This design comes from an exercise in tuning for small area on the open sky130 flow, not from production work.
Where RTL was checked, it was by simulation tests only, not by an equivalence proof against the original.
Not every run is shown, and edits may drop behaviour that the tests do not exercise.
No functional check of the RTL was part of run 2.
The clock cells of runs 10 and 11 come from the design's own scripts or RTL, not from TritonCTS.
The clock port is modelled as an ideal driver, which makes a skipped or thinned clock tree look cheaper than it is; a real chip needs a root buffer or a tree.

**Run 1: signal routing as the flow saved it**

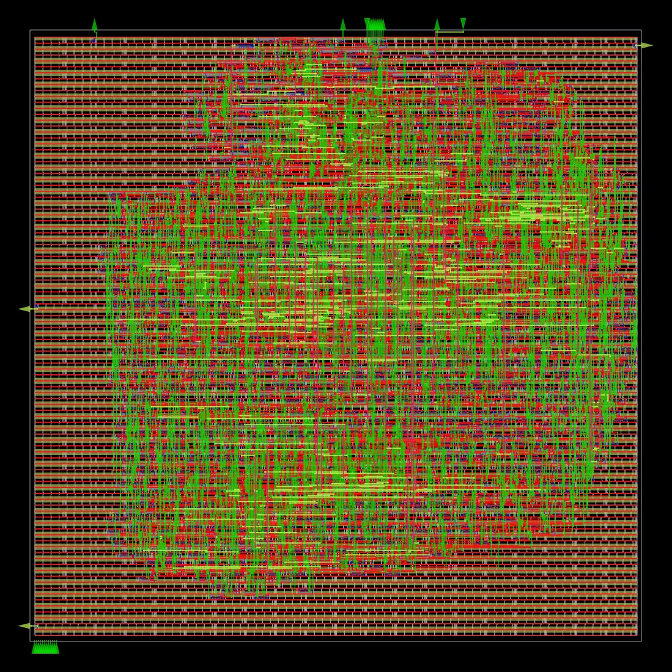
**Run 1: clock distribution**

Scale: 2 px per um.
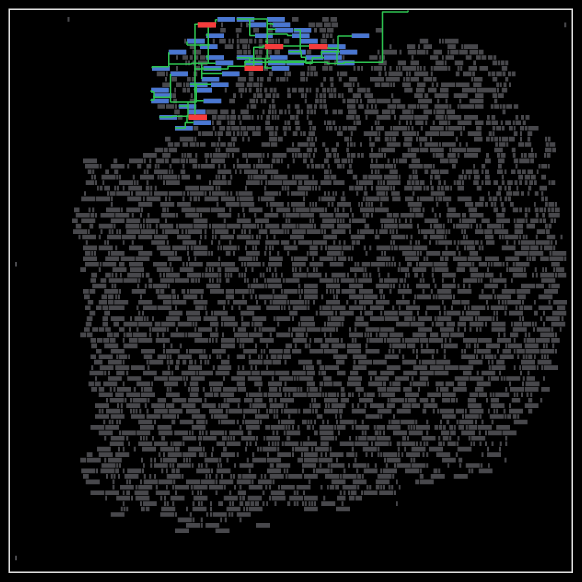
**Run 1: sequential cells coloured by netlist name**

Scale: 3 px per um. Other sequential cells in the stronger grey, the rest of the logic in the fainter grey.
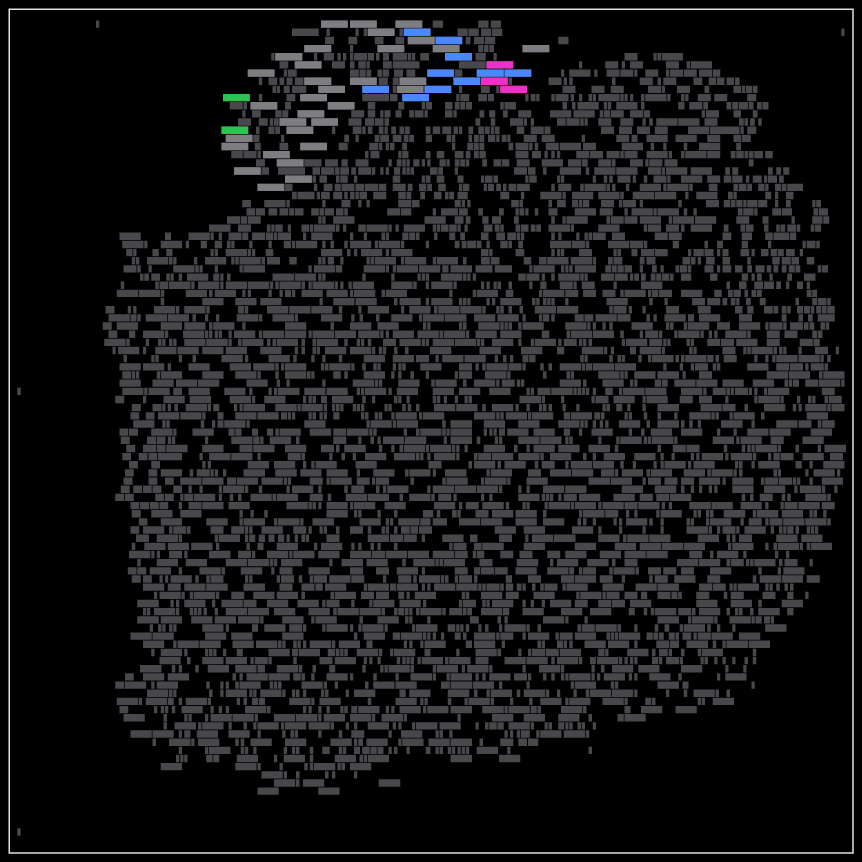
File: config.mk
export PLATFORM = sky130hd
export DESIGN_NAME = nuclear_top
export DESIGN_NICKNAME = nuclear_top
export VERILOG_FILES = /design/flow/design.v
export SDC_FILE = /design/flow/constraint.sdc
export NUM_CORES = 4
export LEC_CHECK = 0
export CAP_MARGIN = 20
export CORE_MARGIN = 2
export CORE_UTILIZATION = 40
export SLEW_MARGIN = 20
File: constraint.sdc
create_clock -name core_clock -period 14.0 [get_ports {clk_100MHz}]
set_input_delay 2.8000 -clock core_clock [delete_from_list [all_inputs] [get_ports {clk_100MHz}]]
set_output_delay 2.8000 -clock core_clock [all_outputs]
set_load 0.01 [all_outputs]
File: design.v
`timescale 1ns / 1ps
module vga_controller(
    input clk_100MHz,    
    input reset,         
    output video_on,     
    output hsync,        
    output vsync,        
    output p_tick,       
    output [9:0] x,      
    output [9:0] y       
    );
    parameter HD = 640;              
    parameter HF = 48;               
    parameter HB = 16;               
    parameter HR = 96;               
    parameter HMAX = HD+HF+HB+HR-1;  
    parameter VD = 480;              
    parameter VF = 10;               
    parameter VB = 33;               
    parameter VR = 2;                
    parameter VMAX = VD+VF+VB+VR-1;  
	reg  [1:0] r_25MHz;
	wire w_25MHz;
	always @(posedge clk_100MHz or posedge reset)
		if(reset)
		  r_25MHz <= 0;
		else
		  r_25MHz <= r_25MHz + 1;
	assign w_25MHz = (r_25MHz == 0) ? 1 : 0;  
    reg [9:0] h_count_reg, h_count_next;
    reg [9:0] v_count_reg, v_count_next;
    reg v_sync_reg, h_sync_reg;
    wire v_sync_next, h_sync_next;
    always @(posedge clk_100MHz or posedge reset)
        if(reset) begin
            v_count_reg <= 0;
            h_count_reg <= 0;
            v_sync_reg  <= 1'b0;
            h_sync_reg  <= 1'b0;
        end
        else begin
            v_count_reg <= v_count_next;
            h_count_reg <= h_count_next;
            v_sync_reg  <= v_sync_next;
            h_sync_reg  <= h_sync_next;
        end
    wire w_tick_edge = (r_25MHz == 2'd3);
    always @(posedge clk_100MHz or posedge reset)       
        if(reset)
            h_count_next <= 0;
        else if(w_tick_edge)
            if(h_count_next == HMAX)                 
                h_count_next <= 0;
            else
                h_count_next <= h_count_next + 1;         
    always @(posedge clk_100MHz or posedge reset)
        if(reset)
            v_count_next <= 0;
        else if(w_tick_edge)
            if(h_count_next == HMAX)                 
                if((v_count_next == VMAX))           
                    v_count_next <= 0;
                else
                    v_count_next <= v_count_next + 1;
    assign h_sync_next = (h_count_reg >= (HD+HB) && h_count_reg <= (HD+HB+HR-1));
    assign v_sync_next = (v_count_reg >= (VD+VB) && v_count_reg <= (VD+VB+VR-1));
    assign video_on = (h_count_reg < HD) && (v_count_reg < VD);  
    assign hsync  = h_sync_reg;
    assign vsync  = v_sync_reg;
    assign x      = h_count_reg;
    assign y      = v_count_reg;
    assign p_tick = w_25MHz;
endmodule
`timescale 1ns / 1ps
module simple_nuclear_display(
    input clk_100MHz,       
    input reset,
    input [11:0] sw,        
    output hsync, 
    output vsync,
    output [11:0] rgb       
);
    wire video_on;          
    wire p_tick;            
    wire [9:0] x, y;        
    reg [11:0] rgb_reg;     
    localparam BLACK       = 12'h000;
    localparam WHITE       = 12'hFFF;
    localparam YELLOW      = 12'hFF0;
    localparam GREEN       = 12'h0F0;
    localparam DARK_GREEN  = 12'h080;
    localparam RED         = 12'hF00;
    localparam DISPLAY_X = 120;        
    localparam DISPLAY_Y = 110;        
    localparam DISPLAY_WIDTH = 400;    
    localparam DISPLAY_HEIGHT = 260;   
    vga_controller vga_c(
        .clk_100MHz(clk_100MHz), 
        .reset(reset), 
        .video_on(video_on), 
        .hsync(hsync), 
        .vsync(vsync), 
        .p_tick(p_tick), 
        .x(x), 
        .y(y)
    );
    always @(posedge clk_100MHz or posedge reset)
    begin
        if (reset)
            rgb_reg <= BLACK;
        else if (p_tick) begin
            rgb_reg <= BLACK;
            if (video_on) begin
                if (x >= DISPLAY_X && x < DISPLAY_X + DISPLAY_WIDTH && 
                    y >= DISPLAY_Y && y < DISPLAY_Y + DISPLAY_HEIGHT) begin
                    if (x < DISPLAY_X + 3 || x >= DISPLAY_X + DISPLAY_WIDTH - 3 ||
                        y < DISPLAY_Y + 3 || y >= DISPLAY_Y + DISPLAY_HEIGHT - 3) begin
                        rgb_reg <= GREEN;
                    end
                    else if (y >= DISPLAY_Y + 60 && y < DISPLAY_Y + 63) begin
                        rgb_reg <= GREEN;
                    end
                    else if (y >= DISPLAY_Y + 210 && y < DISPLAY_Y + 213) begin
                        rgb_reg <= GREEN;
                    end
                    else if (x >= DISPLAY_X + DISPLAY_WIDTH/2 - 1 && 
                             x < DISPLAY_X + DISPLAY_WIDTH/2 + 2 &&
                             y >= DISPLAY_Y + 63 && y < DISPLAY_Y + 210) begin
                        rgb_reg <= GREEN;
                    end
                    else if ((x-DISPLAY_X-340)*(x-DISPLAY_X-340) + (y-DISPLAY_Y-30)*(y-DISPLAY_Y-30) <= 225 &&
                             (x-DISPLAY_X-340)*(x-DISPLAY_X-340) + (y-DISPLAY_Y-30)*(y-DISPLAY_Y-30) >= 100) begin
                        rgb_reg <= BLACK;
                    end
                    else if (x >= DISPLAY_X + 50 && x < DISPLAY_X + 150 &&
                             y >= DISPLAY_Y + 100 && y < DISPLAY_Y + 150) begin
                        rgb_reg <= BLACK;
                    end
                    else if (x >= DISPLAY_X + 250 && x < DISPLAY_X + 350 &&
                             y >= DISPLAY_Y + 100 && y < DISPLAY_Y + 150) begin
                        rgb_reg <= BLACK;
                    end
                    else if (y >= DISPLAY_Y + 225 && y < DISPLAY_Y + 240) begin
                        if (x >= DISPLAY_X + 50 && x < DISPLAY_X + 80) begin
                            rgb_reg <= RED;
                        end
                        else if ((x >= DISPLAY_X + 90 && x < DISPLAY_X + 120) ||
                                 (x >= DISPLAY_X + 130 && x < DISPLAY_X + 160) ||
                                 (x >= DISPLAY_X + 170 && x < DISPLAY_X + 200) ||
                                 (x >= DISPLAY_X + 210 && x < DISPLAY_X + 240) ||
                                 (x >= DISPLAY_X + 250 && x < DISPLAY_X + 280) ||
                                 (x >= DISPLAY_X + 290 && x < DISPLAY_X + 320) ||
                                 (x >= DISPLAY_X + 330 && x < DISPLAY_X + 360)) begin
                            rgb_reg <= DARK_GREEN;
                        end
                        else begin
                            rgb_reg <= YELLOW;
                        end
                    end
                    else if (y >= DISPLAY_Y + 20 && y < DISPLAY_Y + 40 &&
                             x >= DISPLAY_X + 50 && x < DISPLAY_X + 250) begin
                        rgb_reg <= BLACK;
                    end
                    else if (y >= DISPLAY_Y + 15 && y < DISPLAY_Y + 45 &&
                             x >= DISPLAY_X + 360 && x < DISPLAY_X + 390) begin
                        rgb_reg <= BLACK;
                    end
                    else begin
                        rgb_reg <= YELLOW;
                    end
                end
                else if (x >= DISPLAY_X + DISPLAY_WIDTH + 10 &&
                         x < DISPLAY_X + DISPLAY_WIDTH + 20 &&
                         y >= DISPLAY_Y + 200 &&
                         y < DISPLAY_Y + 210) begin
                    rgb_reg <= GREEN;
                end
            end
        end
    end
    assign rgb = (video_on) ? rgb_reg : 12'b0;
endmodule
`timescale 1ns / 1ps
module nuclear_top(
    input clk_100MHz,
    input reset,
    input [11:0] sw,
    output hsync,
    output vsync,
    output [11:0] rgb
);
    simple_nuclear_display display(
        .clk_100MHz(clk_100MHz),
        .reset(reset),
        .sw(sw),
        .hsync(hsync),
        .vsync(vsync),
        .rgb(rgb)
    );
endmodule
File: run.sh
#!/bin/bash
# synth_recipe.tcl (not shown) runs the flow's synth.tcl, then flattens the netlist and writes it again
# the make line also repeats each setting of config.mk as NAME=value (left out here)
make -C /OpenROAD-flow-scripts/flow DESIGN_CONFIG=/design/flow/config.mk WORK_HOME=/design/flow/orfs CLKGATE_MAP_FILE= SYNTH_SCRIPT=/design/flow/synth_recipe.tcl finish
==> impl_metrics.csv, run 1 <==
group,metric,value,unit
status,status,"timing/DRC/antenna clean",
worst_setup_path,endpoint_kind,"register",
synthesis,synth_fa_ha_area_share,63.6,%
min_path,hold_class,"register to register",
worst_setup_path,r2r_end,"display.rgb_reg[7]",
worst_setup_path,rr_worst_depth,35,
synthesis,synthMuxAreaShare,0.171,%
final_layout,ff_latch_area,0.00118,mm^2
clock_network,numClockSinks,47,
final_layout,area_share_nonclk_buffers,1.28,%
route,ant_nets,0,
timing,tightestPinTransition,1.08,ns
job,maxCapViolCount,0,
worst_setup_path,critPathTopFamily,"adder cells",
place,dpl.cell_count,4266,
synthesis,synth.most_common_cell,"inv_1",
clock_network,ctsLongestPathBuffers,2,
route,drcViolationCount,0,
place,dp_worst_setup_slack,1.12,ns
clock_network,path_clk_slew,0.06,ns
clock_network,hold_buffers,0,
synthesis,synthXorXnorAreaFrac,3.38,%
worst_setup_path,worstSetupStartpoint,"display.vga_c.h_count_reg[3]",
worst_setup_path,slowest_stage,"ha_1",
final_layout,final-clk-cell-share,0.487,%
global_route,met1_usage,29.4,%
synthesis,synthTopCellsByArea,"fa_1, inv_1, ha_1, dfrtp_1, nand2_1",
timing,clock-skew-final,0.00367,ns
place,place_area,0.0320,mm^2
route,vias_per_cell,4.90,
final_layout,final_common_cell,"inv_1",
final_layout,nNonClkInverters,1061,
worst_setup_path,critical_path_required,14.13,ns
synthesis,synth_top_area_share,51.8,%
place,dp_hpwl,70600,um
timing,relSlewSlack,27.5,%
synthesis,synth_edf_count,0,
synthesis,synthCells,3279,
synthesis,synth_top_area_cell,"fa_1",
synthesis,ys_ff_latch,47,
final_layout,utilization,42.3,%
timing,min_period,13.06,ns
final_layout,dominant_cells,"multi-input combinational cells",
final_layout,seq_cells,47,
global_route,grt_use_total,21.8,%
clock_network,cts_root_buffer,"clkbuf_16",
timing,holdWs,0.425,ns
final_layout,sh_seq_area,3.66,%
Back to the opening pictures, 'signal routing as the flow saved it':
wl on met1: 33,900 um
metal2 WL: 39,700 um
WL/cell: 18.9 um

Back to the opening pictures, 'clock distribution':
red -> clock drivers  # count 5
blue -> flip-flops  # count 47
green -> clock wires  # length 660 um
routed clock nets = 6
Clock Latency Late Sink: 0.29 ns

Back to the opening pictures, 'sequential cells coloured by netlist name':
blue -> display.vga_c.v_count_reg  # flops 10, where top centre
green -> display.vga_c.r_25MHz  # flops 2
magenta -> display.rgb_reg  # flops 3
not coloured = 32

--- run 2 (diff from run 1) ---
==> design.v (replaced) <==
`timescale 1ns / 1ps
module vga_controller(
    input clk_100MHz,
    input reset,
    output [1:0] phase,
    output [9:0] x,
    output [9:0] y
    );
    reg [1:0] r;
    reg [9:0] dx, dy;
    always @(posedge clk_100MHz or posedge reset)
        if (reset) begin
            r  <= 2'd0;
            dx <= 10'd798;
            dy <= 10'd524;
        end else begin
            r <= r + 2'd1;
            if (r == 2'd0) begin
                if (dx == 10'd799) begin
                    dx <= 10'd0;
                    dy <= (dy == 10'd524) ? 10'd0 : dy + 10'd1;
                end else
                    dx <= dx + 10'd1;
            end
        end
    assign phase = r;
    assign x = dx;
    assign y = dy;
endmodule
`timescale 1ns / 1ps
module simple_nuclear_display(
    input clk_100MHz,
    input reset,
    input [11:0] sw,
    output hsync,
    output vsync,
    output [11:0] rgb
);
    wire [1:0] r;
    wire [9:0] x, y;
    vga_controller vga_c(.clk_100MHz(clk_100MHz), .reset(reset),
                         .phase(r), .x(x), .y(y));
    wire r1 = (r == 2'd1);
    assign hsync = r1 ? (x >= 656 && x <= 751) : (x >= 655 && x <= 750);
    assign vsync = (r1 || x != 799) ? (y >= 513 && y <= 514)
                                    : (y >= 512 && y <= 513);
    wire panel  = x >= 120 && x < 520 && y >= 110 && y < 370;
    wire border = x < 123 || x >= 517 || y < 113 || y >= 367;
    wire hdiv   = (y >= 170 && y < 173) || (y >= 320 && y < 323);
    wire vdiv   = x >= 319 && x < 322 && y >= 173 && y < 320;
    reg [31:0] ring_row;
    always @* begin
        case (y[4:0])
            5'd0: ring_row = 32'h003ffff8;
            5'd1: ring_row = 32'h007ffffc;
            5'd2: ring_row = 32'h00fffffe;
            5'd3: ring_row = 32'h01fe00ff;
            5'd4: ring_row = 32'h01fc007f;
            5'd5: ring_row = 32'h83f0001f;
            5'd6: ring_row = 32'h83f0001f;
            5'd7: ring_row = 32'hc7e0000f;
            5'd8: ring_row = 32'hc7c00007;
            5'd9: ring_row = 32'hc7c00007;
            5'd10: ring_row = 32'hc7c00007;
            5'd11: ring_row = 32'hc7c00007;
            5'd12: ring_row = 32'hefc00007;
            5'd13: ring_row = 32'hc7c00007;
            5'd14: ring_row = 32'hc7c00007;
            5'd15: ring_row = 32'hc7c00007;
            5'd16: ring_row = 32'hc7c00007;
            5'd17: ring_row = 32'hc7e0000f;
            5'd18: ring_row = 32'h83f0001f;
            5'd19: ring_row = 32'h83f0001f;
            5'd20: ring_row = 32'h01fc007f;
            5'd21: ring_row = 32'h01fe00ff;
            5'd22: ring_row = 32'h00fffffe;
            5'd23: ring_row = 32'h007ffffc;
            5'd24: ring_row = 32'h003ffff8;
            5'd25: ring_row = 32'h000fffe0;
            5'd26: ring_row = 32'h0003ff80;
            5'd27: ring_row = 32'h00001000;
            5'd28: ring_row = 32'h00000000;
            5'd29: ring_row = 32'h00001000;
            5'd30: ring_row = 32'h0003ff80;
            5'd31: ring_row = 32'h000fffe0;
            default: ring_row = 32'h0;
        endcase
    end
    wire ring   = x >= 445 && x <= 475 && y >= 125 && y <= 155 && ring_row[x[4:0]];
    wire boxes  = y >= 210 && y < 260 &&
                  ((x >= 170 && x < 270) || (x >= 370 && x < 470));
    wire lamps  = y >= 335 && y < 350;
    wire red    = x >= 170 && x < 200;
    wire dgreen = (x >= 210 && x < 240) || (x >= 250 && x < 280) ||
                  (x >= 290 && x < 320) || (x >= 330 && x < 360) ||
                  (x >= 370 && x < 400) || (x >= 410 && x < 440) ||
                  (x >= 450 && x < 480);
    wire title  = y >= 130 && y < 150 && x >= 170 && x < 370;
    wire label  = y >= 125 && y < 155 && x >= 480 && x < 510;
    wire status = x >= 530 && x < 540 && y >= 310 && y < 320;
    reg [2:0] c;  
    always @* begin
        if (panel) begin
            if (border || hdiv || vdiv)  c = 3'b011;
            else if (ring || boxes)      c = 3'b000;
            else if (lamps)              c = red ? 3'b100 : dgreen ? 3'b010 : 3'b111;
            else if (title || label)     c = 3'b000;
            else                         c = 3'b111;
        end else if (status)             c = 3'b011;
        else                             c = 3'b000;
    end
    assign rgb = {{4{c[2]}}, c[1], {3{c[0]}}, 4'b0000};
endmodule
`timescale 1ns / 1ps
module nuclear_top(
    input clk_100MHz,
    input reset,
    input [11:0] sw,
    output hsync,
    output vsync,
    output [11:0] rgb
);
    simple_nuclear_display display(
        .clk_100MHz(clk_100MHz),
        .reset(reset),
        .sw(sw),
        .hsync(hsync),
        .vsync(vsync),
        .rgb(rgb)
    );
endmodule
--- a/config.mk
+++ b/config.mk
@@ -7,2 +7,3 @@
 export LEC_CHECK = 0
+export ABC_AREA = 1
 export CAP_MARGIN = 20
==> impl_metrics.csv, run 2 <==
group,metric,value,unit
timing,relSlewSlack,44.2,%
final_layout,n_all_buffers,11,
final_layout,seq_cells,22,
final_layout,final_common_cell,"nand2_1",
synthesis,synthCells,452,
route,vias_per_cell,5.63,
min_path,min_from,"display.vga_c.r[0]",
route,routed-wl-met2,3490,um
worst_setup_path,crit_type,"register to primary output",
place,dp_worst_setup_slack,8.39,ns
synthesis,synthTopCellsByArea,"nand2_1, dfrtp_1, nand3_1, dfstp_2, inv_1",
final_layout,finalNonFillerCells,526,
timing,setup_violations,0,
place,place_area,0.00282,mm^2
clock_network,clock_latency,0.26,ns
timing,fin_ws,8.05,ns
clock_network,tritoncts,"built",
synthesis,synth_top_family_by_area,"simple AND/OR/NAND/NOR gates",
min_path,hold_depth,1,
final_layout,area_share_nonclk_buffers,3.81,%
floorplan,die_h,87.3,um
timing,min_period,5.95,ns
clock_network,hold_buffers,0,
worst_setup_path,path_max_fanout,14,
clock_network,ctsLongestPathBuffers,2,
clock_network,path_clk_slew,0.08,ns
worst_setup_path,critPathBufInv,2,
final_layout,dominant_cells,"multi-input combinational cells",
synthesis,synth_top_area_cell,"nand2_1",
worst_setup_path,r2r_end,"display.vga_c.dy[6]",
synthesis,synth.most_common_cell,"nand2_1",
worst_setup_path,reg2reg_slack,11.60,ns
timing,slew_violations,0,
worst_setup_path,rr_worst_depth,9,
global_route,grt_max_degree,23,
global_route,globalRoute.busiestLayer,"met2",
global_route,use_met3,0.948,%
floorplan,ioPinCount,28,
timing,timing.final.crit_share,42.5,%
clock_network,ctsResizeCount,0,
global_route,met1_usage,33.0,%
global_route,grt_pass1_wl,13400,um
route,ant_nets,0,
final_layout,nNonClkInverters,62,
synthesis,synthArstFlopShare,100,%
place,dpl.cell_count,522,
timing,tightestPinTransition,0.836,ns
worst_setup_path,critical_path_required,11.20,ns
worst_setup_path,crit_end,"rgb[6]",
final_layout,num-fill-cells,737,
place,portBuffers,11,
final_layout,multi_input_cells,347,
status,status,"timing/DRC/antenna clean",
clock_network,numClockSinks,22,
floorplan,die_w,87.3,um
worst_setup_path,slowest_stage,"dfstp_2",
synthesis,synthXorXnorAreaFrac,1.58,%
floorplan,num_rows,30,
worst_setup_path,crit_chain,"inv_1 > nand2_1 > nand2_1 > nand2_1 > nand2_1 > a2111oi_0 > nand4_1 > nand2_1 > clkdlybuf4s50_1",
synthesis,yosysWarnings,2,
final_layout,synthToLayoutAreaGrowth,4.19,%
synthesis,synthMuxAreaShare,0,%
global_route,grt.overflow.total,0,
timing,clock-skew-final,0.00347,ns
worst_setup_path,worstSetupStartpoint,"display.vga_c.dx[1]",
min_path,hold_class,"register to register",
synthesis,synthSimpleGateAreaFrac,41.9,%
route,vias,2960,
route,drt_pre_antenna_iters,5,
job,maxCapViolCount,0,
synthesis,yosysUniqueCellTypes,48,
clock_network,cts_setup_buffers,0,
synthesis,synth_top_area_share,13.9,%
worst_setup_path,endpoint_kind,"primary output",
clock_network,cts_root_buffer,"clkbuf_8",
synthesis,ys_ff_latch,22,
synthesis,synth_fa_ha_area_share,5.41,%
final_layout,final-clk-cell-share,2.47,%
route,drt_iter0_drc,321,
worst_setup_path,critPathTopFamily,"simple AND/OR/NAND/NOR gates",
place,dp_hpwl,6330,um
synthesis,synth_common_cells,"nand2_1, inv_1, nand3_1",
route,drcViolationCount,0,
timing,holdWs,0.449,ns
synthesis,synth_edf_count,0,
worst_setup_path,startpoint_type,"register",
worst_setup_path,cpPeakStageDelay,0.70,ns
worst_setup_path,cp.arrival,3.15,ns
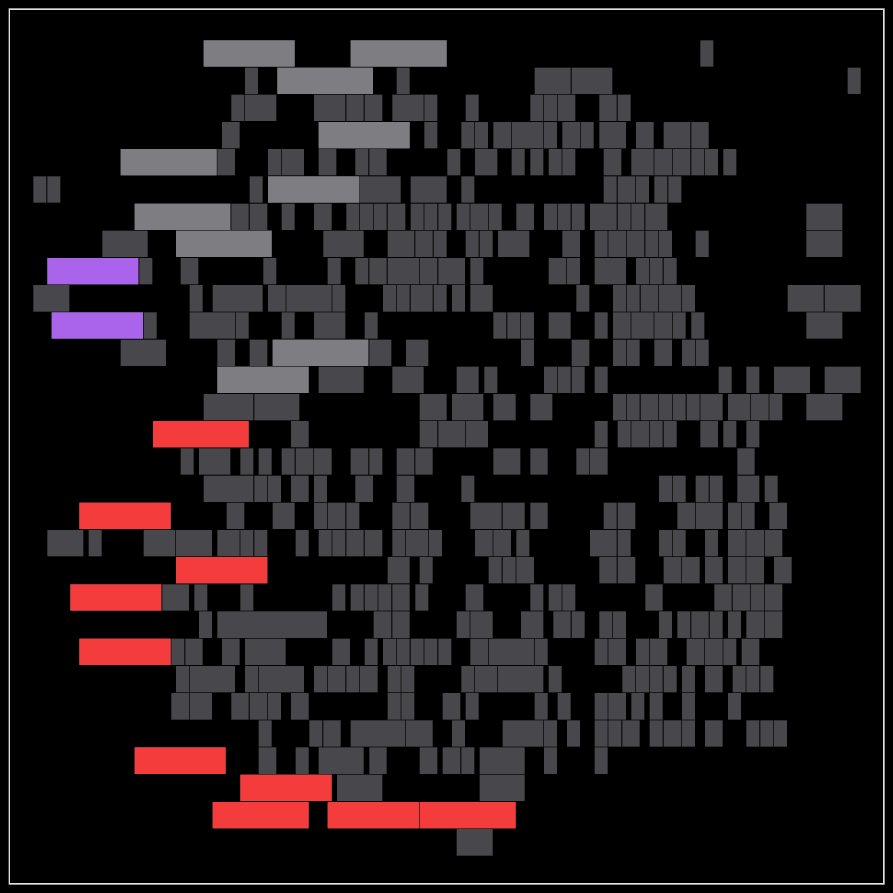
**Above:** run 2 (sequential cells coloured by netlist name).
Scale: 10 px per um. Other sequential cells in the stronger grey, the rest of the logic in the fainter grey.
red -> display.vga_c.dy  # flops 10, where lower left
purple -> display.vga_c.r  # flops 2
Seq. cell area: 562 um^2
Layout Utilization: 42.8%
Seq area share: 19.4%

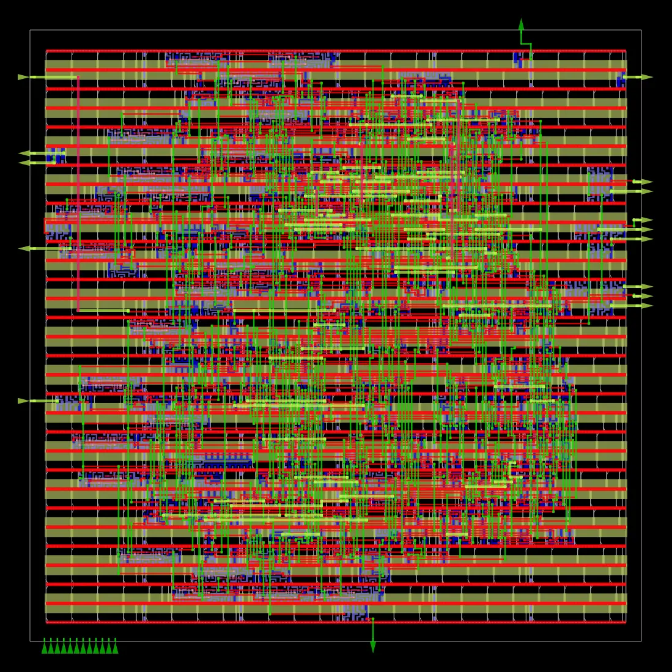
**Above:** run 2 (signal routing as the flow saved it).
max layer used: met4
WL/cell: 15.0 um
wl on met1: 3810 um
all-layer global routing usage: 21.9%
metal3 WL: 490 um

## Run 3: files that changed since run 2, shown whole
removed: run.sh
==> design.v <==
`timescale 1ns / 1ps
module vga_controller(
    input [1:0] qs,
    input [4:0] XHs,
    input [5:0] XLs,
    input [6:0] YHs,
    input [2:0] YLs,
    output [1:0] qns,
    output [4:0] XHns,
    output [5:0] XLns,
    output [6:0] YHns,
    output [2:0] YLns,
    output hsync,
    output vsync,
    output [2:0] c);
    wire new_n101;
    wire new_n103;
    wire new_n104;
    wire new_n105;
    wire new_n106;
    wire new_n108;
    wire new_n110;
    wire new_n111;
    wire new_n112;
    wire new_n113;
    wire new_n114;
    wire new_n115;
    wire new_n116;
    wire new_n117;
    wire new_n118;
    wire new_n119;
    wire new_n120;
    wire new_n121;
    wire new_n122;
    wire new_n123;
    wire new_n125;
    wire new_n126;
    wire new_n127;
    wire new_n128;
    wire new_n129;
    wire new_n130;
    wire new_n131;
    wire new_n133;
    wire new_n134;
    wire new_n135;
    wire new_n136;
    wire new_n137;
    wire new_n139;
    wire new_n140;
    wire new_n141;
    wire new_n143;
    wire new_n144;
    wire new_n145;
    wire new_n147;
    wire new_n149;
    wire new_n150;
    wire new_n151;
    wire new_n152;
    wire new_n153;
    wire new_n155;
    wire new_n157;
    wire new_n158;
    wire new_n159;
    wire new_n162;
    wire new_n163;
    wire new_n164;
    wire new_n165;
    wire new_n166;
    wire new_n167;
    wire new_n168;
    wire new_n169;
    wire new_n170;
    wire new_n171;
    wire new_n172;
    wire new_n173;
    wire new_n175;
    wire new_n176;
    wire new_n177;
    wire new_n178;
    wire new_n179;
    wire new_n180;
    wire new_n181;
    wire new_n183;
    wire new_n184;
    wire new_n185;
    wire new_n186;
    wire new_n187;
    wire new_n188;
    wire new_n189;
    wire new_n190;
    wire new_n191;
    wire new_n192;
    wire new_n193;
    wire new_n194;
    wire new_n195;
    wire new_n196;
    wire new_n197;
    wire new_n198;
    wire new_n199;
    wire new_n200;
    wire new_n201;
    wire new_n202;
    wire new_n203;
    wire new_n204;
    wire new_n205;
    wire new_n206;
    wire new_n207;
    wire new_n208;
    wire new_n209;
    wire new_n210;
    wire new_n211;
    wire new_n212;
    wire new_n213;
    wire new_n214;
    wire new_n215;
    wire new_n216;
    wire new_n217;
    wire new_n218;
    wire new_n219;
    wire new_n220;
    wire new_n221;
    wire new_n222;
    wire new_n223;
    wire new_n224;
    wire new_n225;
    wire new_n226;
    wire new_n227;
    wire new_n228;
    wire new_n229;
    wire new_n230;
    wire new_n231;
    wire new_n232;
    wire new_n233;
    wire new_n234;
    wire new_n235;
    wire new_n236;
    wire new_n237;
    wire new_n238;
    wire new_n239;
    wire new_n240;
    wire new_n241;
    wire new_n242;
    wire new_n243;
    wire new_n244;
    wire new_n245;
    wire new_n246;
    wire new_n247;
    wire new_n248;
    wire new_n249;
    wire new_n250;
    wire new_n251;
    wire new_n252;
    wire new_n253;
    wire new_n254;
    wire new_n255;
    wire new_n256;
    wire new_n257;
    wire new_n258;
    wire new_n259;
    wire new_n260;
    wire new_n261;
    wire new_n262;
    wire new_n263;
    wire new_n264;
    wire new_n265;
    wire new_n266;
    wire new_n267;
    wire new_n268;
    wire new_n269;
    wire new_n270;
    wire new_n271;
    wire new_n272;
    wire new_n273;
    wire new_n274;
    wire new_n275;
    wire new_n276;
    wire new_n277;
    wire new_n278;
    wire new_n279;
    wire new_n280;
    wire new_n281;
    wire new_n282;
    wire new_n283;
    wire new_n284;
    wire new_n285;
    wire new_n286;
    wire new_n287;
    wire new_n288;
    wire new_n289;
    wire new_n290;
    wire new_n291;
    wire new_n292;
    wire new_n293;
    wire new_n294;
    wire new_n295;
    wire new_n296;
    wire new_n297;
    wire new_n298;
    wire new_n299;
    wire new_n300;
    wire new_n301;
    wire new_n302;
    wire new_n303;
    wire new_n304;
    wire new_n305;
    wire new_n306;
    wire new_n307;
    wire new_n308;
    wire new_n311;
    wire new_n312;
    wire new_n313;
    wire new_n314;
    wire new_n315;
    wire new_n316;
    wire new_n317;
    wire new_n318;
    wire new_n319;
    wire new_n320;
    wire new_n321;
    wire new_n322;
    wire new_n323;
    wire new_n324;
    wire new_n54;
    wire new_n55;
    wire new_n56;
    wire new_n57;
    wire new_n58;
    wire new_n59;
    wire new_n60;
    wire new_n61;
    wire new_n62;
    wire new_n63;
    wire new_n64;
    wire new_n65;
    wire new_n66;
    wire new_n68;
    wire new_n69;
    wire new_n70;
    wire new_n72;
    wire new_n73;
    wire new_n74;
    wire new_n75;
    wire new_n76;
    wire new_n77;
    wire new_n78;
    wire new_n79;
    wire new_n80;
    wire new_n81;
    wire new_n83;
    wire new_n84;
    wire new_n85;
    wire new_n86;
    wire new_n87;
    wire new_n88;
    wire new_n90;
    wire new_n91;
    wire new_n92;
    wire new_n95;
    wire new_n96;
    wire new_n98;
    wire new_n99;
    assign qns[0] = ( ~ qs[1] );
    assign qns[1] = ( qs[0] );
    assign new_n54 = ( ~ XLs[0] );
    assign new_n55 = ( ~ XLs[1] & ~ new_n54 );
    assign new_n56 = ( ~ qs[0] & ~ qs[1] );
    assign new_n57 = ( ~ new_n55 ) | ( ~ new_n56 );
    assign new_n58 = ( ~ XLs[2] & ~ new_n57 );
    assign new_n59 = ( ~ XLs[3] );
    assign new_n60 = ( ~ new_n58 ) | ( ~ new_n59 );
    assign new_n61 = ( ~ new_n60 );
    assign new_n62 = ( ~ XLs[4] & ~ XLs[5] );
    assign new_n63 = ( ~ new_n61 ) | ( ~ new_n62 );
    assign new_n64 = ( ~ XHs[0] & ~ new_n63 );
    assign new_n65 = ( ~ new_n64 );
    assign new_n66 = ( ~ new_n63 ) | ( ~ XHs[0] );
    assign XHns[0] = ( ~ new_n65 ) | ( ~ new_n66 );
    assign new_n68 = ( ~ new_n65 ) | ( ~ XHs[1] );
    assign new_n69 = ( ~ XHs[1] );
    assign new_n70 = ( ~ new_n64 ) | ( ~ new_n69 );
    assign XHns[1] = ( ~ new_n68 ) | ( ~ new_n70 );
    assign new_n72 = ( ~ XLs[1] );
    assign new_n73 = ( ~ XLs[0] & ~ new_n72 );
    assign new_n74 = ( ~ XLs[2] & ~ XLs[3] );
    assign new_n75 = ( ~ new_n74 );
    assign new_n76 = ( ~ XHs[3] & ~ XHs[4] );
    assign new_n77 = ( ~ new_n76 );
    assign new_n78 = ( ~ new_n73 & ~ new_n75 & ~ new_n77 );
    assign new_n79 = ( ~ XHs[0] & ~ XHs[1] & ~ XHs[2] );
    assign new_n80 = ( ~ new_n61 ) | ( ~ new_n62 ) | ( ~ new_n79 );
    assign new_n81 = ( ~ new_n70 ) | ( ~ XHs[2] );
    assign XHns[2] = ( ~ new_n78 & ~ new_n80 ) | ( ~ new_n81 );
    assign new_n83 = ( ~ XHs[2] );
    assign new_n84 = ( ~ XHs[3] );
    assign new_n85 = ( ~ new_n64 ) | ( ~ new_n69 ) | ( ~ new_n83 ) | ( ~ new_n84 );
    assign new_n86 = ( ~ new_n80 ) | ( ~ XHs[3] );
    assign new_n87 = ( ~ new_n78 ) | ( ~ new_n62 );
    assign new_n88 = ( ~ new_n87 );
    assign XHns[3] = ( ~ new_n85 & ~ new_n88 ) | ( ~ new_n86 & ~ new_n88 );
    assign new_n90 = ( ~ new_n85 ) | ( ~ XHs[4] );
    assign new_n91 = ( ~ new_n77 & ~ new_n80 );
    assign new_n92 = ( ~ new_n91 );
    assign XHns[4] = ( ~ new_n90 ) | ( ~ new_n92 );
    assign XLns[0] = ( XLs[0] & ~ new_n56 ) | ( ~ XLs[0] & new_n56 );
    assign new_n95 = ( ~ new_n56 ) | ( ~ XLs[0] );
    assign new_n96 = ( ~ new_n95 ) | ( ~ XLs[1] );
    assign XLns[1] = ( ~ new_n96 ) | ( ~ new_n57 );
    assign new_n98 = ( ~ new_n58 );
    assign new_n99 = ( ~ new_n57 ) | ( ~ XLs[2] );
    assign XLns[2] = ( ~ new_n98 ) | ( ~ new_n99 );
    assign new_n101 = ( ~ new_n98 ) | ( ~ XLs[3] );
    assign XLns[3] = ( ~ new_n62 & ~ new_n60 ) | ( ~ new_n101 );
    assign new_n103 = ( ~ XLs[5] );
    assign new_n104 = ( ~ XLs[4] );
    assign new_n105 = ( ~ new_n61 ) | ( ~ new_n104 );
    assign new_n106 = ( ~ new_n60 ) | ( ~ XLs[4] );
    assign XLns[4] = ( ~ new_n103 & ~ new_n105 ) | ( ~ new_n106 );
    assign new_n108 = ( XLs[5] & ~ new_n105 ) | ( ~ XLs[5] & new_n105 );
    assign XLns[5] = ( ~ new_n108 );
    assign new_n110 = ( ~ YHs[0] );
    assign new_n111 = ( ~ YLs[1] & ~ YLs[2] );
    assign new_n112 = ( ~ new_n111 );
    assign new_n113 = ( ~ YLs[0] );
    assign new_n114 = ( ~ new_n91 ) | ( ~ new_n113 );
    assign new_n115 = ( ~ new_n112 & ~ new_n114 );
    assign new_n116 = ( ~ YHs[2] );
    assign new_n117 = ( ~ YHs[4] );
    assign new_n118 = ( ~ new_n116 ) | ( ~ new_n117 );
    assign new_n119 = ( ~ YHs[5] & ~ YHs[6] );
    assign new_n120 = ( ~ new_n119 );
    assign new_n121 = ( ~ YHs[3] & ~ new_n118 & ~ new_n120 );
    assign new_n122 = ( ~ new_n121 );
    assign new_n123 = ( ~ YHs[1] & ~ new_n122 ) | ( ~ new_n110 ) | ( ~ new_n115 );
    assign YHns[0] = ( ~ new_n110 & ~ new_n115 ) | ( ~ new_n123 );
    assign new_n125 = ( ~ YHs[1] );
    assign new_n126 = ( ~ new_n115 ) | ( ~ new_n110 );
    assign new_n127 = ( ~ new_n126 );
    assign new_n128 = ( ~ new_n76 ) | ( ~ new_n83 );
    assign new_n129 = ( ~ YLs[0] & ~ new_n128 & ~ new_n70 );
    assign new_n130 = ( ~ YHs[0] & ~ YHs[1] );
    assign new_n131 = ( ~ new_n129 ) | ( ~ new_n111 ) | ( ~ new_n130 );
    assign YHns[1] = ( ~ new_n121 & ~ new_n131 ) | ( ~ new_n125 & ~ new_n127 );
    assign new_n133 = ( ~ new_n131 ) | ( ~ YHs[2] );
    assign new_n134 = ( ~ YHs[1] & ~ YHs[2] );
    assign new_n135 = ( ~ new_n134 );
    assign new_n136 = ( ~ new_n135 & ~ new_n126 );
    assign new_n137 = ( ~ new_n136 );
    assign YHns[2] = ( ~ new_n133 & ~ new_n121 ) | ( ~ new_n137 & ~ new_n121 );
    assign new_n139 = ( ~ new_n137 ) | ( ~ YHs[3] );
    assign new_n140 = ( ~ YHs[3] );
    assign new_n141 = ( ~ new_n136 ) | ( ~ new_n140 );
    assign YHns[3] = ( ~ new_n139 ) | ( ~ new_n141 );
    assign new_n143 = ( ~ YHs[3] & ~ YHs[4] );
    assign new_n144 = ( ~ new_n127 ) | ( ~ new_n125 ) | ( ~ new_n116 ) | ( ~ new_n143 );
    assign new_n145 = ( ~ new_n141 ) | ( ~ YHs[4] );
    assign YHns[4] = ( ~ new_n119 & ~ new_n144 ) | ( ~ new_n145 );
    assign new_n147 = ( YHs[5] & ~ new_n144 ) | ( ~ YHs[5] & new_n144 );
    assign YHns[5] = ( ~ new_n147 );
    assign new_n149 = ( ~ YHs[6] );
    assign new_n150 = ( ~ YHs[5] );
    assign new_n151 = ( ~ new_n143 ) | ( ~ new_n150 );
    assign new_n152 = ( ~ new_n151 & ~ new_n137 );
    assign new_n153 = ( new_n149 & ~ new_n152 ) | ( ~ new_n149 & new_n152 );
    assign YHns[6] = ( ~ new_n153 );
    assign new_n155 = ( ~ new_n92 ) | ( ~ YLs[0] );
    assign YLns[0] = ( ~ new_n111 & ~ new_n114 ) | ( ~ new_n155 );
    assign new_n157 = ( ~ YLs[0] & ~ YLs[1] );
    assign new_n158 = ( ~ new_n157 ) | ( ~ YLs[2] );
    assign new_n159 = ( ~ new_n114 ) | ( ~ YLs[1] );
    assign YLns[1] = ( ~ new_n92 & ~ new_n158 ) | ( ~ new_n159 );
    assign YLns[2] = ( new_n92 & YLs[2] ) | ( new_n158 & YLs[2] ) | ( new_n92 & new_n115 ) | ( new_n158 & new_n115 );
    assign new_n162 = ( ~ XHs[0] ) | ( ~ XHs[1] );
    assign new_n163 = ( ~ XHs[2] & ~ new_n103 & ~ new_n162 );
    assign new_n164 = ( ~ new_n55 );
    assign new_n165 = ( ~ XLs[2] & ~ new_n164 );
    assign new_n166 = ( ~ new_n165 );
    assign new_n167 = ( ~ qs[0] & ~ new_n166 ) | ( ~ qns[0] & ~ new_n166 );
    assign new_n168 = ( ~ new_n167 );
    assign new_n169 = ( ~ new_n62 ) | ( ~ new_n69 );
    assign new_n170 = ( ~ new_n168 & ~ new_n169 ) | ( ~ XLs[3] & ~ new_n169 );
    assign new_n171 = ( ~ XLs[3] ) | ( ~ XLs[4] );
    assign new_n172 = ( ~ new_n79 ) | ( ~ new_n84 );
    assign new_n173 = ( ~ new_n162 & ~ new_n171 & ~ new_n167 ) | ( ~ new_n172 );
    assign hsync = ( ~ new_n128 & ~ new_n163 & ~ new_n170 & ~ new_n173 );
    assign new_n175 = ( ~ new_n88 ) | ( ~ new_n167 ) | ( ~ new_n113 ) | ( ~ new_n79 );
    assign new_n176 = ( ~ YLs[2] & ~ new_n125 );
    assign new_n177 = ( ~ YHs[0] ) | ( ~ YHs[1] );
    assign new_n178 = ( ~ new_n177 ) | ( ~ new_n116 );
    assign new_n179 = ( ~ YHs[0] ) | ( ~ YHs[1] ) | ( ~ YHs[2] );
    assign new_n180 = ( ~ new_n178 ) | ( ~ new_n179 );
    assign new_n181 = ( ~ YLs[1] & ~ new_n175 ) | ( ~ new_n121 ) | ( ~ new_n176 ) | ( ~ new_n180 );
    assign vsync = ( ~ YLs[1] & ~ new_n181 ) | ( ~ new_n175 & ~ new_n181 );
    assign new_n183 = ( ~ YHs[0] & ~ YLs[1] );
    assign new_n184 = ( ~ new_n183 ) | ( ~ new_n116 );
    assign new_n185 = ( ~ YHs[0] ) | ( ~ YHs[2] ) | ( ~ YLs[1] );
    assign new_n186 = ( ~ new_n184 ) | ( ~ new_n176 ) | ( ~ new_n185 );
    assign new_n187 = ( ~ YLs[2] );
    assign new_n188 = ( ~ YHs[0] & ~ new_n187 );
    assign new_n189 = ( ~ new_n188 ) | ( ~ YHs[1] ) | ( ~ new_n157 );
    assign new_n190 = ( ~ new_n186 ) | ( ~ new_n189 );
    assign new_n191 = ( ~ new_n190 );
    assign new_n192 = ( ~ XLs[2] );
    assign new_n193 = ( ~ new_n54 & ~ new_n180 );
    assign new_n194 = ( ~ new_n157 ) | ( ~ YHs[0] ) | ( ~ YLs[2] );
    assign new_n195 = ( ~ new_n194 );
    assign new_n196 = ( ~ new_n193 ) | ( ~ new_n195 );
    assign new_n197 = ( ~ new_n191 ) | ( ~ new_n192 ) | ( ~ new_n196 );
    assign new_n198 = ( ~ new_n116 ) | ( ~ YLs[0] );
    assign new_n199 = ( ~ new_n113 ) | ( ~ YHs[2] );
    assign new_n200 = ( ~ new_n198 ) | ( ~ new_n199 );
    assign new_n201 = ( ~ new_n200 & ~ YLs[2] ) | ( ~ new_n54 & ~ YLs[2] );
    assign new_n202 = ( ~ new_n201 ) | ( ~ new_n72 );
    assign new_n203 = ( ~ new_n197 ) | ( ~ new_n202 );
    assign new_n204 = ( ~ new_n203 );
    assign new_n205 = ( ~ YHs[0] ) | ( ~ YLs[1] );
    assign new_n206 = ( ~ new_n205 );
    assign new_n207 = ( ~ new_n206 ) | ( ~ new_n199 );
    assign new_n208 = ( ~ new_n198 ) | ( ~ new_n183 );
    assign new_n209 = ( ~ new_n207 ) | ( ~ new_n208 ) | ( ~ new_n176 );
    assign new_n210 = ( ~ new_n209 ) | ( ~ new_n189 );
    assign new_n211 = ( ~ new_n200 );
    assign new_n212 = ( ~ new_n210 ) | ( ~ XLs[0] ) | ( ~ new_n211 );
    assign new_n213 = ( ~ new_n189 );
    assign new_n214 = ( ~ new_n176 & ~ new_n213 ) | ( ~ new_n180 & ~ new_n213 );
    assign new_n215 = ( ~ new_n212 ) | ( ~ XLs[2] ) | ( ~ new_n214 );
    assign new_n216 = ( ~ new_n204 ) | ( ~ new_n215 );
    assign new_n217 = ( ~ new_n180 );
    assign new_n218 = ( ~ new_n187 & ~ new_n157 ) | ( ~ new_n217 );
    assign new_n219 = ( ~ new_n218 & ~ XLs[1] ) | ( ~ new_n192 & ~ XLs[1] );
    assign new_n220 = ( ~ new_n192 & ~ new_n210 ) | ( ~ new_n219 );
    assign new_n221 = ( ~ new_n216 ) | ( ~ new_n220 );
    assign new_n222 = ( ~ new_n221 ) | ( ~ XLs[3] );
    assign new_n223 = ( ~ new_n212 ) | ( ~ new_n214 );
    assign new_n224 = ( ~ new_n166 ) | ( ~ XLs[3] );
    assign new_n225 = ( ~ new_n223 ) | ( ~ new_n224 );
    assign new_n226 = ( ~ new_n187 & ~ new_n157 ) | ( ~ new_n189 ) | ( ~ new_n217 );
    assign new_n227 = ( ~ new_n226 );
    assign new_n228 = ( ~ new_n192 & ~ new_n55 );
    assign new_n229 = ( ~ new_n227 ) | ( ~ new_n228 );
    assign new_n230 = ( ~ new_n225 ) | ( ~ new_n73 ) | ( ~ new_n229 );
    assign new_n231 = ( ~ new_n171 );
    assign new_n232 = ( ~ new_n230 ) | ( ~ new_n231 );
    assign new_n233 = ( ~ XLs[0] & ~ new_n176 );
    assign new_n234 = ( ~ new_n188 & ~ new_n233 );
    assign new_n235 = ( ~ new_n234 ) | ( ~ new_n72 );
    assign new_n236 = ( ~ new_n235 ) | ( ~ XLs[2] );
    assign new_n237 = ( ~ new_n226 & ~ new_n236 ) | ( ~ new_n62 );
    assign new_n238 = ( ~ new_n195 & ~ new_n104 ) | ( ~ new_n180 & ~ new_n104 );
    assign new_n239 = ( ~ new_n214 & ~ XLs[3] ) | ( ~ new_n238 & ~ XLs[3] );
    assign new_n240 = ( ~ new_n210 ) | ( ~ XLs[0] ) | ( ~ new_n104 );
    assign new_n241 = ( ~ new_n237 ) | ( ~ new_n239 ) | ( ~ new_n240 );
    assign new_n242 = ( ~ new_n222 ) | ( ~ new_n232 ) | ( ~ new_n241 );
    assign new_n243 = ( ~ new_n225 ) | ( ~ new_n229 );
    assign new_n244 = ( ~ new_n73 & ~ new_n201 ) | ( ~ new_n228 );
    assign new_n245 = ( ~ new_n210 ) | ( ~ new_n164 );
    assign new_n246 = ( ~ XLs[2] & ~ new_n73 );
    assign new_n247 = ( ~ new_n245 ) | ( ~ new_n246 );
    assign new_n248 = ( ~ new_n191 ) | ( ~ XLs[2] ) | ( ~ new_n196 );
    assign new_n249 = ( ~ new_n244 ) | ( ~ new_n247 ) | ( ~ new_n248 );
    assign new_n250 = ( ~ new_n249 ) | ( ~ XLs[4] );
    assign new_n251 = ( ~ new_n243 & ~ new_n250 );
    assign new_n252 = ( ~ new_n234 ) | ( ~ new_n164 );
    assign new_n253 = ( ~ new_n252 ) | ( ~ new_n59 ) | ( ~ new_n246 );
    assign new_n254 = ( ~ new_n226 & ~ new_n253 ) | ( ~ XLs[5] );
    assign new_n255 = ( ~ XHs[4] );
    assign new_n256 = ( ~ YHs[4] & ~ YHs[5] & ~ new_n140 );
    assign new_n257 = ( ~ new_n254 ) | ( ~ new_n255 ) | ( ~ new_n79 ) | ( ~ new_n256 );
    assign new_n258 = ( ~ new_n251 & ~ new_n257 );
    assign new_n259 = ( ~ new_n242 ) | ( ~ new_n258 );
    assign new_n260 = ( ~ XLs[1] ) | ( ~ XLs[2] );
    assign new_n261 = ( ~ new_n260 );
    assign new_n262 = ( ~ new_n231 ) | ( ~ new_n261 );
    assign new_n263 = ( ~ new_n262 ) | ( ~ new_n103 );
    assign new_n264 = ( ~ new_n263 );
    assign new_n265 = ( ~ new_n83 ) | ( ~ XHs[0] );
    assign new_n266 = ( ~ new_n264 ) | ( ~ new_n265 );
    assign new_n267 = ( XHs[0] ) | ( new_n83 );
    assign new_n268 = ( ~ new_n266 ) | ( ~ XHs[1] ) | ( ~ new_n267 );
    assign new_n269 = ( ~ new_n268 ) | ( ~ new_n83 );
    assign new_n270 = ( ~ new_n83 & ~ new_n162 );
    assign new_n271 = ( ~ new_n179 ) | ( ~ XHs[3] ) | ( ~ YHs[3] );
    assign new_n272 = ( ~ new_n263 & ~ new_n271 ) | ( ~ new_n270 & ~ new_n271 );
    assign new_n273 = ( ~ new_n269 ) | ( ~ new_n272 );
    assign new_n274 = ( ~ new_n273 ) | ( ~ new_n117 );
    assign new_n275 = ( ~ new_n274 ) | ( ~ new_n178 );
    assign new_n276 = ( ~ new_n275 ) | ( ~ new_n150 );
    assign new_n277 = ( ~ XLs[1] & ~ XLs[2] ) | ( ~ XLs[3] );
    assign new_n278 = ( ~ new_n277 ) | ( ~ new_n62 );
    assign new_n279 = ( ~ new_n278 ) | ( ~ new_n267 );
    assign new_n280 = ( ~ new_n279 ) | ( ~ new_n69 ) | ( ~ new_n265 );
    assign new_n281 = ( ~ new_n268 ) | ( ~ new_n280 ) | ( ~ XHs[3] );
    assign new_n282 = ( ~ new_n281 ) | ( ~ YHs[5] );
    assign new_n283 = ( ~ new_n179 );
    assign new_n284 = ( ~ new_n130 );
    assign new_n285 = ( ~ new_n284 ) | ( ~ YHs[2] ) | ( ~ new_n140 );
    assign new_n286 = ( ~ new_n140 & ~ new_n283 ) | ( ~ new_n285 );
    assign new_n287 = ( ~ new_n282 ) | ( ~ YHs[4] ) | ( ~ new_n286 );
    assign new_n288 = ( ~ new_n278 ) | ( ~ new_n135 ) | ( ~ new_n256 );
    assign new_n289 = ( ~ new_n288 ) | ( ~ new_n270 );
    assign new_n290 = ( ~ new_n172 ) | ( ~ XHs[4] );
    assign new_n291 = ( ~ new_n140 & ~ new_n117 ) | ( ~ new_n119 );
    assign new_n292 = ( ~ new_n290 ) | ( ~ new_n291 );
    assign new_n293 = ( ~ new_n289 & ~ new_n292 ) | ( ~ new_n76 & ~ new_n292 );
    assign new_n294 = ( ~ new_n287 ) | ( ~ new_n293 );
    assign new_n295 = ( ~ new_n276 & ~ new_n294 ) | ( ~ YHs[6] & ~ new_n294 );
    assign new_n296 = ( ~ new_n125 & ~ new_n116 ) | ( ~ new_n149 ) | ( ~ new_n143 );
    assign new_n297 = ( ~ new_n264 ) | ( ~ new_n178 );
    assign new_n298 = ( ~ new_n296 & ~ new_n297 );
    assign new_n299 = ( ~ new_n298 ) | ( ~ XHs[3] ) | ( ~ new_n270 );
    assign new_n300 = ( ~ new_n259 ) | ( ~ new_n295 ) | ( ~ new_n299 );
    assign new_n301 = ( ~ new_n117 ) | ( ~ new_n149 ) | ( ~ YHs[3] );
    assign new_n302 = ( ~ new_n75 ) | ( ~ new_n284 ) | ( ~ XHs[1] ) | ( ~ XHs[2] );
    assign new_n303 = ( ~ new_n178 & ~ new_n301 & ~ new_n302 );
    assign new_n304 = ( ~ XHs[4] & ~ new_n104 );
    assign new_n305 = ( ~ new_n303 ) | ( ~ YHs[5] ) | ( ~ new_n264 ) | ( ~ new_n304 );
    assign new_n306 = ( ~ new_n270 );
    assign new_n307 = ( ~ new_n298 ) | ( ~ new_n255 ) | ( ~ new_n306 );
    assign new_n308 = ( ~ new_n307 );
    assign c[0] = ( ~ new_n300 & ~ new_n308 ) | ( ~ new_n305 & ~ new_n308 );
    assign c[1] = ( ~ new_n300 ) | ( ~ new_n305 );
    assign new_n311 = ( ~ new_n59 ) | ( ~ new_n104 );
    assign new_n312 = ( ~ new_n311 & ~ new_n261 ) | ( ~ new_n163 );
    assign new_n313 = ( ~ new_n75 & ~ new_n164 & ~ new_n169 & ~ new_n267 ) | ( ~ new_n312 );
    assign new_n314 = ( ~ new_n150 & ~ new_n143 );
    assign new_n315 = ( ~ new_n118 & ~ new_n284 ) | ( ~ new_n314 );
    assign new_n316 = ( ~ new_n151 & ~ new_n283 ) | ( ~ new_n315 );
    assign new_n317 = ( ~ new_n118 ) | ( ~ YHs[1] ) | ( ~ new_n140 ) | ( ~ YHs[6] );
    assign new_n318 = ( ~ new_n135 & ~ new_n301 ) | ( ~ new_n317 );
    assign new_n319 = ( ~ new_n318 ) | ( ~ new_n110 ) | ( ~ new_n112 );
    assign new_n320 = ( ~ new_n311 & ~ new_n228 ) | ( ~ XHs[4] ) | ( ~ XLs[5] );
    assign new_n321 = ( ~ new_n307 ) | ( ~ new_n87 ) | ( ~ new_n319 ) | ( ~ new_n320 );
    assign new_n322 = ( ~ new_n119 & ~ new_n313 & ~ new_n321 ) | ( ~ new_n119 & ~ new_n316 & ~ new_n321 ) | ( ~ new_n210 & ~ new_n313 & ~ new_n321 ) | ( ~ new_n210 & ~ new_n316 & ~ new_n321 );
    assign new_n323 = ( new_n259 & new_n295 );
    assign new_n324 = ( ~ new_n322 ) | ( ~ new_n323 );
    assign c[2] = ( ~ new_n324 );
endmodule
`timescale 1ns / 1ps
module simple_nuclear_display(
    input clk_100MHz,
    input reset,
    input [11:0] sw,
    output hsync,
    output vsync,
    output [11:0] rgb
);
    reg  [1:0] qs;
    wire [1:0] qns;
    reg  [4:0] XHs;
    wire [4:0] XHns;
    reg  [5:0] XLs;
    wire [5:0] XLns;
    reg  [6:0] YHs;
    wire [6:0] YHns;
    reg  [2:0] YLs;
    wire [2:0] YLns;
    wire [2:0] c;
    vga_controller logic_i(.qs(qs), .qns(qns), .XHs(XHs), .XHns(XHns), .XLs(XLs), .XLns(XLns), .YHs(YHs), .YHns(YHns), .YLs(YLs), .YLns(YLns),
                           .hsync(hsync), .vsync(vsync), .c(c));
    always @(posedge clk_100MHz or posedge reset)
        if (reset) begin
            qs <= 2'd0;
            XHs <= 5'd0;
            XLs <= 6'd0;
            YHs <= 7'd0;
            YLs <= 3'd0;
        end else begin
            qs <= qns;
            XHs <= XHns;
            XLs <= XLns;
            YHs <= YHns;
            YLs <= YLns;
        end
    assign rgb = {{4{c[2]}}, c[1], {3{c[0]}}, 4'b0000};
endmodule
`timescale 1ns / 1ps
module nuclear_top(
    input clk_100MHz,
    input reset,
    input [11:0] sw,
    output hsync,
    output vsync,
    output [11:0] rgb
);
    simple_nuclear_display display(
        .clk_100MHz(clk_100MHz),
        .reset(reset),
        .sw(sw),
        .hsync(hsync),
        .vsync(vsync),
        .rgb(rgb)
    );
endmodule
==> flow/run.sh <==
#!/bin/bash
# Layout flow: the standard ORFS flow (standard.sh) unchanged, plus
#  - port buffers of the smallest buffer cell (buf_1) instead of the default,
#  - after floorplan, every logic cell set to the smallest drive of its kind
#    (the design has ~8 ns of slack; later repair steps size up where needed),
#  - clock tree without dummy loads, from small clock buffers.
set -euo pipefail
here=$(pwd)
cat >> config.mk <<EOC
export BUFFER_PORTS_ARGS = -buffer_cell sky130_fd_sc_hd__buf_1
export POST_FLOORPLAN_TCL = $here/flow/downsize.tcl
export CTS_ARGS = ${FLOW_CTS_ARGS:--sink_clustering_enable -repair_clock_nets -dont_use_dummy_load}
EOC
bash standard.sh finish > "$here/flow_make.log" 2>&1
==> flow/downsize.tcl <==
# Set every non-sequential cell to the smallest-area drive strength of the same
# cell family (same name but the _N suffix), keeping its pins.
set dont_use_pats $::env(DONT_USE_CELLS)
proc is_dont_use {name} {
  foreach p $::dont_use_pats { if {[string match $p $name]} { return 1 } }
  return 0
}
set n 0
foreach inst [[ord::get_db_block] getInsts] {
  set m [$inst getMaster]
  set name [$m getName]
  if {![regexp {^(sky130_fd_sc_hd__[a-z0-9]+)_([0-9]+)$} $name -> base drive]} { continue }
  if {[regexp {df|dl|sdf|edf|conb|tap|fill|decap|clkbuf|clkinv|clkdly|dlygate|buf} $base]} { continue }
  set best $name
  set best_area [expr {[$m getWidth] * [$m getHeight]}]
  foreach d {0 1 2 4 6 8 12 16} {
    set cand ${base}_$d
    set cm [[ord::get_db] findMaster $cand]
    if {$cm == "NULL" || [is_dont_use $cand]} { continue }
    set a [expr {[$cm getWidth] * [$cm getHeight]}]
    if {$a < $best_area} { set best $cand; set best_area $a }
  }
  if {$best ne $name} {
    replace_cell [$inst getName] $best
    incr n
  }
}
puts "downsize: $n cells set to a smaller drive"
==> standard.sh <==
#!/bin/bash
# synth_recipe.tcl (not shown) runs the flow's synth.tcl, then flattens the netlist and writes it again
# the make line also repeats each setting of config.mk as NAME=value (left out here)
make -C /OpenROAD-flow-scripts/flow DESIGN_CONFIG=/design/flow/config.mk WORK_HOME=/design/flow/orfs CLKGATE_MAP_FILE= SYNTH_SCRIPT=/design/flow/synth_recipe.tcl "${@:-finish}"
==> config.mk <==
export PLATFORM = sky130hd
export DESIGN_NAME = nuclear_top
export DESIGN_NICKNAME = nuclear_top
export VERILOG_FILES = /design/flow/design.v
export SDC_FILE = /design/flow/constraint.sdc
export NUM_CORES = 4
export LEC_CHECK = 0
export ABC_AREA = 1
export CAP_MARGIN = 20
export CORE_MARGIN = 2
export CORE_UTILIZATION = 40
export SLEW_MARGIN = 20
export BUFFER_PORTS_ARGS = -buffer_cell sky130_fd_sc_hd__buf_1
export POST_FLOORPLAN_TCL = /design/flow/flow/downsize.tcl
export CTS_ARGS = -sink_clustering_enable -repair_clock_nets -dont_use_dummy_load
==> impl_metrics.csv, run 3 <==
group,metric,value,unit
synthesis,ys_ff_latch,23,
synthesis,synthCells,294,
synthesis,synth.most_common_cell,"nand2_1",
floorplan,num_rows,25,
synthesis,synth_common_cells,"nand2_1, inv_1, nor2_1",
synthesis,synthTopCellsByArea,"dfrtp_1, nand2_1, inv_1, nand3_1, nor2_1",
synthesis,synth_flop_cell,"dfrtp_1",
synthesis,synth_top_family_by_area,"simple AND/OR/NAND/NOR gates",
floorplan,die_h,73.8,um
synthesis,synthArstFlopShare,100,%
synthesis,synth.avg_cell_area,6.62,um^2
synthesis,synthSimpleGateAreaFrac,37.3,%
synthesis,synthMuxAreaShare,0,%
synthesis,synth_top_area_cell,"dfrtp_1",
floorplan,start_util,41.2,%
synthesis,yosysWarnings,1,
synthesis,synth_edf_count,0,
synthesis,synth_top_area_share,29.6,%
synthesis,ys_seq_area_share,29.6,%
status,haltStage,"2_1_floorplan",
synthesis,syn_area,0.00195,mm^2
synthesis,synth-compound-area-share,12.6,%
status,error_line,"Error: floorplan.tcl, 161 can't read \"::dont_use_pats\": no such variable",
floorplan,die_w,73.8,um
synthesis,synth_fa_ha_area_share,6.43,%
synthesis,yosysUniqueCellTypes,32,
synthesis,synthXorXnorAreaFrac,0.450,%
status,status,"did not finish",
--- run 4 (diff from run 3) ---
--- a/flow/downsize.tcl
+++ b/flow/downsize.tcl
@@ -2,3 +2,3 @@
 # cell family (same name but the _N suffix), keeping its pins.
-set dont_use_pats $::env(DONT_USE_CELLS)
+set ::dont_use_pats $::env(DONT_USE_CELLS)
 proc is_dont_use {name} {
==> impl_metrics.csv, run 4 <==
group,metric,value,unit
status,status,"timing/DRC/antenna clean",
timing,timing.final.crit_share,38.8,%
clock_network,cts_setup_buffers,0,
synthesis,synth_common_cells,"nand2_1, inv_1, nor2_1",
route,ant_nets,0,
place,dp_hpwl,3820,um
min_path,min_from,"display.qs[0]",
route,vias,1856,
synthesis,synthSimpleGateAreaFrac,37.3,%
final_layout,finalNonFillerCells,367,
synthesis,synth-compound-area-share,12.6,%
route,vias_per_cell,5.06,
synthesis,syn_area,0.00195,mm^2
synthesis,yosysUniqueCellTypes,32,
floorplan,die_w,73.8,um
clock_network,clock_latency,0.27,ns
final_layout,dominant_cells,"multi-input combinational cells",
final_layout,num-fill-cells,527,
clock_network,tritoncts,"built",
synthesis,synth_top_area_share,29.6,%
worst_setup_path,cpPeakStageDelay,0.49,ns
timing,holdWs,0.441,ns
clock_network,numClockSinks,23,
worst_setup_path,critical_path_required,11.20,ns
global_route,globalRoute.busiestLayer,"met2",
floorplan,ioPinCount,28,
min_path,hold_class,"register to register",
synthesis,synth_top_family_by_area,"simple AND/OR/NAND/NOR gates",
route,m1WireLength,2390,um
worst_setup_path,startpoint_type,"register",
worst_setup_path,rr_worst_depth,17,
synthesis,synth_edf_count,0,
route,top_layer,"met4",
final_layout,final_common_cell,"nand2_1",
route,drt_iter0_drc,90,
clock_network,ctsResizeCount,0,
route,drt_pre_antenna_iters,4,
worst_setup_path,cp.arrival,2.63,ns
floorplan,num_rows,25,
route,wl_met3,219,um
synthesis,synthTopCellsByArea,"dfrtp_1, nand2_1, inv_1, nand3_1, nor2_1",
synthesis,synth_top_area_cell,"dfrtp_1",
worst_setup_path,r2r_end,"display.YHs[6]",
clock_network,cts_root_buffer,"clkbuf_8",
worst_setup_path,slowest_stage,"dfrtp_1",
place,portBuffers,11,
worst_setup_path,critPathTopFamily,"simple AND/OR/NAND/NOR gates",
min_path,hold_depth,0,
final_layout,seq_cells,23,
global_route,met1_usage,27.3,%
clock_network,ctsLongestPathBuffers,2,
floorplan,die_h,73.8,um
place,dp_worst_setup_slack,8.92,ns
place,place_area,0.00193,mm^2
synthesis,ys_ff_latch,23,
global_route,grt.overflow.total,0,
worst_setup_path,worstSetupStartpoint,"display.YHs[2]",
synthesis,synthXorXnorAreaFrac,0.450,%
timing,clock-skew-final,0.00811,ns
worst_setup_path,path_max_fanout,7,
route,wl_per_cell,12.9,um
global_route,use_met3,3.84,%
floorplan,start_util,41.2,%
synthesis,synth.avg_cell_area,6.62,um^2
final_layout,nNonClkInverters,49,
worst_setup_path,endpoint_kind,"primary output",
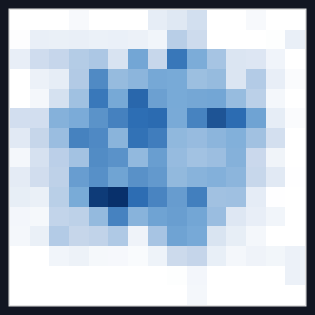
**Above:** run 4 (wire density map).
Scale: 4 px per um. The die is cut into 15 by 15 equal tiles; white is low, dark blue is high, scaled to the fullest tile. Values are wire area over tile area, all layers added.
nearly empty tiles = 25%
fullest tile = 0.55
mean over tiles = 0.14
tiles over half the peak = 19%
densest ninth of the die = centre

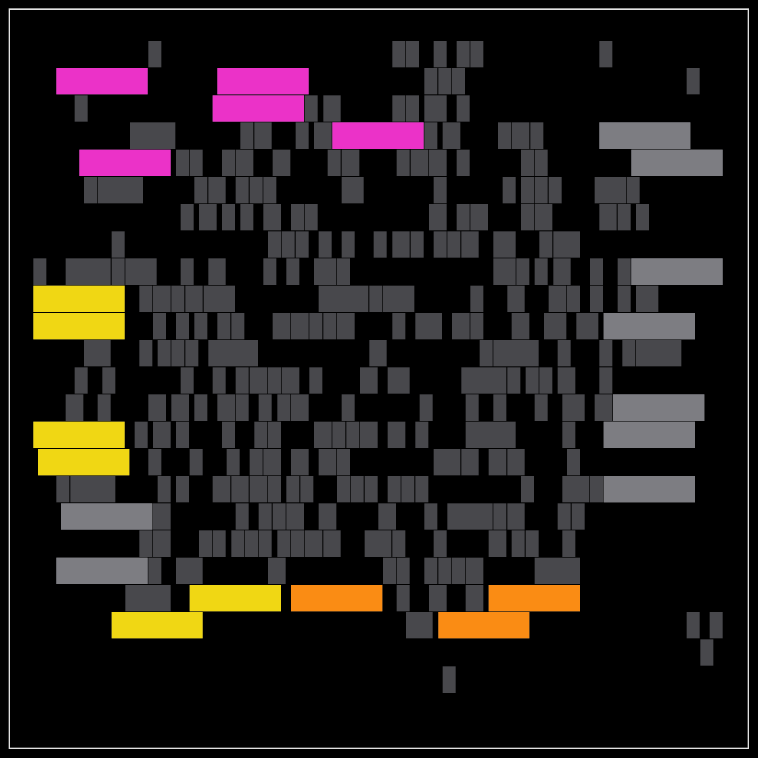
**Above:** run 4 (sequential cells coloured by netlist name).
Scale: 10 px per um. Other sequential cells in the stronger grey, the rest of the logic in the fainter grey.
magenta -> display.XHs  # flops 5
orange -> display.YLs  # flops 3
yellow -> display.XLs  # flops 6
Layout Utilization: 41.8%
Seq. cell area: 576 um^2
Seq area share: 29.1%

--- run 5 (diff from run 4) ---
==> run.sh (new file) <==
#!/bin/bash
# synth_recipe.tcl (not shown) runs the flow's synth.tcl, then flattens the netlist and writes it again
# the make line also repeats each setting of config.mk as NAME=value (left out here)
make -C /OpenROAD-flow-scripts/flow DESIGN_CONFIG=/design/flow/config.mk WORK_HOME=/design/flow/orfs CLKGATE_MAP_FILE= SYNTH_SCRIPT=/design/flow/synth_recipe.tcl finish
--- a/config.mk
+++ b/config.mk
@@ -12,4 +12 @@
 export SLEW_MARGIN = 20
-export BUFFER_PORTS_ARGS = -buffer_cell sky130_fd_sc_hd__buf_1
-export POST_FLOORPLAN_TCL = /design/flow/flow/downsize.tcl
-export CTS_ARGS = -sink_clustering_enable -repair_clock_nets -dont_use_dummy_load
removed: flow/run.sh
removed: flow/downsize.tcl
removed: standard.sh
==> impl_metrics.csv, run 5 <==
group,metric,value,unit
status,status,"timing/DRC/antenna clean",
synthesis,synth-compound-area-share,12.6,%
min_path,hold_class,"register to register",
synthesis,yosysUniqueCellTypes,32,
clock_network,cts_setup_buffers,0,
floorplan,num_rows,25,
final_layout,final-clk-cell-share,2.18,%
final_layout,n_all_buffers,11,
floorplan,start_util,41.2,%
place,dp_worst_setup_slack,8.48,ns
final_layout,dominant_cells,"multi-input combinational cells",
worst_setup_path,crit_end,"rgb[10]",
job,maxCapViolCount,0,
place,dpl.cell_count,364,
route,drt_pre_antenna_iters,4,
worst_setup_path,r2r_end,"display.YHs[6]",
place,place_area,0.00207,mm^2
clock_network,ctsResizeCount,0,
clock_network,path_clk_slew,0.09,ns
worst_setup_path,critPathTopFamily,"simple AND/OR/NAND/NOR gates",
min_path,hold_depth,0,
route,drt_iter0_drc,112,
worst_setup_path,slowest_stage,"dfrtp_1",
route,wl_per_cell,13.4,um
route,m1WireLength,2340,um
final_layout,finalNonFillerCells,368,
final_layout,seq_cells,23,
synthesis,synth_flop_cell,"dfrtp_1",
synthesis,yosysWarnings,1,
route,routed-wl-met2,2290,um
timing,holdWs,0.440,ns
synthesis,synth_fa_ha_area_share,6.43,%
global_route,met1_usage,27.8,%
clock_network,tritoncts,"built",
route,ant_nets,0,
route,top_layer,"met4",
synthesis,synth_top_family_by_area,"simple AND/OR/NAND/NOR gates",
final_layout,area_share_nonclk_buffers,5.19,%
floorplan,die_h,73.8,um
timing,relSlewSlack,39.1,%
synthesis,syn_area,0.00195,mm^2
route,vias_per_cell,5.15,
final_layout,synthToLayoutAreaGrowth,8.93,%
worst_setup_path,path_max_fanout,10,
synthesis,synth.most_common_cell,"nand2_1",
final_layout,num-fill-cells,513,
synthesis,synth_common_cells,"nand2_1, inv_1, nor2_1",
global_route,grt_pass1_wl,8310,um
timing,min_period,5.81,ns
clock_network,cts_root_buffer,"clkbuf_8",
timing,fin_ws,8.19,ns
worst_setup_path,cpPeakStageDelay,0.57,ns
worst_setup_path,reg2reg_slack,11.40,ns
clock_network,numClockSinks,23,
synthesis,synthTopCellsByArea,"dfrtp_1, nand2_1, inv_1, nand3_1, nor2_1",
synthesis,synthMuxAreaShare,0,%
timing,tightestPinTransition,0.913,ns
synthesis,ys_ff_latch,23,
worst_setup_path,endpoint_kind,"primary output",
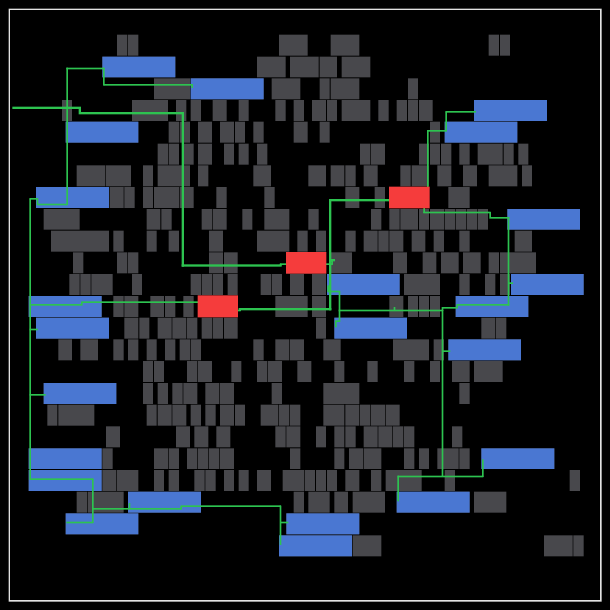
**Above:** run 5 (clock distribution).
Scale: 8 px per um.
red -> clock drivers  # count 3
green -> clock wires  # length 354 um
blue -> flip-flops  # count 23
flops lie = all over the die
routed clock nets = 4
clock skew: 0.00555 ns
Clock Latency Late Sink: 0.27 ns

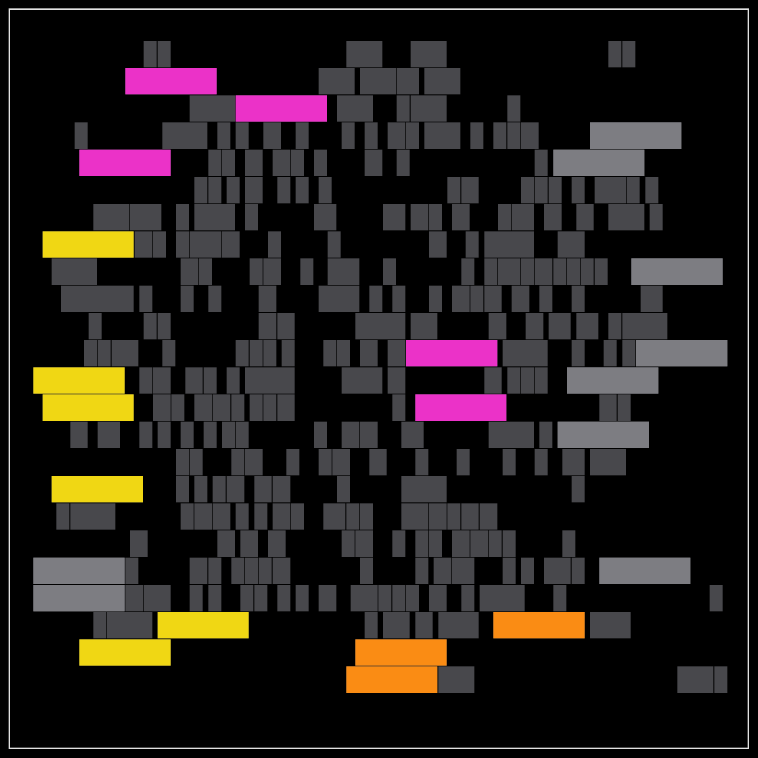
**Above:** run 5 (sequential cells coloured by netlist name).
Scale: 10 px per um. Other sequential cells in the stronger grey, the rest of the logic in the fainter grey.
Layout Utilization: 44.9%
Seq area share: 27.1%

--- run 6 (diff from run 5) ---
==> flow/run.sh (new file) <==
#!/bin/bash
# Layout flow: the standard ORFS flow (standard.sh), with these changes:
#  - synthesis is the standard flow's script (synth_recipe.tcl) with only ABC's mapping script
#    replaced by flow/map.abc (area-oriented mapping, no buffering or upsizing);
#    the registers, their cells and names are the standard synthesis's: the standard
#    synthesis runs first, and flow/fixnames.py gives any register whose name yosys
#    numbered (rather than naming it after its net) the standard synthesis's name;
#  - port buffers of the smallest buffer cell (buf_1) instead of the default;
#  - after floorplan, every logic cell set to the smallest drive of its kind
#    (the design has ~8 ns of slack; later repair steps size up where needed);
#  - clock tree without dummy loads.
# Every tool's output is in orfs/logs/ (the standard synthesis's in std_logs/);
# make's own output in flow_*.log.
set -euo pipefail
here=$(pwd)
res=$here/orfs/results/$FLOW_PLATFORM/nuclear_top/base
# 1. the standard synthesis, for its register names
bash standard.sh synth > "$here/flow_std_synth.log" 2>&1
cp "$res/1_2_yosys.v" "$here/std_1_2_yosys.v"
cp -r "$here/orfs/logs" "$here/std_logs"
rm -rf "$here/orfs"
# 2. this flow's synthesis, names fixed to the standard ones
sed "s|@ABC_SCRIPT@|$here/flow/map.abc|" flow/synth_tmpl.tcl > "$here/flow_synth.tcl"
cat >> config.mk <<EOC
export BUFFER_PORTS_ARGS = -buffer_cell sky130_fd_sc_hd__buf_1
export POST_FLOORPLAN_TCL = $here/flow/downsize.tcl
export CTS_ARGS = -sink_clustering_enable -repair_clock_nets -dont_use_dummy_load
EOC
bash standard.sh "SYNTH_SCRIPT=$here/flow_synth.tcl" "$res/1_2_yosys.v" > "$here/flow_synth.log" 2>&1
python3 flow/fixnames.py "$here/std_1_2_yosys.v" "$res/1_2_yosys.v" > "$here/fixnames.log" 2>&1
# 3. the rest of the standard flow
bash standard.sh "SYNTH_SCRIPT=$here/flow_synth.tcl" finish > "$here/flow_make.log" 2>&1
==> flow/downsize.tcl (new file) <==
# Set every non-sequential cell to the smallest-area drive strength of the same
# cell family (same name but the _N suffix), keeping its pins.
set ::dont_use_pats $::env(DONT_USE_CELLS)
proc is_dont_use {name} {
  foreach p $::dont_use_pats { if {[string match $p $name]} { return 1 } }
  return 0
}
set n 0
foreach inst [[ord::get_db_block] getInsts] {
  set m [$inst getMaster]
  set name [$m getName]
  if {![regexp {^(sky130_fd_sc_hd__[a-z0-9]+)_([0-9]+)$} $name -> base drive]} { continue }
  if {[regexp {df|dl|sdf|edf|conb|tap|fill|decap|clkbuf|clkinv|clkdly|dlygate|buf} $base]} { continue }
  set best $name
  set best_area [expr {[$m getWidth] * [$m getHeight]}]
  foreach d {0 1 2 4 6 8 12 16} {
    set cand ${base}_$d
    set cm [[ord::get_db] findMaster $cand]
    if {$cm == "NULL" || [is_dont_use $cand]} { continue }
    set a [expr {[$cm getWidth] * [$cm getHeight]}]
    if {$a < $best_area} { set best $cand; set best_area $a }
  }
  if {$best ne $name} {
    replace_cell [$inst getName] $best
    incr n
  }
}
puts "downsize: $n cells set to a smaller drive"
==> flow/fixnames.py (new file) <==
# fixnames.py STANDARD.v MINE.v : give each register of MINE.v the instance name the
# standard synthesis (STANDARD.v) gave the register driving the same net. Yosys names a
# register after its net, except one it re-creates (an enable it adds, say), which gets a
# number that depends on the rest of the netlist; this keeps those names the standard ones.
import re, sys
std, mine = sys.argv[1], sys.argv[2]
inst_re = re.compile(r'^(\s*)(sky130_fd_sc_hd__\w+)\s+(\S+)\s*\((.*?)\);', re.S | re.M)
def flops(text):
    out = {}
    for m in inst_re.finditer(text):
        cell, name, body = m.group(2), m.group(3), m.group(4)
        if re.match(r'sky130_fd_sc_hd__(df|sdf|edf)', cell):
            q = re.search(r'\.Q\((.*?)\)', body, re.S)
            out[q.group(1).strip()] = (name, cell)
    return out
s_text, m_text = open(std).read(), open(mine).read()
sf, mf = flops(s_text), flops(m_text)
assert set(sf) == set(mf), "register sets differ"
names = set(m.group(3) for m in inst_re.finditer(m_text))
ren = {}
for q, (mname, mcell) in mf.items():
    sname, scell = sf[q]
    assert mcell == scell, f"cell type differs for {q}: {mcell} vs {scell}"
    if mname != sname:
        ren[mname] = sname
# names taken by other cells in mine that we need: move those cells aside
taken = {v for v in ren.values() if v in names and v not in ren}
k = 0
for t in taken:
    while f"_fix{k}_" in names: k += 1
    ren[t] = f"_fix{k}_"; k += 1
def sub(m):
    n = m.group(3)
    return m.group(0) if n not in ren else m.group(0).replace(n, ren[n], 1)
m_text = inst_re.sub(lambda m: m.group(1) + m.group(2) + ' ' + ren.get(m.group(3), m.group(3)) + ' (' + m.group(4) + ');', m_text)
open(mine, 'w').write(m_text)
print("fixnames: renamed", ren)
==> flow/map.abc (new file) <==
strash
&get -n
&dch -f
&nf -R 1000
&put
topo
==> flow/synth_tmpl.tcl (new file) <==
# The standard flow's synthesis script (synth_recipe.tcl) with ABC's mapping script replaced:
# the logic is mapped for area (amap) with no buffering or gate upsizing.
proc synth {args} { yosys synth -nofsm -noshare {*}$args }
proc abc {args} {
  set i [lsearch -exact $args -script]
  if {$i >= 0} { lset args [expr {$i + 1}] @ABC_SCRIPT@ }
  yosys abc {*}$args
}
source $::env(SCRIPTS_DIR)/synth.tcl
# left out here: clear keep_hierarchy, flatten, clean up, hide names made inside functions, write 1_2_yosys.v
==> standard.sh (new file) <==
#!/bin/bash
# synth_recipe.tcl (not shown) runs the flow's synth.tcl, then flattens the netlist and writes it again
# the make line also repeats each setting of config.mk as NAME=value (left out here)
make -C /OpenROAD-flow-scripts/flow DESIGN_CONFIG=/design/flow/config.mk WORK_HOME=/design/flow/orfs CLKGATE_MAP_FILE= SYNTH_SCRIPT=/design/flow/synth_recipe.tcl "${@:-finish}"
--- a/config.mk
+++ b/config.mk
@@ -12 +12,4 @@
 export SLEW_MARGIN = 20
+export BUFFER_PORTS_ARGS = -buffer_cell sky130_fd_sc_hd__buf_1
+export POST_FLOORPLAN_TCL = /design/flow/flow/downsize.tcl
+export CTS_ARGS = -sink_clustering_enable -repair_clock_nets -dont_use_dummy_load
removed: run.sh
==> impl_metrics.csv, run 6 <==
group,metric,value,unit
global_route,grt_pass1_wl,7540,um
clock_network,tritoncts,"built",
clock_network,numClockSinks,23,
synthesis,synth_top_area_share,32.6,%
synthesis,synthMuxAreaShare,0.567,%
synthesis,synthArstFlopShare,100,%
final_layout,multi_input_cells,189,
clock_network,clock_latency,0.27,ns
job,maxCapViolCount,0,
timing,holdWs,0.443,ns
worst_setup_path,crit_end,"rgb[8]",
synthesis,yosysUniqueCellTypes,39,
synthesis,yosysWarnings,1,
final_layout,area_share_nonclk_buffers,2.23,%
worst_setup_path,rr_worst_depth,14,
route,routed-wl-met2,1960,um
worst_setup_path,critPathTopFamily,"compound AO/OA/AOI/OAI gates",
clock_network,ctsLongestPathBuffers,2,
timing,tightestPinTransition,0.925,ns
worst_setup_path,critPathBufInv,2,
route,top_layer,"met4",
final_layout,ff_latch_area,576,um^2
timing,setup_violations,0,
final_layout,final_common_cell,"nand2_1",
final_layout,dominant_cells,"multi-input combinational cells",
min_path,hold_class,"register to register",
global_route,met1_usage,26.9,%
final_layout,utilization,43.2,%
worst_setup_path,cp.arrival,3.75,ns
final_layout,n_all_buffers,11,
synthesis,synth.most_common_cell,"nand2_1",
floorplan,ioPinCount,28,
route,wl_met3,220,um
synthesis,synth.avg_cell_area,7.51,um^2
synthesis,synth_top_area_cell,"dfrtp_1",
synthesis,ys_ff_latch,23,
clock_network,cts_setup_buffers,0,
timing,timing.final.crit_share,46.8,%
global_route,grt_use_total,18.7,%
final_layout,finalNonFillerCells,295,
timing,min_period,6.55,ns
global_route,grt_max_degree,24,
floorplan,start_util,41.1,%
worst_setup_path,r2r_end,"display.YHs[6]",
final_layout,synthToLayoutAreaGrowth,5.18,%
timing,slew_violations,0,
synthesis,synth_common_cells,"nand2_1, nor2_1, dfrtp_1",
synthesis,synthXorXnorAreaFrac,0.993,%
worst_setup_path,slowest_stage,"a2111oi_0",
synthesis,synth_flop_cell,"dfrtp_1",
route,vias,1704,
min_path,min_from,"display.qs[0]",
synthesis,synthTopCellsByArea,"dfrtp_1, ha_1, nand2_1, nor2_1, o21ai_0",
clock_network,ctsResizeCount,0,
synthesis,synthCells,235,
synthesis,syn_area,0.00176,mm^2
worst_setup_path,reg2reg_slack,10.63,ns
global_route,use_met3,2.89,%
floorplan,die_h,70.4,um
worst_setup_path,endpoint_kind,"primary output",
timing,fin_ws,7.45,ns
clock_network,cts_root_buffer,"clkbuf_8",
final_layout,sh_seq_area,31.0,%
timing,final-hold-violation-count,0,
worst_setup_path,startpoint_type,"register",
status,status,"timing/DRC/antenna clean",
final_layout,final-clk-cell-share,2.23,%
clock_network,hold_buffers,0,
synthesis,synth-compound-area-share,22.8,%
route,m1WireLength,2050,um
floorplan,die_w,70.4,um
place,dp_worst_setup_slack,7.79,ns
final_layout,seq_cells,23,
worst_setup_path,critical_path_required,11.20,ns
worst_setup_path,crit_chain,"clkinv_1 > ha_1 > nor3_1 > o21ai_0 > a31oi_1 > mux2i_1 > o21ai_0 > o311ai_0 > nand2_1 > nand3_1 > nand4_1 > nand3_1 > a2111oi_0 > buf_1",
final_layout,num-fill-cells,456,
route,drcViolationCount,0,
route,drt_iter0_drc,164,
synthesis,synth_top_family_by_area,"simple AND/OR/NAND/NOR gates",
worst_setup_path,crit_type,"register to primary output",
route,wl_per_cell,14.5,um
worst_setup_path,worstSetupStartpoint,"display.YHs[2]",
clock_network,path_clk_slew,0.08,ns
route,ant_nets,0,
worst_setup_path,path_max_fanout,9,
timing,relSlewSlack,36.7,%
min_path,hold_depth,0,
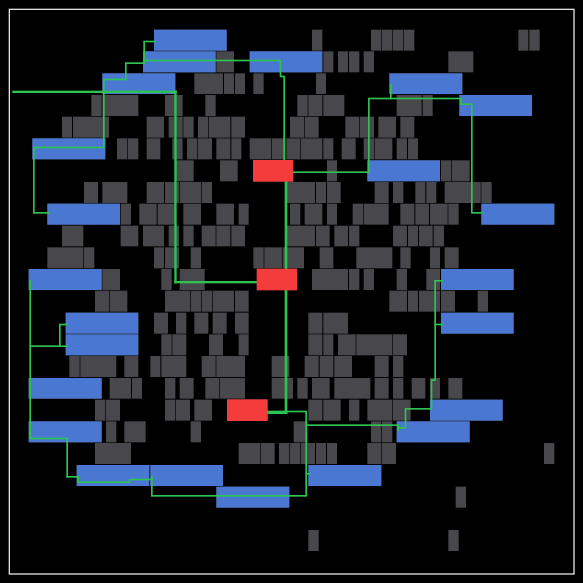
**Above:** run 6 (clock distribution).
Scale: 8 px per um.
clock skew: 0.00955 ns

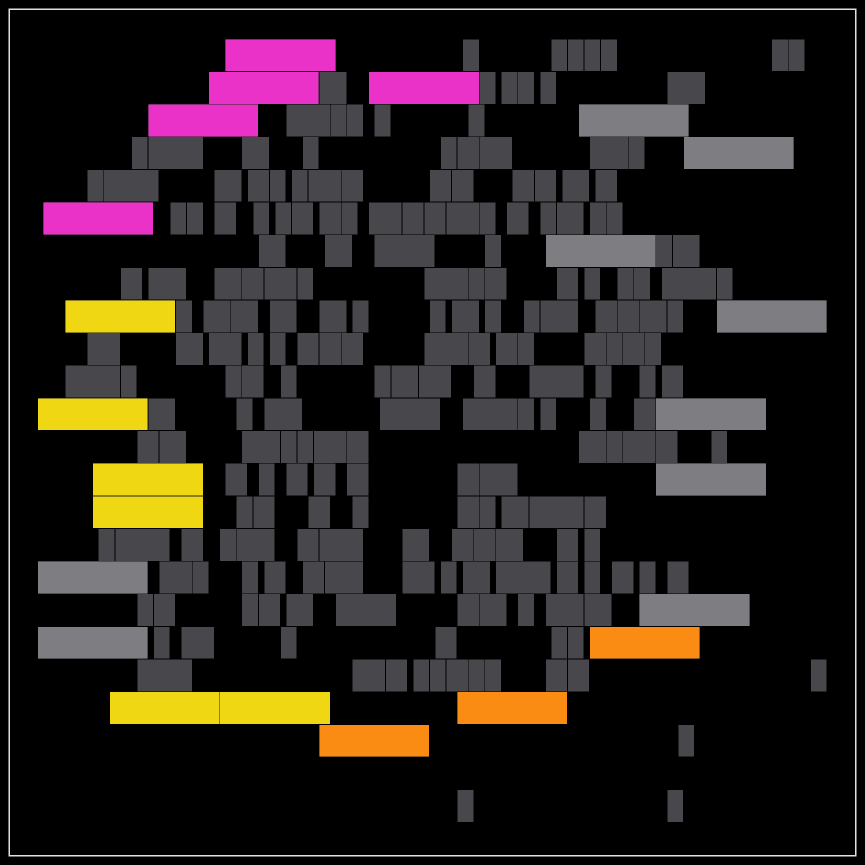
**Above:** run 6 (sequential cells coloured by netlist name).
Scale: 12 px per um. Other sequential cells in the stronger grey, the rest of the logic in the fainter grey.
yellow -> display.XLs  # flops 6
orange -> display.YLs  # flops 3
magenta -> display.XHs  # flops 5
not coloured = 9

==> run 7: too many edits to list; what changed since run 6 <==
design.v: 592 -> 581 lines; modules unchanged: 1
  vga_controller: edited, 535 -> 525 lines
  simple_nuclear_display: edited, 37 -> 36 lines
==> module simple_nuclear_display as of run 7 <==
module simple_nuclear_display(
    input clk_100MHz,
    input reset,
    input [11:0] sw,
    output hsync,
    output vsync,
    output [11:0] rgb
);
    reg  [1:0] qs;
    wire [1:0] qns;
    reg  [4:0] XHs;
    wire [4:0] XHns;
    reg  [5:0] XLs;
    wire [5:0] XLns;
    reg  [6:0] YHs;
    wire [6:0] YHns;
    reg  [2:0] YLs;
    wire [2:0] YLns;
    wire [2:0] c;
    vga_controller logic_i(.qs(qs), .qns(qns), .XHs(XHs), .XHns(XHns), .XLs(XLs), .XLns(XLns), .YHs(YHs), .YHns(YHns), .YLs(YLs), .YLns(YLns), .hsync(hsync), .vsync(vsync), .c(c));
    always @(posedge clk_100MHz or posedge reset)
        if (reset) begin
            qs <= 2'd0;
            XHs <= 5'd0;
            XLs <= 6'd1;
            YHs <= 7'd0;
            YLs <= 3'd0;
        end else begin
            qs <= qns;
            XHs <= XHns;
            XLs <= XLns;
            YHs <= YHns;
            YLs <= YLns;
        end
    assign rgb = {{4{c[2]}}, c[1], {3{c[0]}}, 4'b0000};
endmodule
--- a/flow/run.sh
+++ b/flow/run.sh
@@ -25,5 +25,5 @@
 export BUFFER_PORTS_ARGS = -buffer_cell sky130_fd_sc_hd__buf_1
 export POST_FLOORPLAN_TCL = $here/flow/downsize.tcl
-export CTS_ARGS = -sink_clustering_enable -repair_clock_nets -dont_use_dummy_load
+export CTS_ARGS = -repair_clock_nets -dont_use_dummy_load -root_buf sky130_fd_sc_hd__clkbuf_8 -buf_list {sky130_fd_sc_hd__clkbuf_8}
 EOC
 bash standard.sh "SYNTH_SCRIPT=$here/flow_synth.tcl" "$res/1_2_yosys.v" > "$here/flow_synth.log" 2>&1
--- a/config.mk
+++ b/config.mk
@@ -13,3 +13,3 @@
 export BUFFER_PORTS_ARGS = -buffer_cell sky130_fd_sc_hd__buf_1
 export POST_FLOORPLAN_TCL = /design/flow/flow/downsize.tcl
-export CTS_ARGS = -sink_clustering_enable -repair_clock_nets -dont_use_dummy_load
+export CTS_ARGS = -repair_clock_nets -dont_use_dummy_load -root_buf sky130_fd_sc_hd__clkbuf_8 -buf_list {sky130_fd_sc_hd__clkbuf_8}
==> impl_metrics.csv, run 7 <==
group,metric,value,unit
route,ant_nets,0,
clock_network,ctsResizeCount,0,
route,top_layer,"met4",
worst_setup_path,r2r_end,"display.YHs[6]",
floorplan,start_util,42.5,%
route,routed-wl-met2,1900,um
min_path,min_from,"display.qs[0]",
synthesis,synth.avg_cell_area,7.46,um^2
timing,clock-skew-final,0.00783,ns
min_path,hold_class,"register to register",
synthesis,syn_area,0.00174,mm^2
floorplan,die_h,69.9,um
place,place_area,0.00179,mm^2
clock_network,numClockSinks,23,
clock_network,clock_latency,0.26,ns
timing,fin_ws,7.79,ns
synthesis,synth_top_family_by_area,"simple AND/OR/NAND/NOR gates",
worst_setup_path,crit_chain,"nand2_1 > ha_1 > nor2b_1 > nor3_1 > ha_1 > o41ai_1 > o21ai_0 > nand4_1 > nand3_1 > nor3_1 > buf_1",
route,drt_iter0_drc,198,
final_layout,seq_cells,23,
floorplan,ioPinCount,28,
synthesis,synth.most_common_cell,"nand2_1",
job,maxCapViolCount,0,
final_layout,final-clk-cell-share,2.26,%
place,dpl.cell_count,288,
status,status,"timing/DRC/antenna clean",
timing,tightestPinTransition,0.829,ns
final_layout,synthToLayoutAreaGrowth,5.11,%
synthesis,ys_seq_area_share,33.2,%
clock_network,tritoncts,"built",
clock_network,cts_setup_buffers,0,
clock_network,path_clk_slew,0.08,ns
final_layout,n_all_buffers,11,
global_route,globalRoute.busiestLayer,"met2",
synthesis,synthArstFlopShare,100,%
synthesis,ys_ff_latch,23,
timing,relSlewSlack,44.4,%
min_path,hold_depth,0,
global_route,met1_usage,26.3,%
global_route,grt.overflow.total,0,
worst_setup_path,endpoint_kind,"primary output",
worst_setup_path,worstSetupStartpoint,"display.YHs[1]",
place,portBuffers,11,
timing,slew_violations,0,
worst_setup_path,critical_path_required,11.20,ns
synthesis,synthTopCellsByArea,"dfrtp_1, o21ai_0, nand2_1, ha_1, nor2_1",
worst_setup_path,slowest_stage,"dfrtp_1",
final_layout,dominant_cells,"multi-input combinational cells",
worst_setup_path,cp.arrival,3.41,ns
synthesis,synth_fa_ha_area_share,6.48,%
clock_network,ctsLongestPathBuffers,2,
route,vias_per_cell,5.79,
synthesis,yosysUniqueCellTypes,37,
clock_network,hold_buffers,0,
global_route,grt_max_degree,24,
place,dp_worst_setup_slack,8.12,ns
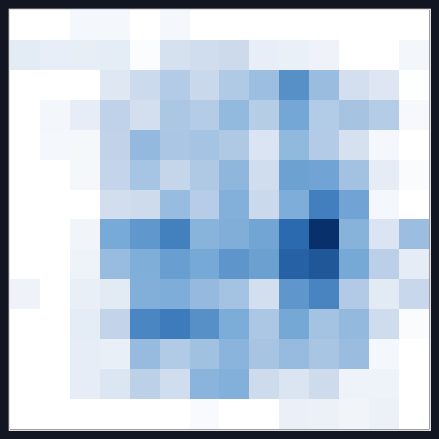
**Above:** run 7 (wire density map).
Scale: 6 px per um. The die is cut into 14 by 14 equal tiles; white is low, dark blue is high, scaled to the fullest tile. Values are wire area over tile area, all layers added.
nearly empty tiles = 25%
densest ninth of the die = centre
mean over tiles = 0.13
WL/cell: 14.1 um
all-layer global routing usage: 18.1%
Vias: 1,686
Post-Route WL: 4100 um

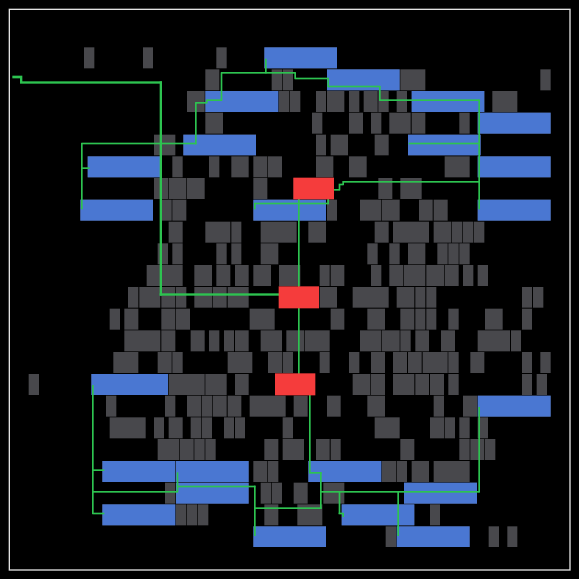
**Above:** run 7 (clock distribution).
Scale: 8 px per um.
blue -> flip-flops  # count 23
green -> clock wires  # length 329 um
red -> clock drivers  # count 3
routed clock nets = 4
flops lie = all over the die

--- run 8 (diff from run 7) ---
--- a/flow/run.sh
+++ b/flow/run.sh
@@ -26,3 +26,3 @@
 export POST_FLOORPLAN_TCL = $here/flow/downsize.tcl
-export CTS_ARGS = -repair_clock_nets -dont_use_dummy_load -root_buf sky130_fd_sc_hd__clkbuf_8 -buf_list {sky130_fd_sc_hd__clkbuf_8}
+export CTS_ARGS = -sink_clustering_enable -repair_clock_nets -dont_use_dummy_load
 EOC
--- a/config.mk
+++ b/config.mk
@@ -14,2 +14,2 @@
 export POST_FLOORPLAN_TCL = /design/flow/flow/downsize.tcl
-export CTS_ARGS = -repair_clock_nets -dont_use_dummy_load -root_buf sky130_fd_sc_hd__clkbuf_8 -buf_list {sky130_fd_sc_hd__clkbuf_8}
+export CTS_ARGS = -sink_clustering_enable -repair_clock_nets -dont_use_dummy_load
==> impl_metrics.csv, run 8 <==
group,metric,value,unit
status,status,"timing/DRC/antenna clean",
worst_setup_path,critical_path_required,11.20,ns
synthesis,yosysUniqueCellTypes,37,
final_layout,multi_input_cells,185,
worst_setup_path,crit_type,"register to primary output",
synthesis,synthXorXnorAreaFrac,2.02,%
final_layout,num-fill-cells,444,
synthesis,synth_flop_cell,"dfrtp_1",
global_route,grt.overflow.total,0,
synthesis,synth_edf_count,0,
final_layout,utilization,44.7,%
worst_setup_path,crit_chain,"nand2_1 > ha_1 > nor2b_1 > nor3_1 > ha_1 > o41ai_1 > o21ai_0 > nand4_1 > nand3_1 > nor3_1 > buf_1",
job,maxCapViolCount,0,
synthesis,synthMuxAreaShare,0,%
route,routed_wl,4100,um
place,dp_worst_setup_slack,8.12,ns
floorplan,start_util,42.5,%
worst_setup_path,worstSetupStartpoint,"display.YHs[1]",
synthesis,synth_top_area_cell,"dfrtp_1",
final_layout,sh_seq_area,31.6,%
synthesis,yosysWarnings,1,
synthesis,synth.avg_cell_area,7.46,um^2
min_path,hold_class,"register to register",
route,vias,1686,
place,portBuffers,11,
final_layout,ff_latch_area,577,um^2
route,drt_iter0_drc,198,
synthesis,synth-compound-area-share,21.9,%
final_layout,n_all_buffers,11,
floorplan,ioPinCount,28,
place,dpl.cell_count,288,
worst_setup_path,slowest_stage,"dfrtp_1",
worst_setup_path,cpPeakStageDelay,0.58,ns
clock_network,hold_buffers,0,
route,drcViolationCount,0,
final_layout,synthToLayoutAreaGrowth,5.11,%
route,ant_nets,0,
min_path,hold_depth,0,
timing,tightestPinTransition,0.829,ns
worst_setup_path,r2r_end,"display.YHs[6]",
synthesis,synthCells,233,
floorplan,die_h,69.9,um
worst_setup_path,cp.arrival,3.41,ns
worst_setup_path,startpoint_type,"register",
floorplan,num_rows,23,
synthesis,synthArstFlopShare,100,%
clock_network,numClockSinks,23,
synthesis,synth_common_cells,"nand2_1, o21ai_0, nor2_1",
global_route,globalRoute.busiestLayer,"met2",
route,wl_per_cell,14.1,um
final_layout,dominant_cells,"multi-input combinational cells",
clock_network,path_clk_slew,0.08,ns
worst_setup_path,critPathBufInv,1,
final_layout,seq_cells,23,
route,vias_per_cell,5.79,
synthesis,synth_fa_ha_area_share,6.48,%
global_route,grt_max_degree,24,
final_layout,final_common_cell,"nand2_1",
worst_setup_path,path_max_fanout,13,
synthesis,synth.most_common_cell,"nand2_1",
timing,holdWs,0.410,ns
clock_network,tritoncts,"built",
worst_setup_path,rr_worst_depth,10,
timing,setup_violations,0,
synthesis,ys_seq_area_share,33.2,%
place,dp_hpwl,3140,um
timing,fin_ws,7.79,ns
synthesis,synth_top_area_share,31.7,%
synthesis,ys_ff_latch,23,
synthesis,synth_top_family_by_area,"simple AND/OR/NAND/NOR gates",
clock_network,ctsLongestPathBuffers,2,
clock_network,cts_root_buffer,"clkbuf_8",
worst_setup_path,endpoint_kind,"primary output",
global_route,grt_use_total,18.1,%
min_path,min_from,"display.qs[0]",
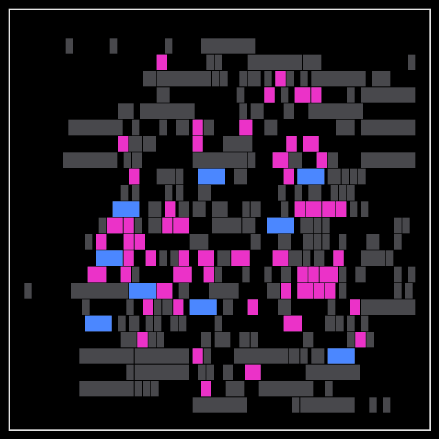
**Above:** run 8 (logic cells by family).
Scale: 6 px per um.
blue -> adder and majority cells  # cells 9, most used ha_1
magenta -> inverting AOI/OAI gates  # cells 56, most used o21ai_0

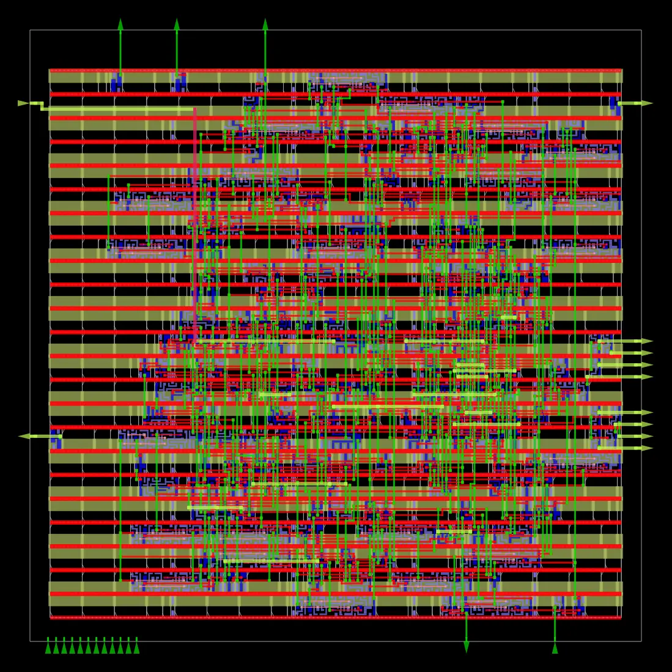
**Above:** run 8 (signal routing as the flow saved it).
metal3 WL: 159 um
wl on met1: 2020 um
metal2 WL: 1900 um

--- run 9 (diff from run 8) ---
--- a/flow/run.sh
+++ b/flow/run.sh
@@ -26,3 +26,3 @@
 export POST_FLOORPLAN_TCL = $here/flow/downsize.tcl
-export CTS_ARGS = -sink_clustering_enable -repair_clock_nets -dont_use_dummy_load
+export CTS_ARGS = -sink_clustering_enable -sink_clustering_size 50 -sink_clustering_max_diameter 1000 -repair_clock_nets -dont_use_dummy_load -root_buf sky130_fd_sc_hd__clkbuf_8 -buf_list {sky130_fd_sc_hd__clkbuf_8}
 EOC
--- a/config.mk
+++ b/config.mk
@@ -14,2 +14,2 @@
 export POST_FLOORPLAN_TCL = /design/flow/flow/downsize.tcl
-export CTS_ARGS = -sink_clustering_enable -repair_clock_nets -dont_use_dummy_load
+export CTS_ARGS = -sink_clustering_enable -sink_clustering_size 50 -sink_clustering_max_diameter 1000 -repair_clock_nets -dont_use_dummy_load -root_buf sky130_fd_sc_hd__clkbuf_8 -buf_list {sky130_fd_sc_hd__clkbuf_8}
==> impl_metrics.csv, run 9 <==
group,metric,value,unit
synthesis,synth_top_area_share,31.7,%
global_route,grt.overflow.total,0,
route,drt_iter0_drc,198,
route,drcViolationCount,0,
synthesis,synthXorXnorAreaFrac,2.02,%
route,routed-wl-met2,1900,um
global_route,globalRoute.busiestLayer,"met2",
worst_setup_path,slowest_stage,"dfrtp_1",
clock_network,cts_root_buffer,"clkbuf_8",
worst_setup_path,endpoint_kind,"primary output",
final_layout,multi_input_cells,185,
place,place_area,0.00179,mm^2
synthesis,synth_common_cells,"nand2_1, o21ai_0, nor2_1",
synthesis,synth_edf_count,0,
timing,relSlewSlack,44.4,%
synthesis,synth_flop_cell,"dfrtp_1",
floorplan,num_rows,23,
final_layout,final-clk-cell-share,2.26,%
synthesis,synthMuxAreaShare,0,%
floorplan,die_h,69.9,um
synthesis,ys_ff_latch,23,
place,dp_worst_setup_slack,8.12,ns
synthesis,synthArstFlopShare,100,%
global_route,grt_max_degree,24,
worst_setup_path,worstSetupStartpoint,"display.YHs[1]",
worst_setup_path,reg2reg_slack,10.73,ns
place,dpl.cell_count,288,
final_layout,nNonClkInverters,19,
worst_setup_path,crit_chain,"nand2_1 > ha_1 > nor2b_1 > nor3_1 > ha_1 > o41ai_1 > o21ai_0 > nand4_1 > nand3_1 > nor3_1 > buf_1",
worst_setup_path,critical_path_required,11.20,ns
worst_setup_path,path_max_fanout,13,
worst_setup_path,cpPeakStageDelay,0.58,ns
final_layout,dominant_cells,"multi-input combinational cells",
timing,min_period,6.21,ns
clock_network,ctsLongestPathBuffers,2,
final_layout,final_common_cell,"nand2_1",
floorplan,ioPinCount,28,
synthesis,syn_area,0.00174,mm^2
worst_setup_path,r2r_end,"display.YHs[6]",
worst_setup_path,rr_worst_depth,10,
timing,slew_violations,0,
status,status,"timing/DRC/antenna clean",
synthesis,synth_top_area_cell,"dfrtp_1",
synthesis,synth_top_family_by_area,"simple AND/OR/NAND/NOR gates",
floorplan,die_w,69.9,um
place,dp_hpwl,3140,um
route,m1WireLength,2020,um
clock_network,numClockSinks,23,
synthesis,synthTopCellsByArea,"dfrtp_1, o21ai_0, nand2_1, ha_1, nor2_1",
final_layout,synthToLayoutAreaGrowth,5.11,%
place,portBuffers,11,
min_path,hold_depth,0,
timing,tightestPinTransition,0.829,ns
route,routed_wl,4100,um
synthesis,yosysUniqueCellTypes,37,
timing,timing.final.crit_share,44.4,%
synthesis,ys_seq_area_share,33.2,%
worst_setup_path,startpoint_type,"register",
clock_network,ctsResizeCount,0,
synthesis,synth.most_common_cell,"nand2_1",
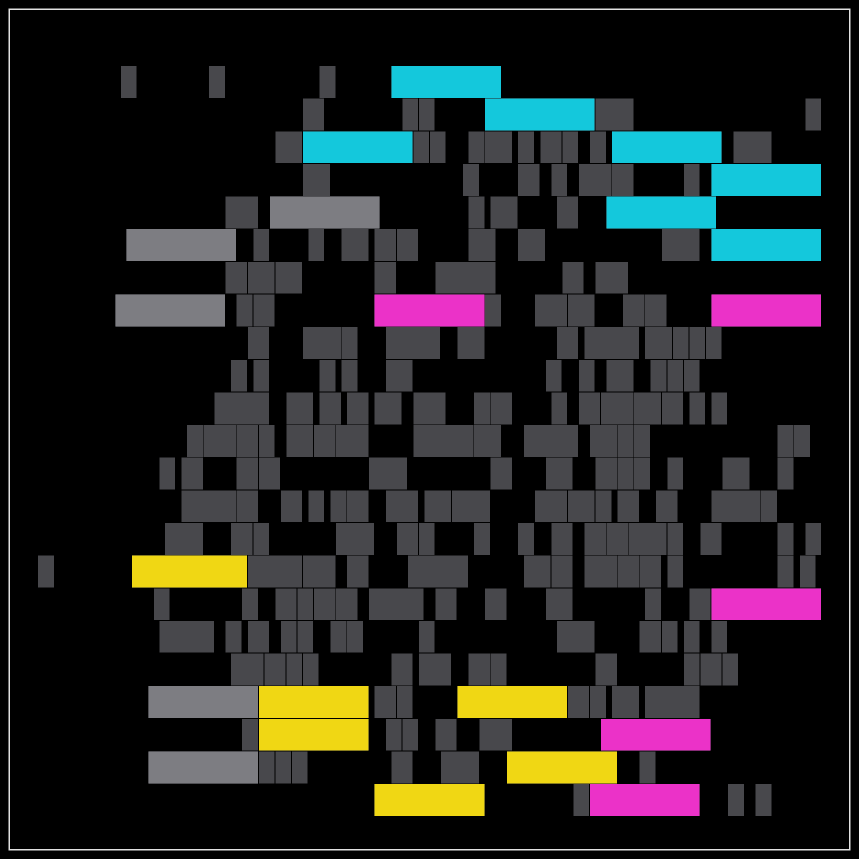
**Above:** run 9 (sequential cells coloured by netlist name).
Scale: 12 px per um. Other sequential cells in the stronger grey, the rest of the logic in the fainter grey.
yellow -> display.XLs  # flops 6
magenta -> display.XHs  # flops 5
cyan -> display.YHs  # flops 7
not coloured = 5
Layout Utilization: 44.7%
Seq. cell area: 577 um^2
Seq area share: 31.6%

--- run 10 (diff from run 9) ---
--- a/flow/run.sh
+++ b/flow/run.sh
@@ -26,3 +26,4 @@
 export POST_FLOORPLAN_TCL = $here/flow/downsize.tcl
-export CTS_ARGS = -sink_clustering_enable -sink_clustering_size 50 -sink_clustering_max_diameter 1000 -repair_clock_nets -dont_use_dummy_load -root_buf sky130_fd_sc_hd__clkbuf_8 -buf_list {sky130_fd_sc_hd__clkbuf_8}
+export CTS_ARGS = -sink_clustering_enable -repair_clock_nets -dont_use_dummy_load
+export POST_CTS_TCL = $here/flow/onebuf.tcl
 EOC
==> flow/onebuf.tcl (new file) <==
# After CTS: hang every register on the clock tree's root buffer and remove the
# leaf buffers under it. The design has ~22 registers close together, which one
# clkbuf_16 drives with a clock-pin slew under the limit; the clock port
# still drives only the root buffer, made a clkbuf_16.
set block [ord::get_db_block]
set clk_net [[$block findBTerm clk_100MHz] getNet]
set root ""
foreach it [$clk_net getITerms] {
  set inst [$it getInst]
  if {[string match "sky130_fd_sc_hd__clkbuf_*" [[$inst getMaster] getName]]} { set root $inst }
}
if {$root eq ""} { error "onebuf: no root clock buffer" }
set root_out [[$root findITerm X] getNet]
set moved 0
set removed 0
foreach it [$root_out getITerms] {
  set inst [$it getInst]
  if {$inst == $root} { continue }
  if {![string match "sky130_fd_sc_hd__clkbuf_*" [[$inst getMaster] getName]]} { continue }
  set leaf_out [[$inst findITerm X] getNet]
  foreach lit [$leaf_out getITerms] {
    if {[$lit getInst] == $inst} { continue }
    $lit disconnect
    $lit connect $root_out
    incr moved
  }
  odb::dbInst_destroy $inst
  odb::dbNet_destroy $leaf_out
  incr removed
}
replace_cell [$root getName] sky130_fd_sc_hd__clkbuf_16
puts "onebuf: removed $removed leaf buffers, moved $moved clock pins to [$root_out getName]"
detailed_placement
check_placement -verbose
estimate_parasitics -placement
report_clock_min_period
--- a/config.mk
+++ b/config.mk
@@ -14,2 +14,3 @@
 export POST_FLOORPLAN_TCL = /design/flow/flow/downsize.tcl
-export CTS_ARGS = -sink_clustering_enable -sink_clustering_size 50 -sink_clustering_max_diameter 1000 -repair_clock_nets -dont_use_dummy_load -root_buf sky130_fd_sc_hd__clkbuf_8 -buf_list {sky130_fd_sc_hd__clkbuf_8}
+export CTS_ARGS = -sink_clustering_enable -repair_clock_nets -dont_use_dummy_load
+export POST_CTS_TCL = /design/flow/flow/onebuf.tcl
==> impl_metrics.csv, run 10 <==
group,metric,value,unit
timing,setup_violations,0,
final_layout,final_common_cell,"nand2_1",
synthesis,synth_common_cells,"nand2_1, o21ai_0, nor2_1",
timing,min_period,6.10,ns
final_layout,seq_cells,23,
clock_network,numClockSinks,23,
synthesis,synth_fa_ha_area_share,6.48,%
min_path,hold_class,"register to register",
place,dp_worst_setup_slack,8.12,ns
final_layout,finalNonFillerCells,289,
worst_setup_path,startpoint_type,"register",
synthesis,synthXorXnorAreaFrac,2.02,%
synthesis,synth_top_family_by_area,"simple AND/OR/NAND/NOR gates",
worst_setup_path,r2r_end,"display.YHs[6]",
route,routed_wl,4180,um
route,top_layer,"met4",
clock_network,clock_latency,0.16,ns
place,dp_hpwl,3140,um
synthesis,synth_top_area_cell,"dfrtp_1",
synthesis,synth.avg_cell_area,7.46,um^2
synthesis,syn_area,0.00174,mm^2
timing,clock-skew-final,0.00807,ns
worst_setup_path,cpPeakStageDelay,0.58,ns
worst_setup_path,path_max_fanout,13,
floorplan,die_w,69.9,um
clock_network,path_clk_slew,0.10,ns
worst_setup_path,reg2reg_slack,10.68,ns
timing,slew_violations,0,
synthesis,synthMuxAreaShare,0,%
timing,timing.final.crit_share,43.6,%
synthesis,synthSimpleGateAreaFrac,28.2,%
global_route,grt_max_degree,24,
worst_setup_path,slowest_stage,"dfrtp_1",
place,portBuffers,11,
worst_setup_path,crit_type,"register to primary output",
final_layout,utilization,44.3,%
route,drt_iter0_drc,245,
floorplan,ioPinCount,28,
worst_setup_path,endpoint_kind,"primary output",
synthesis,synth.most_common_cell,"nand2_1",
route,ant_nets,0,
status,status,"timing/DRC/antenna clean",
final_layout,final-clk-cell-share,1.38,%
timing,fin_ws,7.90,ns
synthesis,synth_edf_count,0,
global_route,globalRoute.busiestLayer,"met2",
final_layout,area_share_nonclk_buffers,2.28,%
synthesis,yosysWarnings,1,
synthesis,ys_ff_latch,23,
route,vias_per_cell,5.88,
synthesis,synthArstFlopShare,100,%
global_route,grt_use_total,19.9,%
global_route,grt_pass1_wl,7270,um
route,drt_pre_antenna_iters,5,
worst_setup_path,cp.arrival,3.30,ns
worst_setup_path,crit_chain,"nand2_1 > ha_1 > nor2b_1 > nor3_1 > ha_1 > o41ai_1 > o21ai_0 > nand4_1 > nand3_1 > nor3_1 > buf_1",
final_layout,nNonClkInverters,19,
final_layout,ff_latch_area,577,um^2
global_route,use_met3,1.73,%
place,dpl.cell_count,288,
min_path,hold_depth,0,
synthesis,synth_flop_cell,"dfrtp_1",
worst_setup_path,critPathBufInv,1,
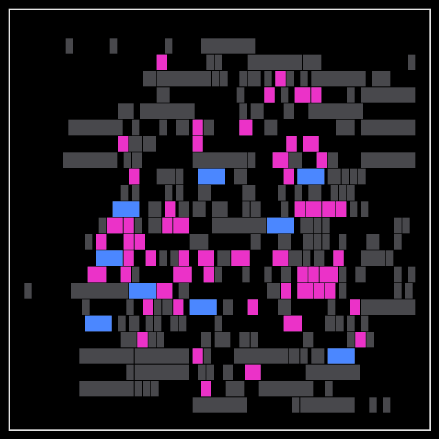
**Above:** run 10 (logic cells by family).
Scale: 6 px per um.
blue -> adder and majority cells  # cells 9, most used ha_1
magenta -> inverting AOI/OAI gates  # cells 56, most used o21ai_0

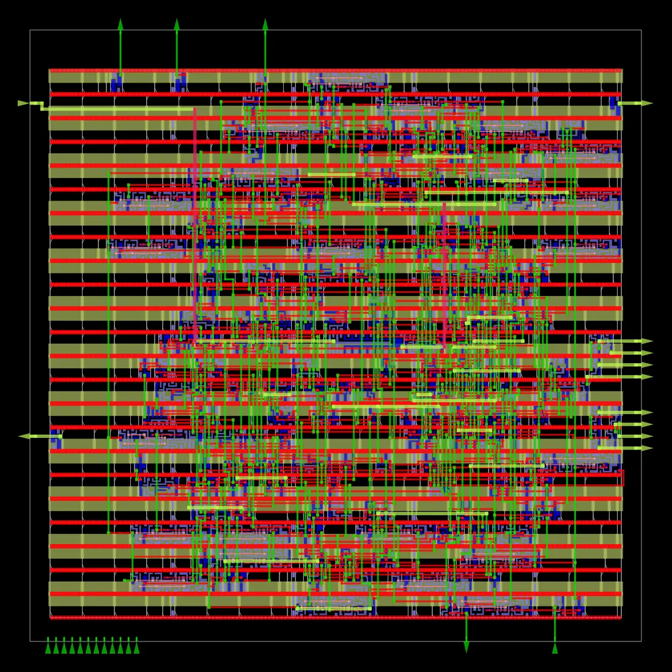
**Above:** run 10 (signal routing as the flow saved it).
metal3 WL: 226 um
wl on met1: 1970 um
WL/cell: 14.5 um

## Run 11: large edit since run 10, in outline
design.v: 581 -> 423 lines; modules unchanged: 1
  vga_controller: edited, 525 -> 367 lines
  simple_nuclear_display: edited, 36 -> 36 lines
==> module simple_nuclear_display as of run 11 <==
module simple_nuclear_display(
    input clk_100MHz,
    input reset,
    input [11:0] sw,
    output hsync,
    output vsync,
    output [11:0] rgb
);
    reg  [1:0] qs;
    wire [1:0] qns;
    reg  [4:0] XHs;
    wire [4:0] XHns;
    reg  [5:0] XLs;
    wire [5:0] XLns;
    reg  [5:0] YHs;
    wire [5:0] YHns;
    reg  [3:0] YLs;
    wire [3:0] YLns;
    wire [2:0] c;
    vga_controller logic_i(.qs(qs), .qns(qns), .XHs(XHs), .XHns(XHns), .XLs(XLs), .XLns(XLns), .YHs(YHs), .YHns(YHns), .YLs(YLs), .YLns(YLns), .hsync(hsync), .vsync(vsync), .c(c));
    always @(posedge clk_100MHz or posedge reset)
        if (reset) begin
            qs <= 2'd0;
            XHs <= 5'd0;
            XLs <= 6'd1;
            YHs <= 6'd0;
            YLs <= 4'd0;
        end else begin
            qs <= qns;
            XHs <= XHns;
            XLs <= XLns;
            YHs <= YHns;
            YLs <= YLns;
        end
    assign rgb = {{4{c[2]}}, c[1], {3{c[0]}}, 4'b0000};
endmodule
==> impl_metrics.csv, run 11 <==
group,metric,value,unit
timing,relSlewSlack,34.5,%
worst_setup_path,endpoint_kind,"primary output",
synthesis,synth_top_area_cell,"dfrtp_1",
timing,tightestPinTransition,0.970,ns
final_layout,seq_cells,23,
final_layout,final-clk-cell-share,1.40,%
timing,fmax,157,MHz
synthesis,synth-compound-area-share,26.9,%
worst_setup_path,r2r_end,"display.YHs[5]",
timing,fin_ws,7.64,ns
synthesis,synth_flop_cell,"dfrtp_1",
synthesis,synth_common_cells,"nand2_1, nor2_1, dfrtp_1",
worst_setup_path,startpoint_type,"register",
route,routed-wl-met2,1800,um
global_route,grt.overflow.total,0,
final_layout,multi_input_cells,177,
route,wl_per_cell,14.5,um
floorplan,die_h,69.4,um
synthesis,synthSimpleGateAreaFrac,23.1,%
synthesis,synth_edf_count,0,
worst_setup_path,slowest_stage,"o311ai_0",
floorplan,start_util,42.1,%
synthesis,synthXorXnorAreaFrac,2.56,%
worst_setup_path,rr_worst_depth,13,
clock_network,path_clk_slew,0.10,ns
global_route,grt_use_total,18.7,%
global_route,grt_max_degree,24,
route,routed_wl,4060,um
route,ant_nets,0,
final_layout,area_share_nonclk_buffers,2.32,%
clock_network,numClockSinks,23,
worst_setup_path,path_max_fanout,7,
route,drcViolationCount,0,
place,place_area,0.00176,mm^2
route,drt_pre_antenna_iters,4,
floorplan,num_rows,23,
route,vias_per_cell,6.01,
global_route,met1_usage,29.5,%
synthesis,synthCells,223,
synthesis,ys_ff_latch,23,
synthesis,synthTopCellsByArea,"dfrtp_1, a21oi_1, nand2_1, ha_1, nor2_1",
timing,slew_violations,0,
timing,final-hold-violation-count,0,
final_layout,synthToLayoutAreaGrowth,4.32,%
job,maxCapViolCount,0,
synthesis,synth.avg_cell_area,7.66,um^2
timing,setup_violations,0,
final_layout,ff_latch_area,577,um^2
route,wl_met3,219,um
synthesis,synth_top_family_by_area,"compound AO/OA/AOI/OAI gates",
place,dp_hpwl,2960,um
final_layout,utilization,43.9,%
synthesis,yosysUniqueCellTypes,38,
route,drt_iter0_drc,160,
worst_setup_path,critPathTopFamily,"compound AO/OA/AOI/OAI gates",
place,portBuffers,11,
place,dpl.cell_count,278,
global_route,globalRoute.busiestLayer,"met1",
timing,timing.final.crit_share,45.5,%
synthesis,synth_top_area_share,32.2,%
synthesis,syn_area,0.00171,mm^2
global_route,grt_pass1_wl,6800,um
worst_setup_path,critical_path_required,11.20,ns
status,status,"timing/DRC/antenna clean",
global_route,grt_pass1_vias,1400,
synthesis,synthArstFlopShare,100,%
final_layout,nNonClkInverters,17,
synthesis,ys_seq_area_share,33.7,%
route,vias,1676,
final_layout,final_common_cell,"nand2_1",
global_route,use_met3,1.74,%
synthesis,yosysWarnings,1,
final_layout,dominant_cells,"multi-input combinational cells",
worst_setup_path,crit_type,"register to primary output",
timing,holdWs,0.440,ns
worst_setup_path,critPathBufInv,2,
timing,clock-skew-final,0.00142,ns
worst_setup_path,cp.arrival,3.56,ns
final_layout,finalNonFillerCells,279,
final_layout,sh_seq_area,32.4,%
worst_setup_path,crit_chain,"clkinv_1 > nor2_1 > a21oi_1 > o311ai_0 > nor3_1 > o211ai_1 > nand2_1 > a221oi_1 > o31ai_1 > a2111oi_1 > buf_1",
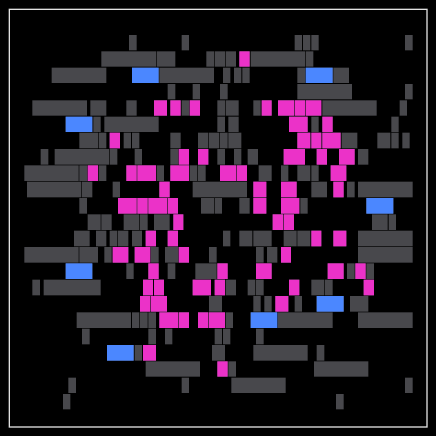
**Above:** run 11 (logic cells by family).
Scale: 6 px per um.
blue -> adder and majority cells  # cells 8, most used ha_1, where all over the die
magenta -> inverting AOI/OAI gates  # cells 67, most used a21oi_1

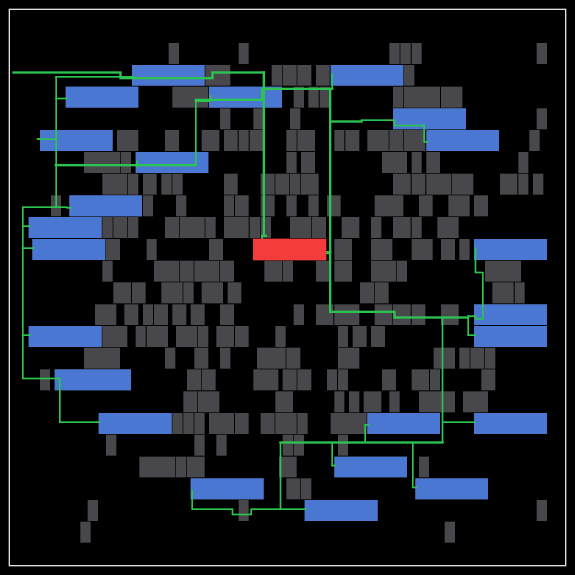
**Above:** run 11 (clock distribution).
Scale: 8 px per um.
Clock Latency Late Sink: 0.16 ns


==> layout pictures side by side <==
Clock distribution.
Plate I
Scale: 8 px per um.
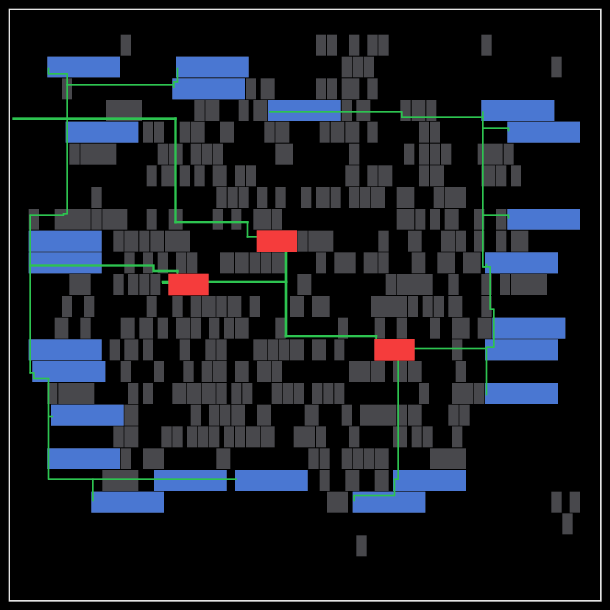
Plate II
Scale: 8 px per um.
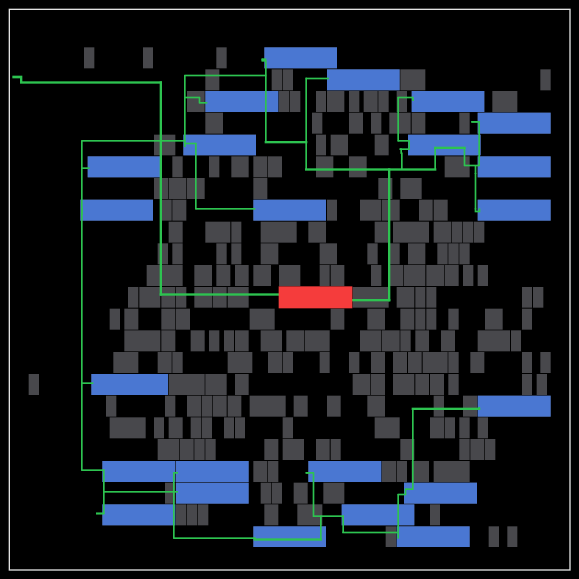
Plate III
Scale: 6 px per um.
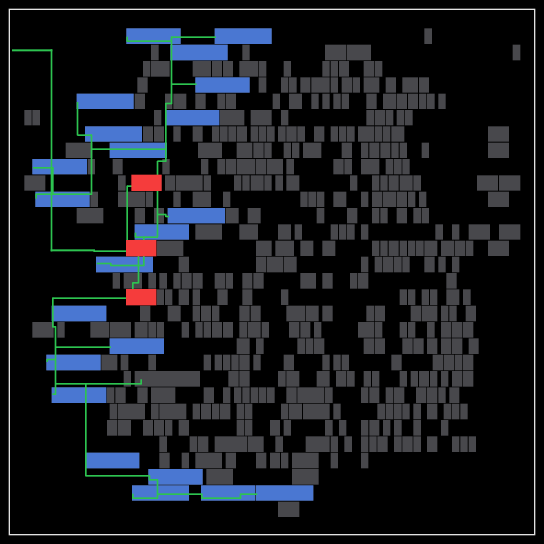
Run 10 is Plate II.
Run 2 is Plate III.
Run 4 is Plate I.
- largest die: Plate III

Key to Plate I:
red -> clock drivers  # count 3
blue -> flip-flops  # count 23
green -> clock wires  # length 326 um
routed clock nets = 4


==> layout pictures side by side <==
Wire density map.
image #1
Scale: 6 px per um. The die is cut into 14 by 14 equal tiles; white is low, dark blue is high, scaled to the fullest tile. Values are wire area over tile area, all layers added.
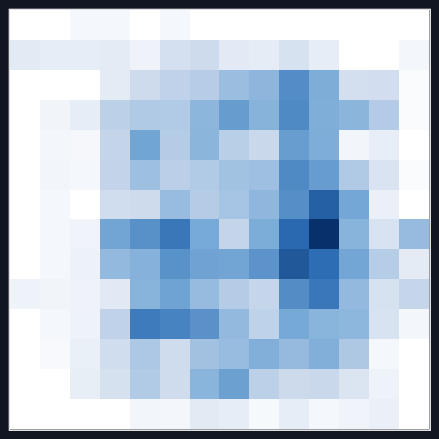
image #2
Scale: 1.5 px per um. The die is cut into 28 by 28 equal tiles; white is low, dark blue is high, scaled to the fullest tile. Values are wire area over tile area, all layers added.
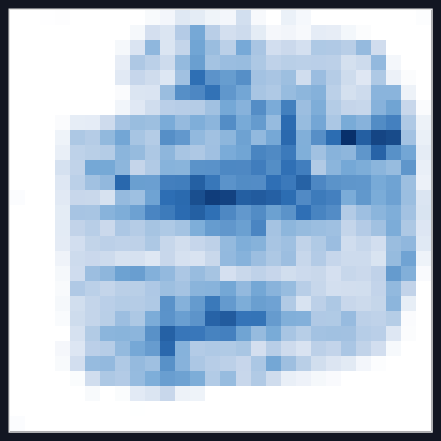
image #3
Scale: 6 px per um. The die is cut into 14 by 14 equal tiles; white is low, dark blue is high, scaled to the fullest tile. Values are wire area over tile area, all layers added.
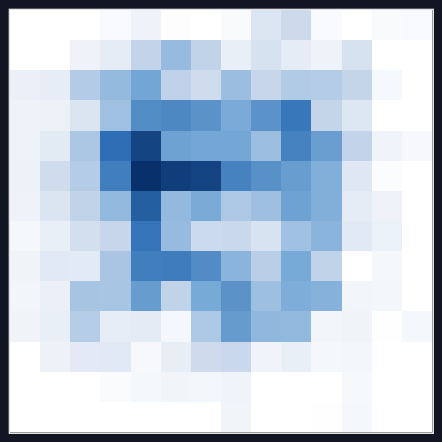
image #4
Scale: 6 px per um. The die is cut into 14 by 14 equal tiles; white is low, dark blue is high, scaled to the fullest tile. Values are wire area over tile area, all layers added.
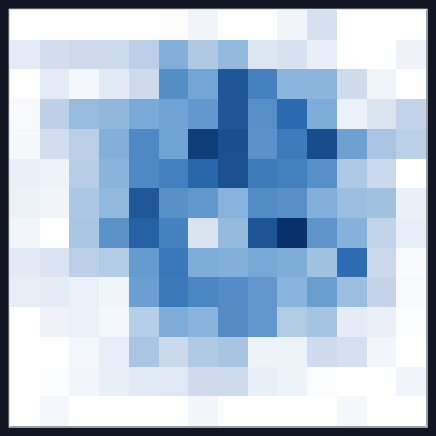
image #5
Scale: 4 px per um. The die is cut into 17 by 17 equal tiles; white is low, dark blue is high, scaled to the fullest tile. Values are wire area over tile area, all layers added.
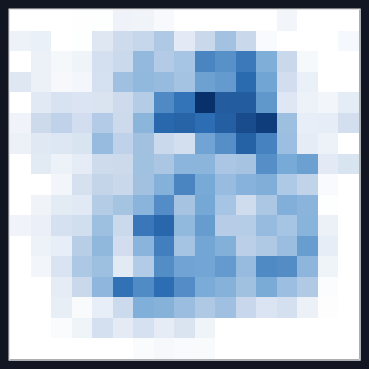
image #6
Scale: 4 px per um. The die is cut into 15 by 15 equal tiles; white is low, dark blue is high, scaled to the fullest tile. Values are wire area over tile area, all layers added.
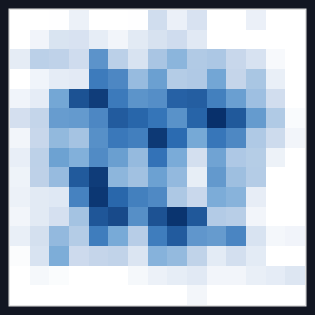
Of these, largest die: image #2
- run 5 = image #6
- run 11 = image #4
- run 6 = image #3
- run 1 = image #2
- run 2 = image #5
- run 10 = image #1

Key to image #5:
nearly empty tiles = 23%
fullest tile = 0.66
tiles over half the peak = 15%
densest ninth of the die = centre
mean over tiles = 0.17

## re-timing with driven ports
The flow's constraints put no driver on any port. The routed layouts listed below were extracted and timed again, unchanged, in two steps. Step 1: set_driving_cell puts a clkbuf_16 on clk_100MHz and a buf_2 on each other input, an assumption about the parent block. Step 2 times the ports against the registers' clock, not the clock port: input delays grow and output delays shrink by t, the midpoint of the rising clock arrivals with the driver on. Slacks: no drivers / after step 1 / after step 2; pairs: no drivers / after step 1.
run | t, ns | setup WS [ns] | worst hold slack (ns) | latest minus earliest clock arrival (ns) | pins driven straight from the clock port
run 1 | 0.326 | 0.943 / 0.943 / 0.943 | 0.425 / 0.425 / 0.425 | 0.003 / 0.004 | 1
run 2 | 0.280 | 8.051 / 8.028 / 8.309 | 0.449 / 0.449 / 0.449 | 0.003 / 0.003 | 1
run 4 | 0.290 | 8.571 / 8.545 / 8.835 | 0.441 / 0.441 / 0.441 | 0.008 / 0.008 | 1
run 5 | 0.294 | 8.188 / 8.162 / 8.456 | 0.440 / 0.440 / 0.440 | 0.005 / 0.006 | 1
run 6 | 0.292 | 7.448 / 7.420 / 7.712 | 0.443 / 0.443 / 0.443 | 0.010 / 0.010 | 1
run 7 | 0.286 | 7.788 / 7.760 / 8.046 | 0.410 / 0.410 / 0.410 | 0.008 / 0.008 | 1
run 8 | 0.286 | 7.788 / 7.760 / 8.046 | 0.410 / 0.410 / 0.410 | 0.008 / 0.008 | 1
run 9 | 0.286 | 7.788 / 7.760 / 8.046 | 0.410 / 0.410 / 0.410 | 0.008 / 0.008 | 1
run 10 | 0.192 | 7.899 / 7.867 / 8.059 | 0.421 / 0.421 / 0.421 | 0.009 / 0.008 | 1
run 11 | 0.189 | 7.636 / 7.605 / 7.794 | 0.440 / 0.440 / 0.440 | 0.002 / 0.002 | 1
After both steps setup and hold are still met in every run listed.
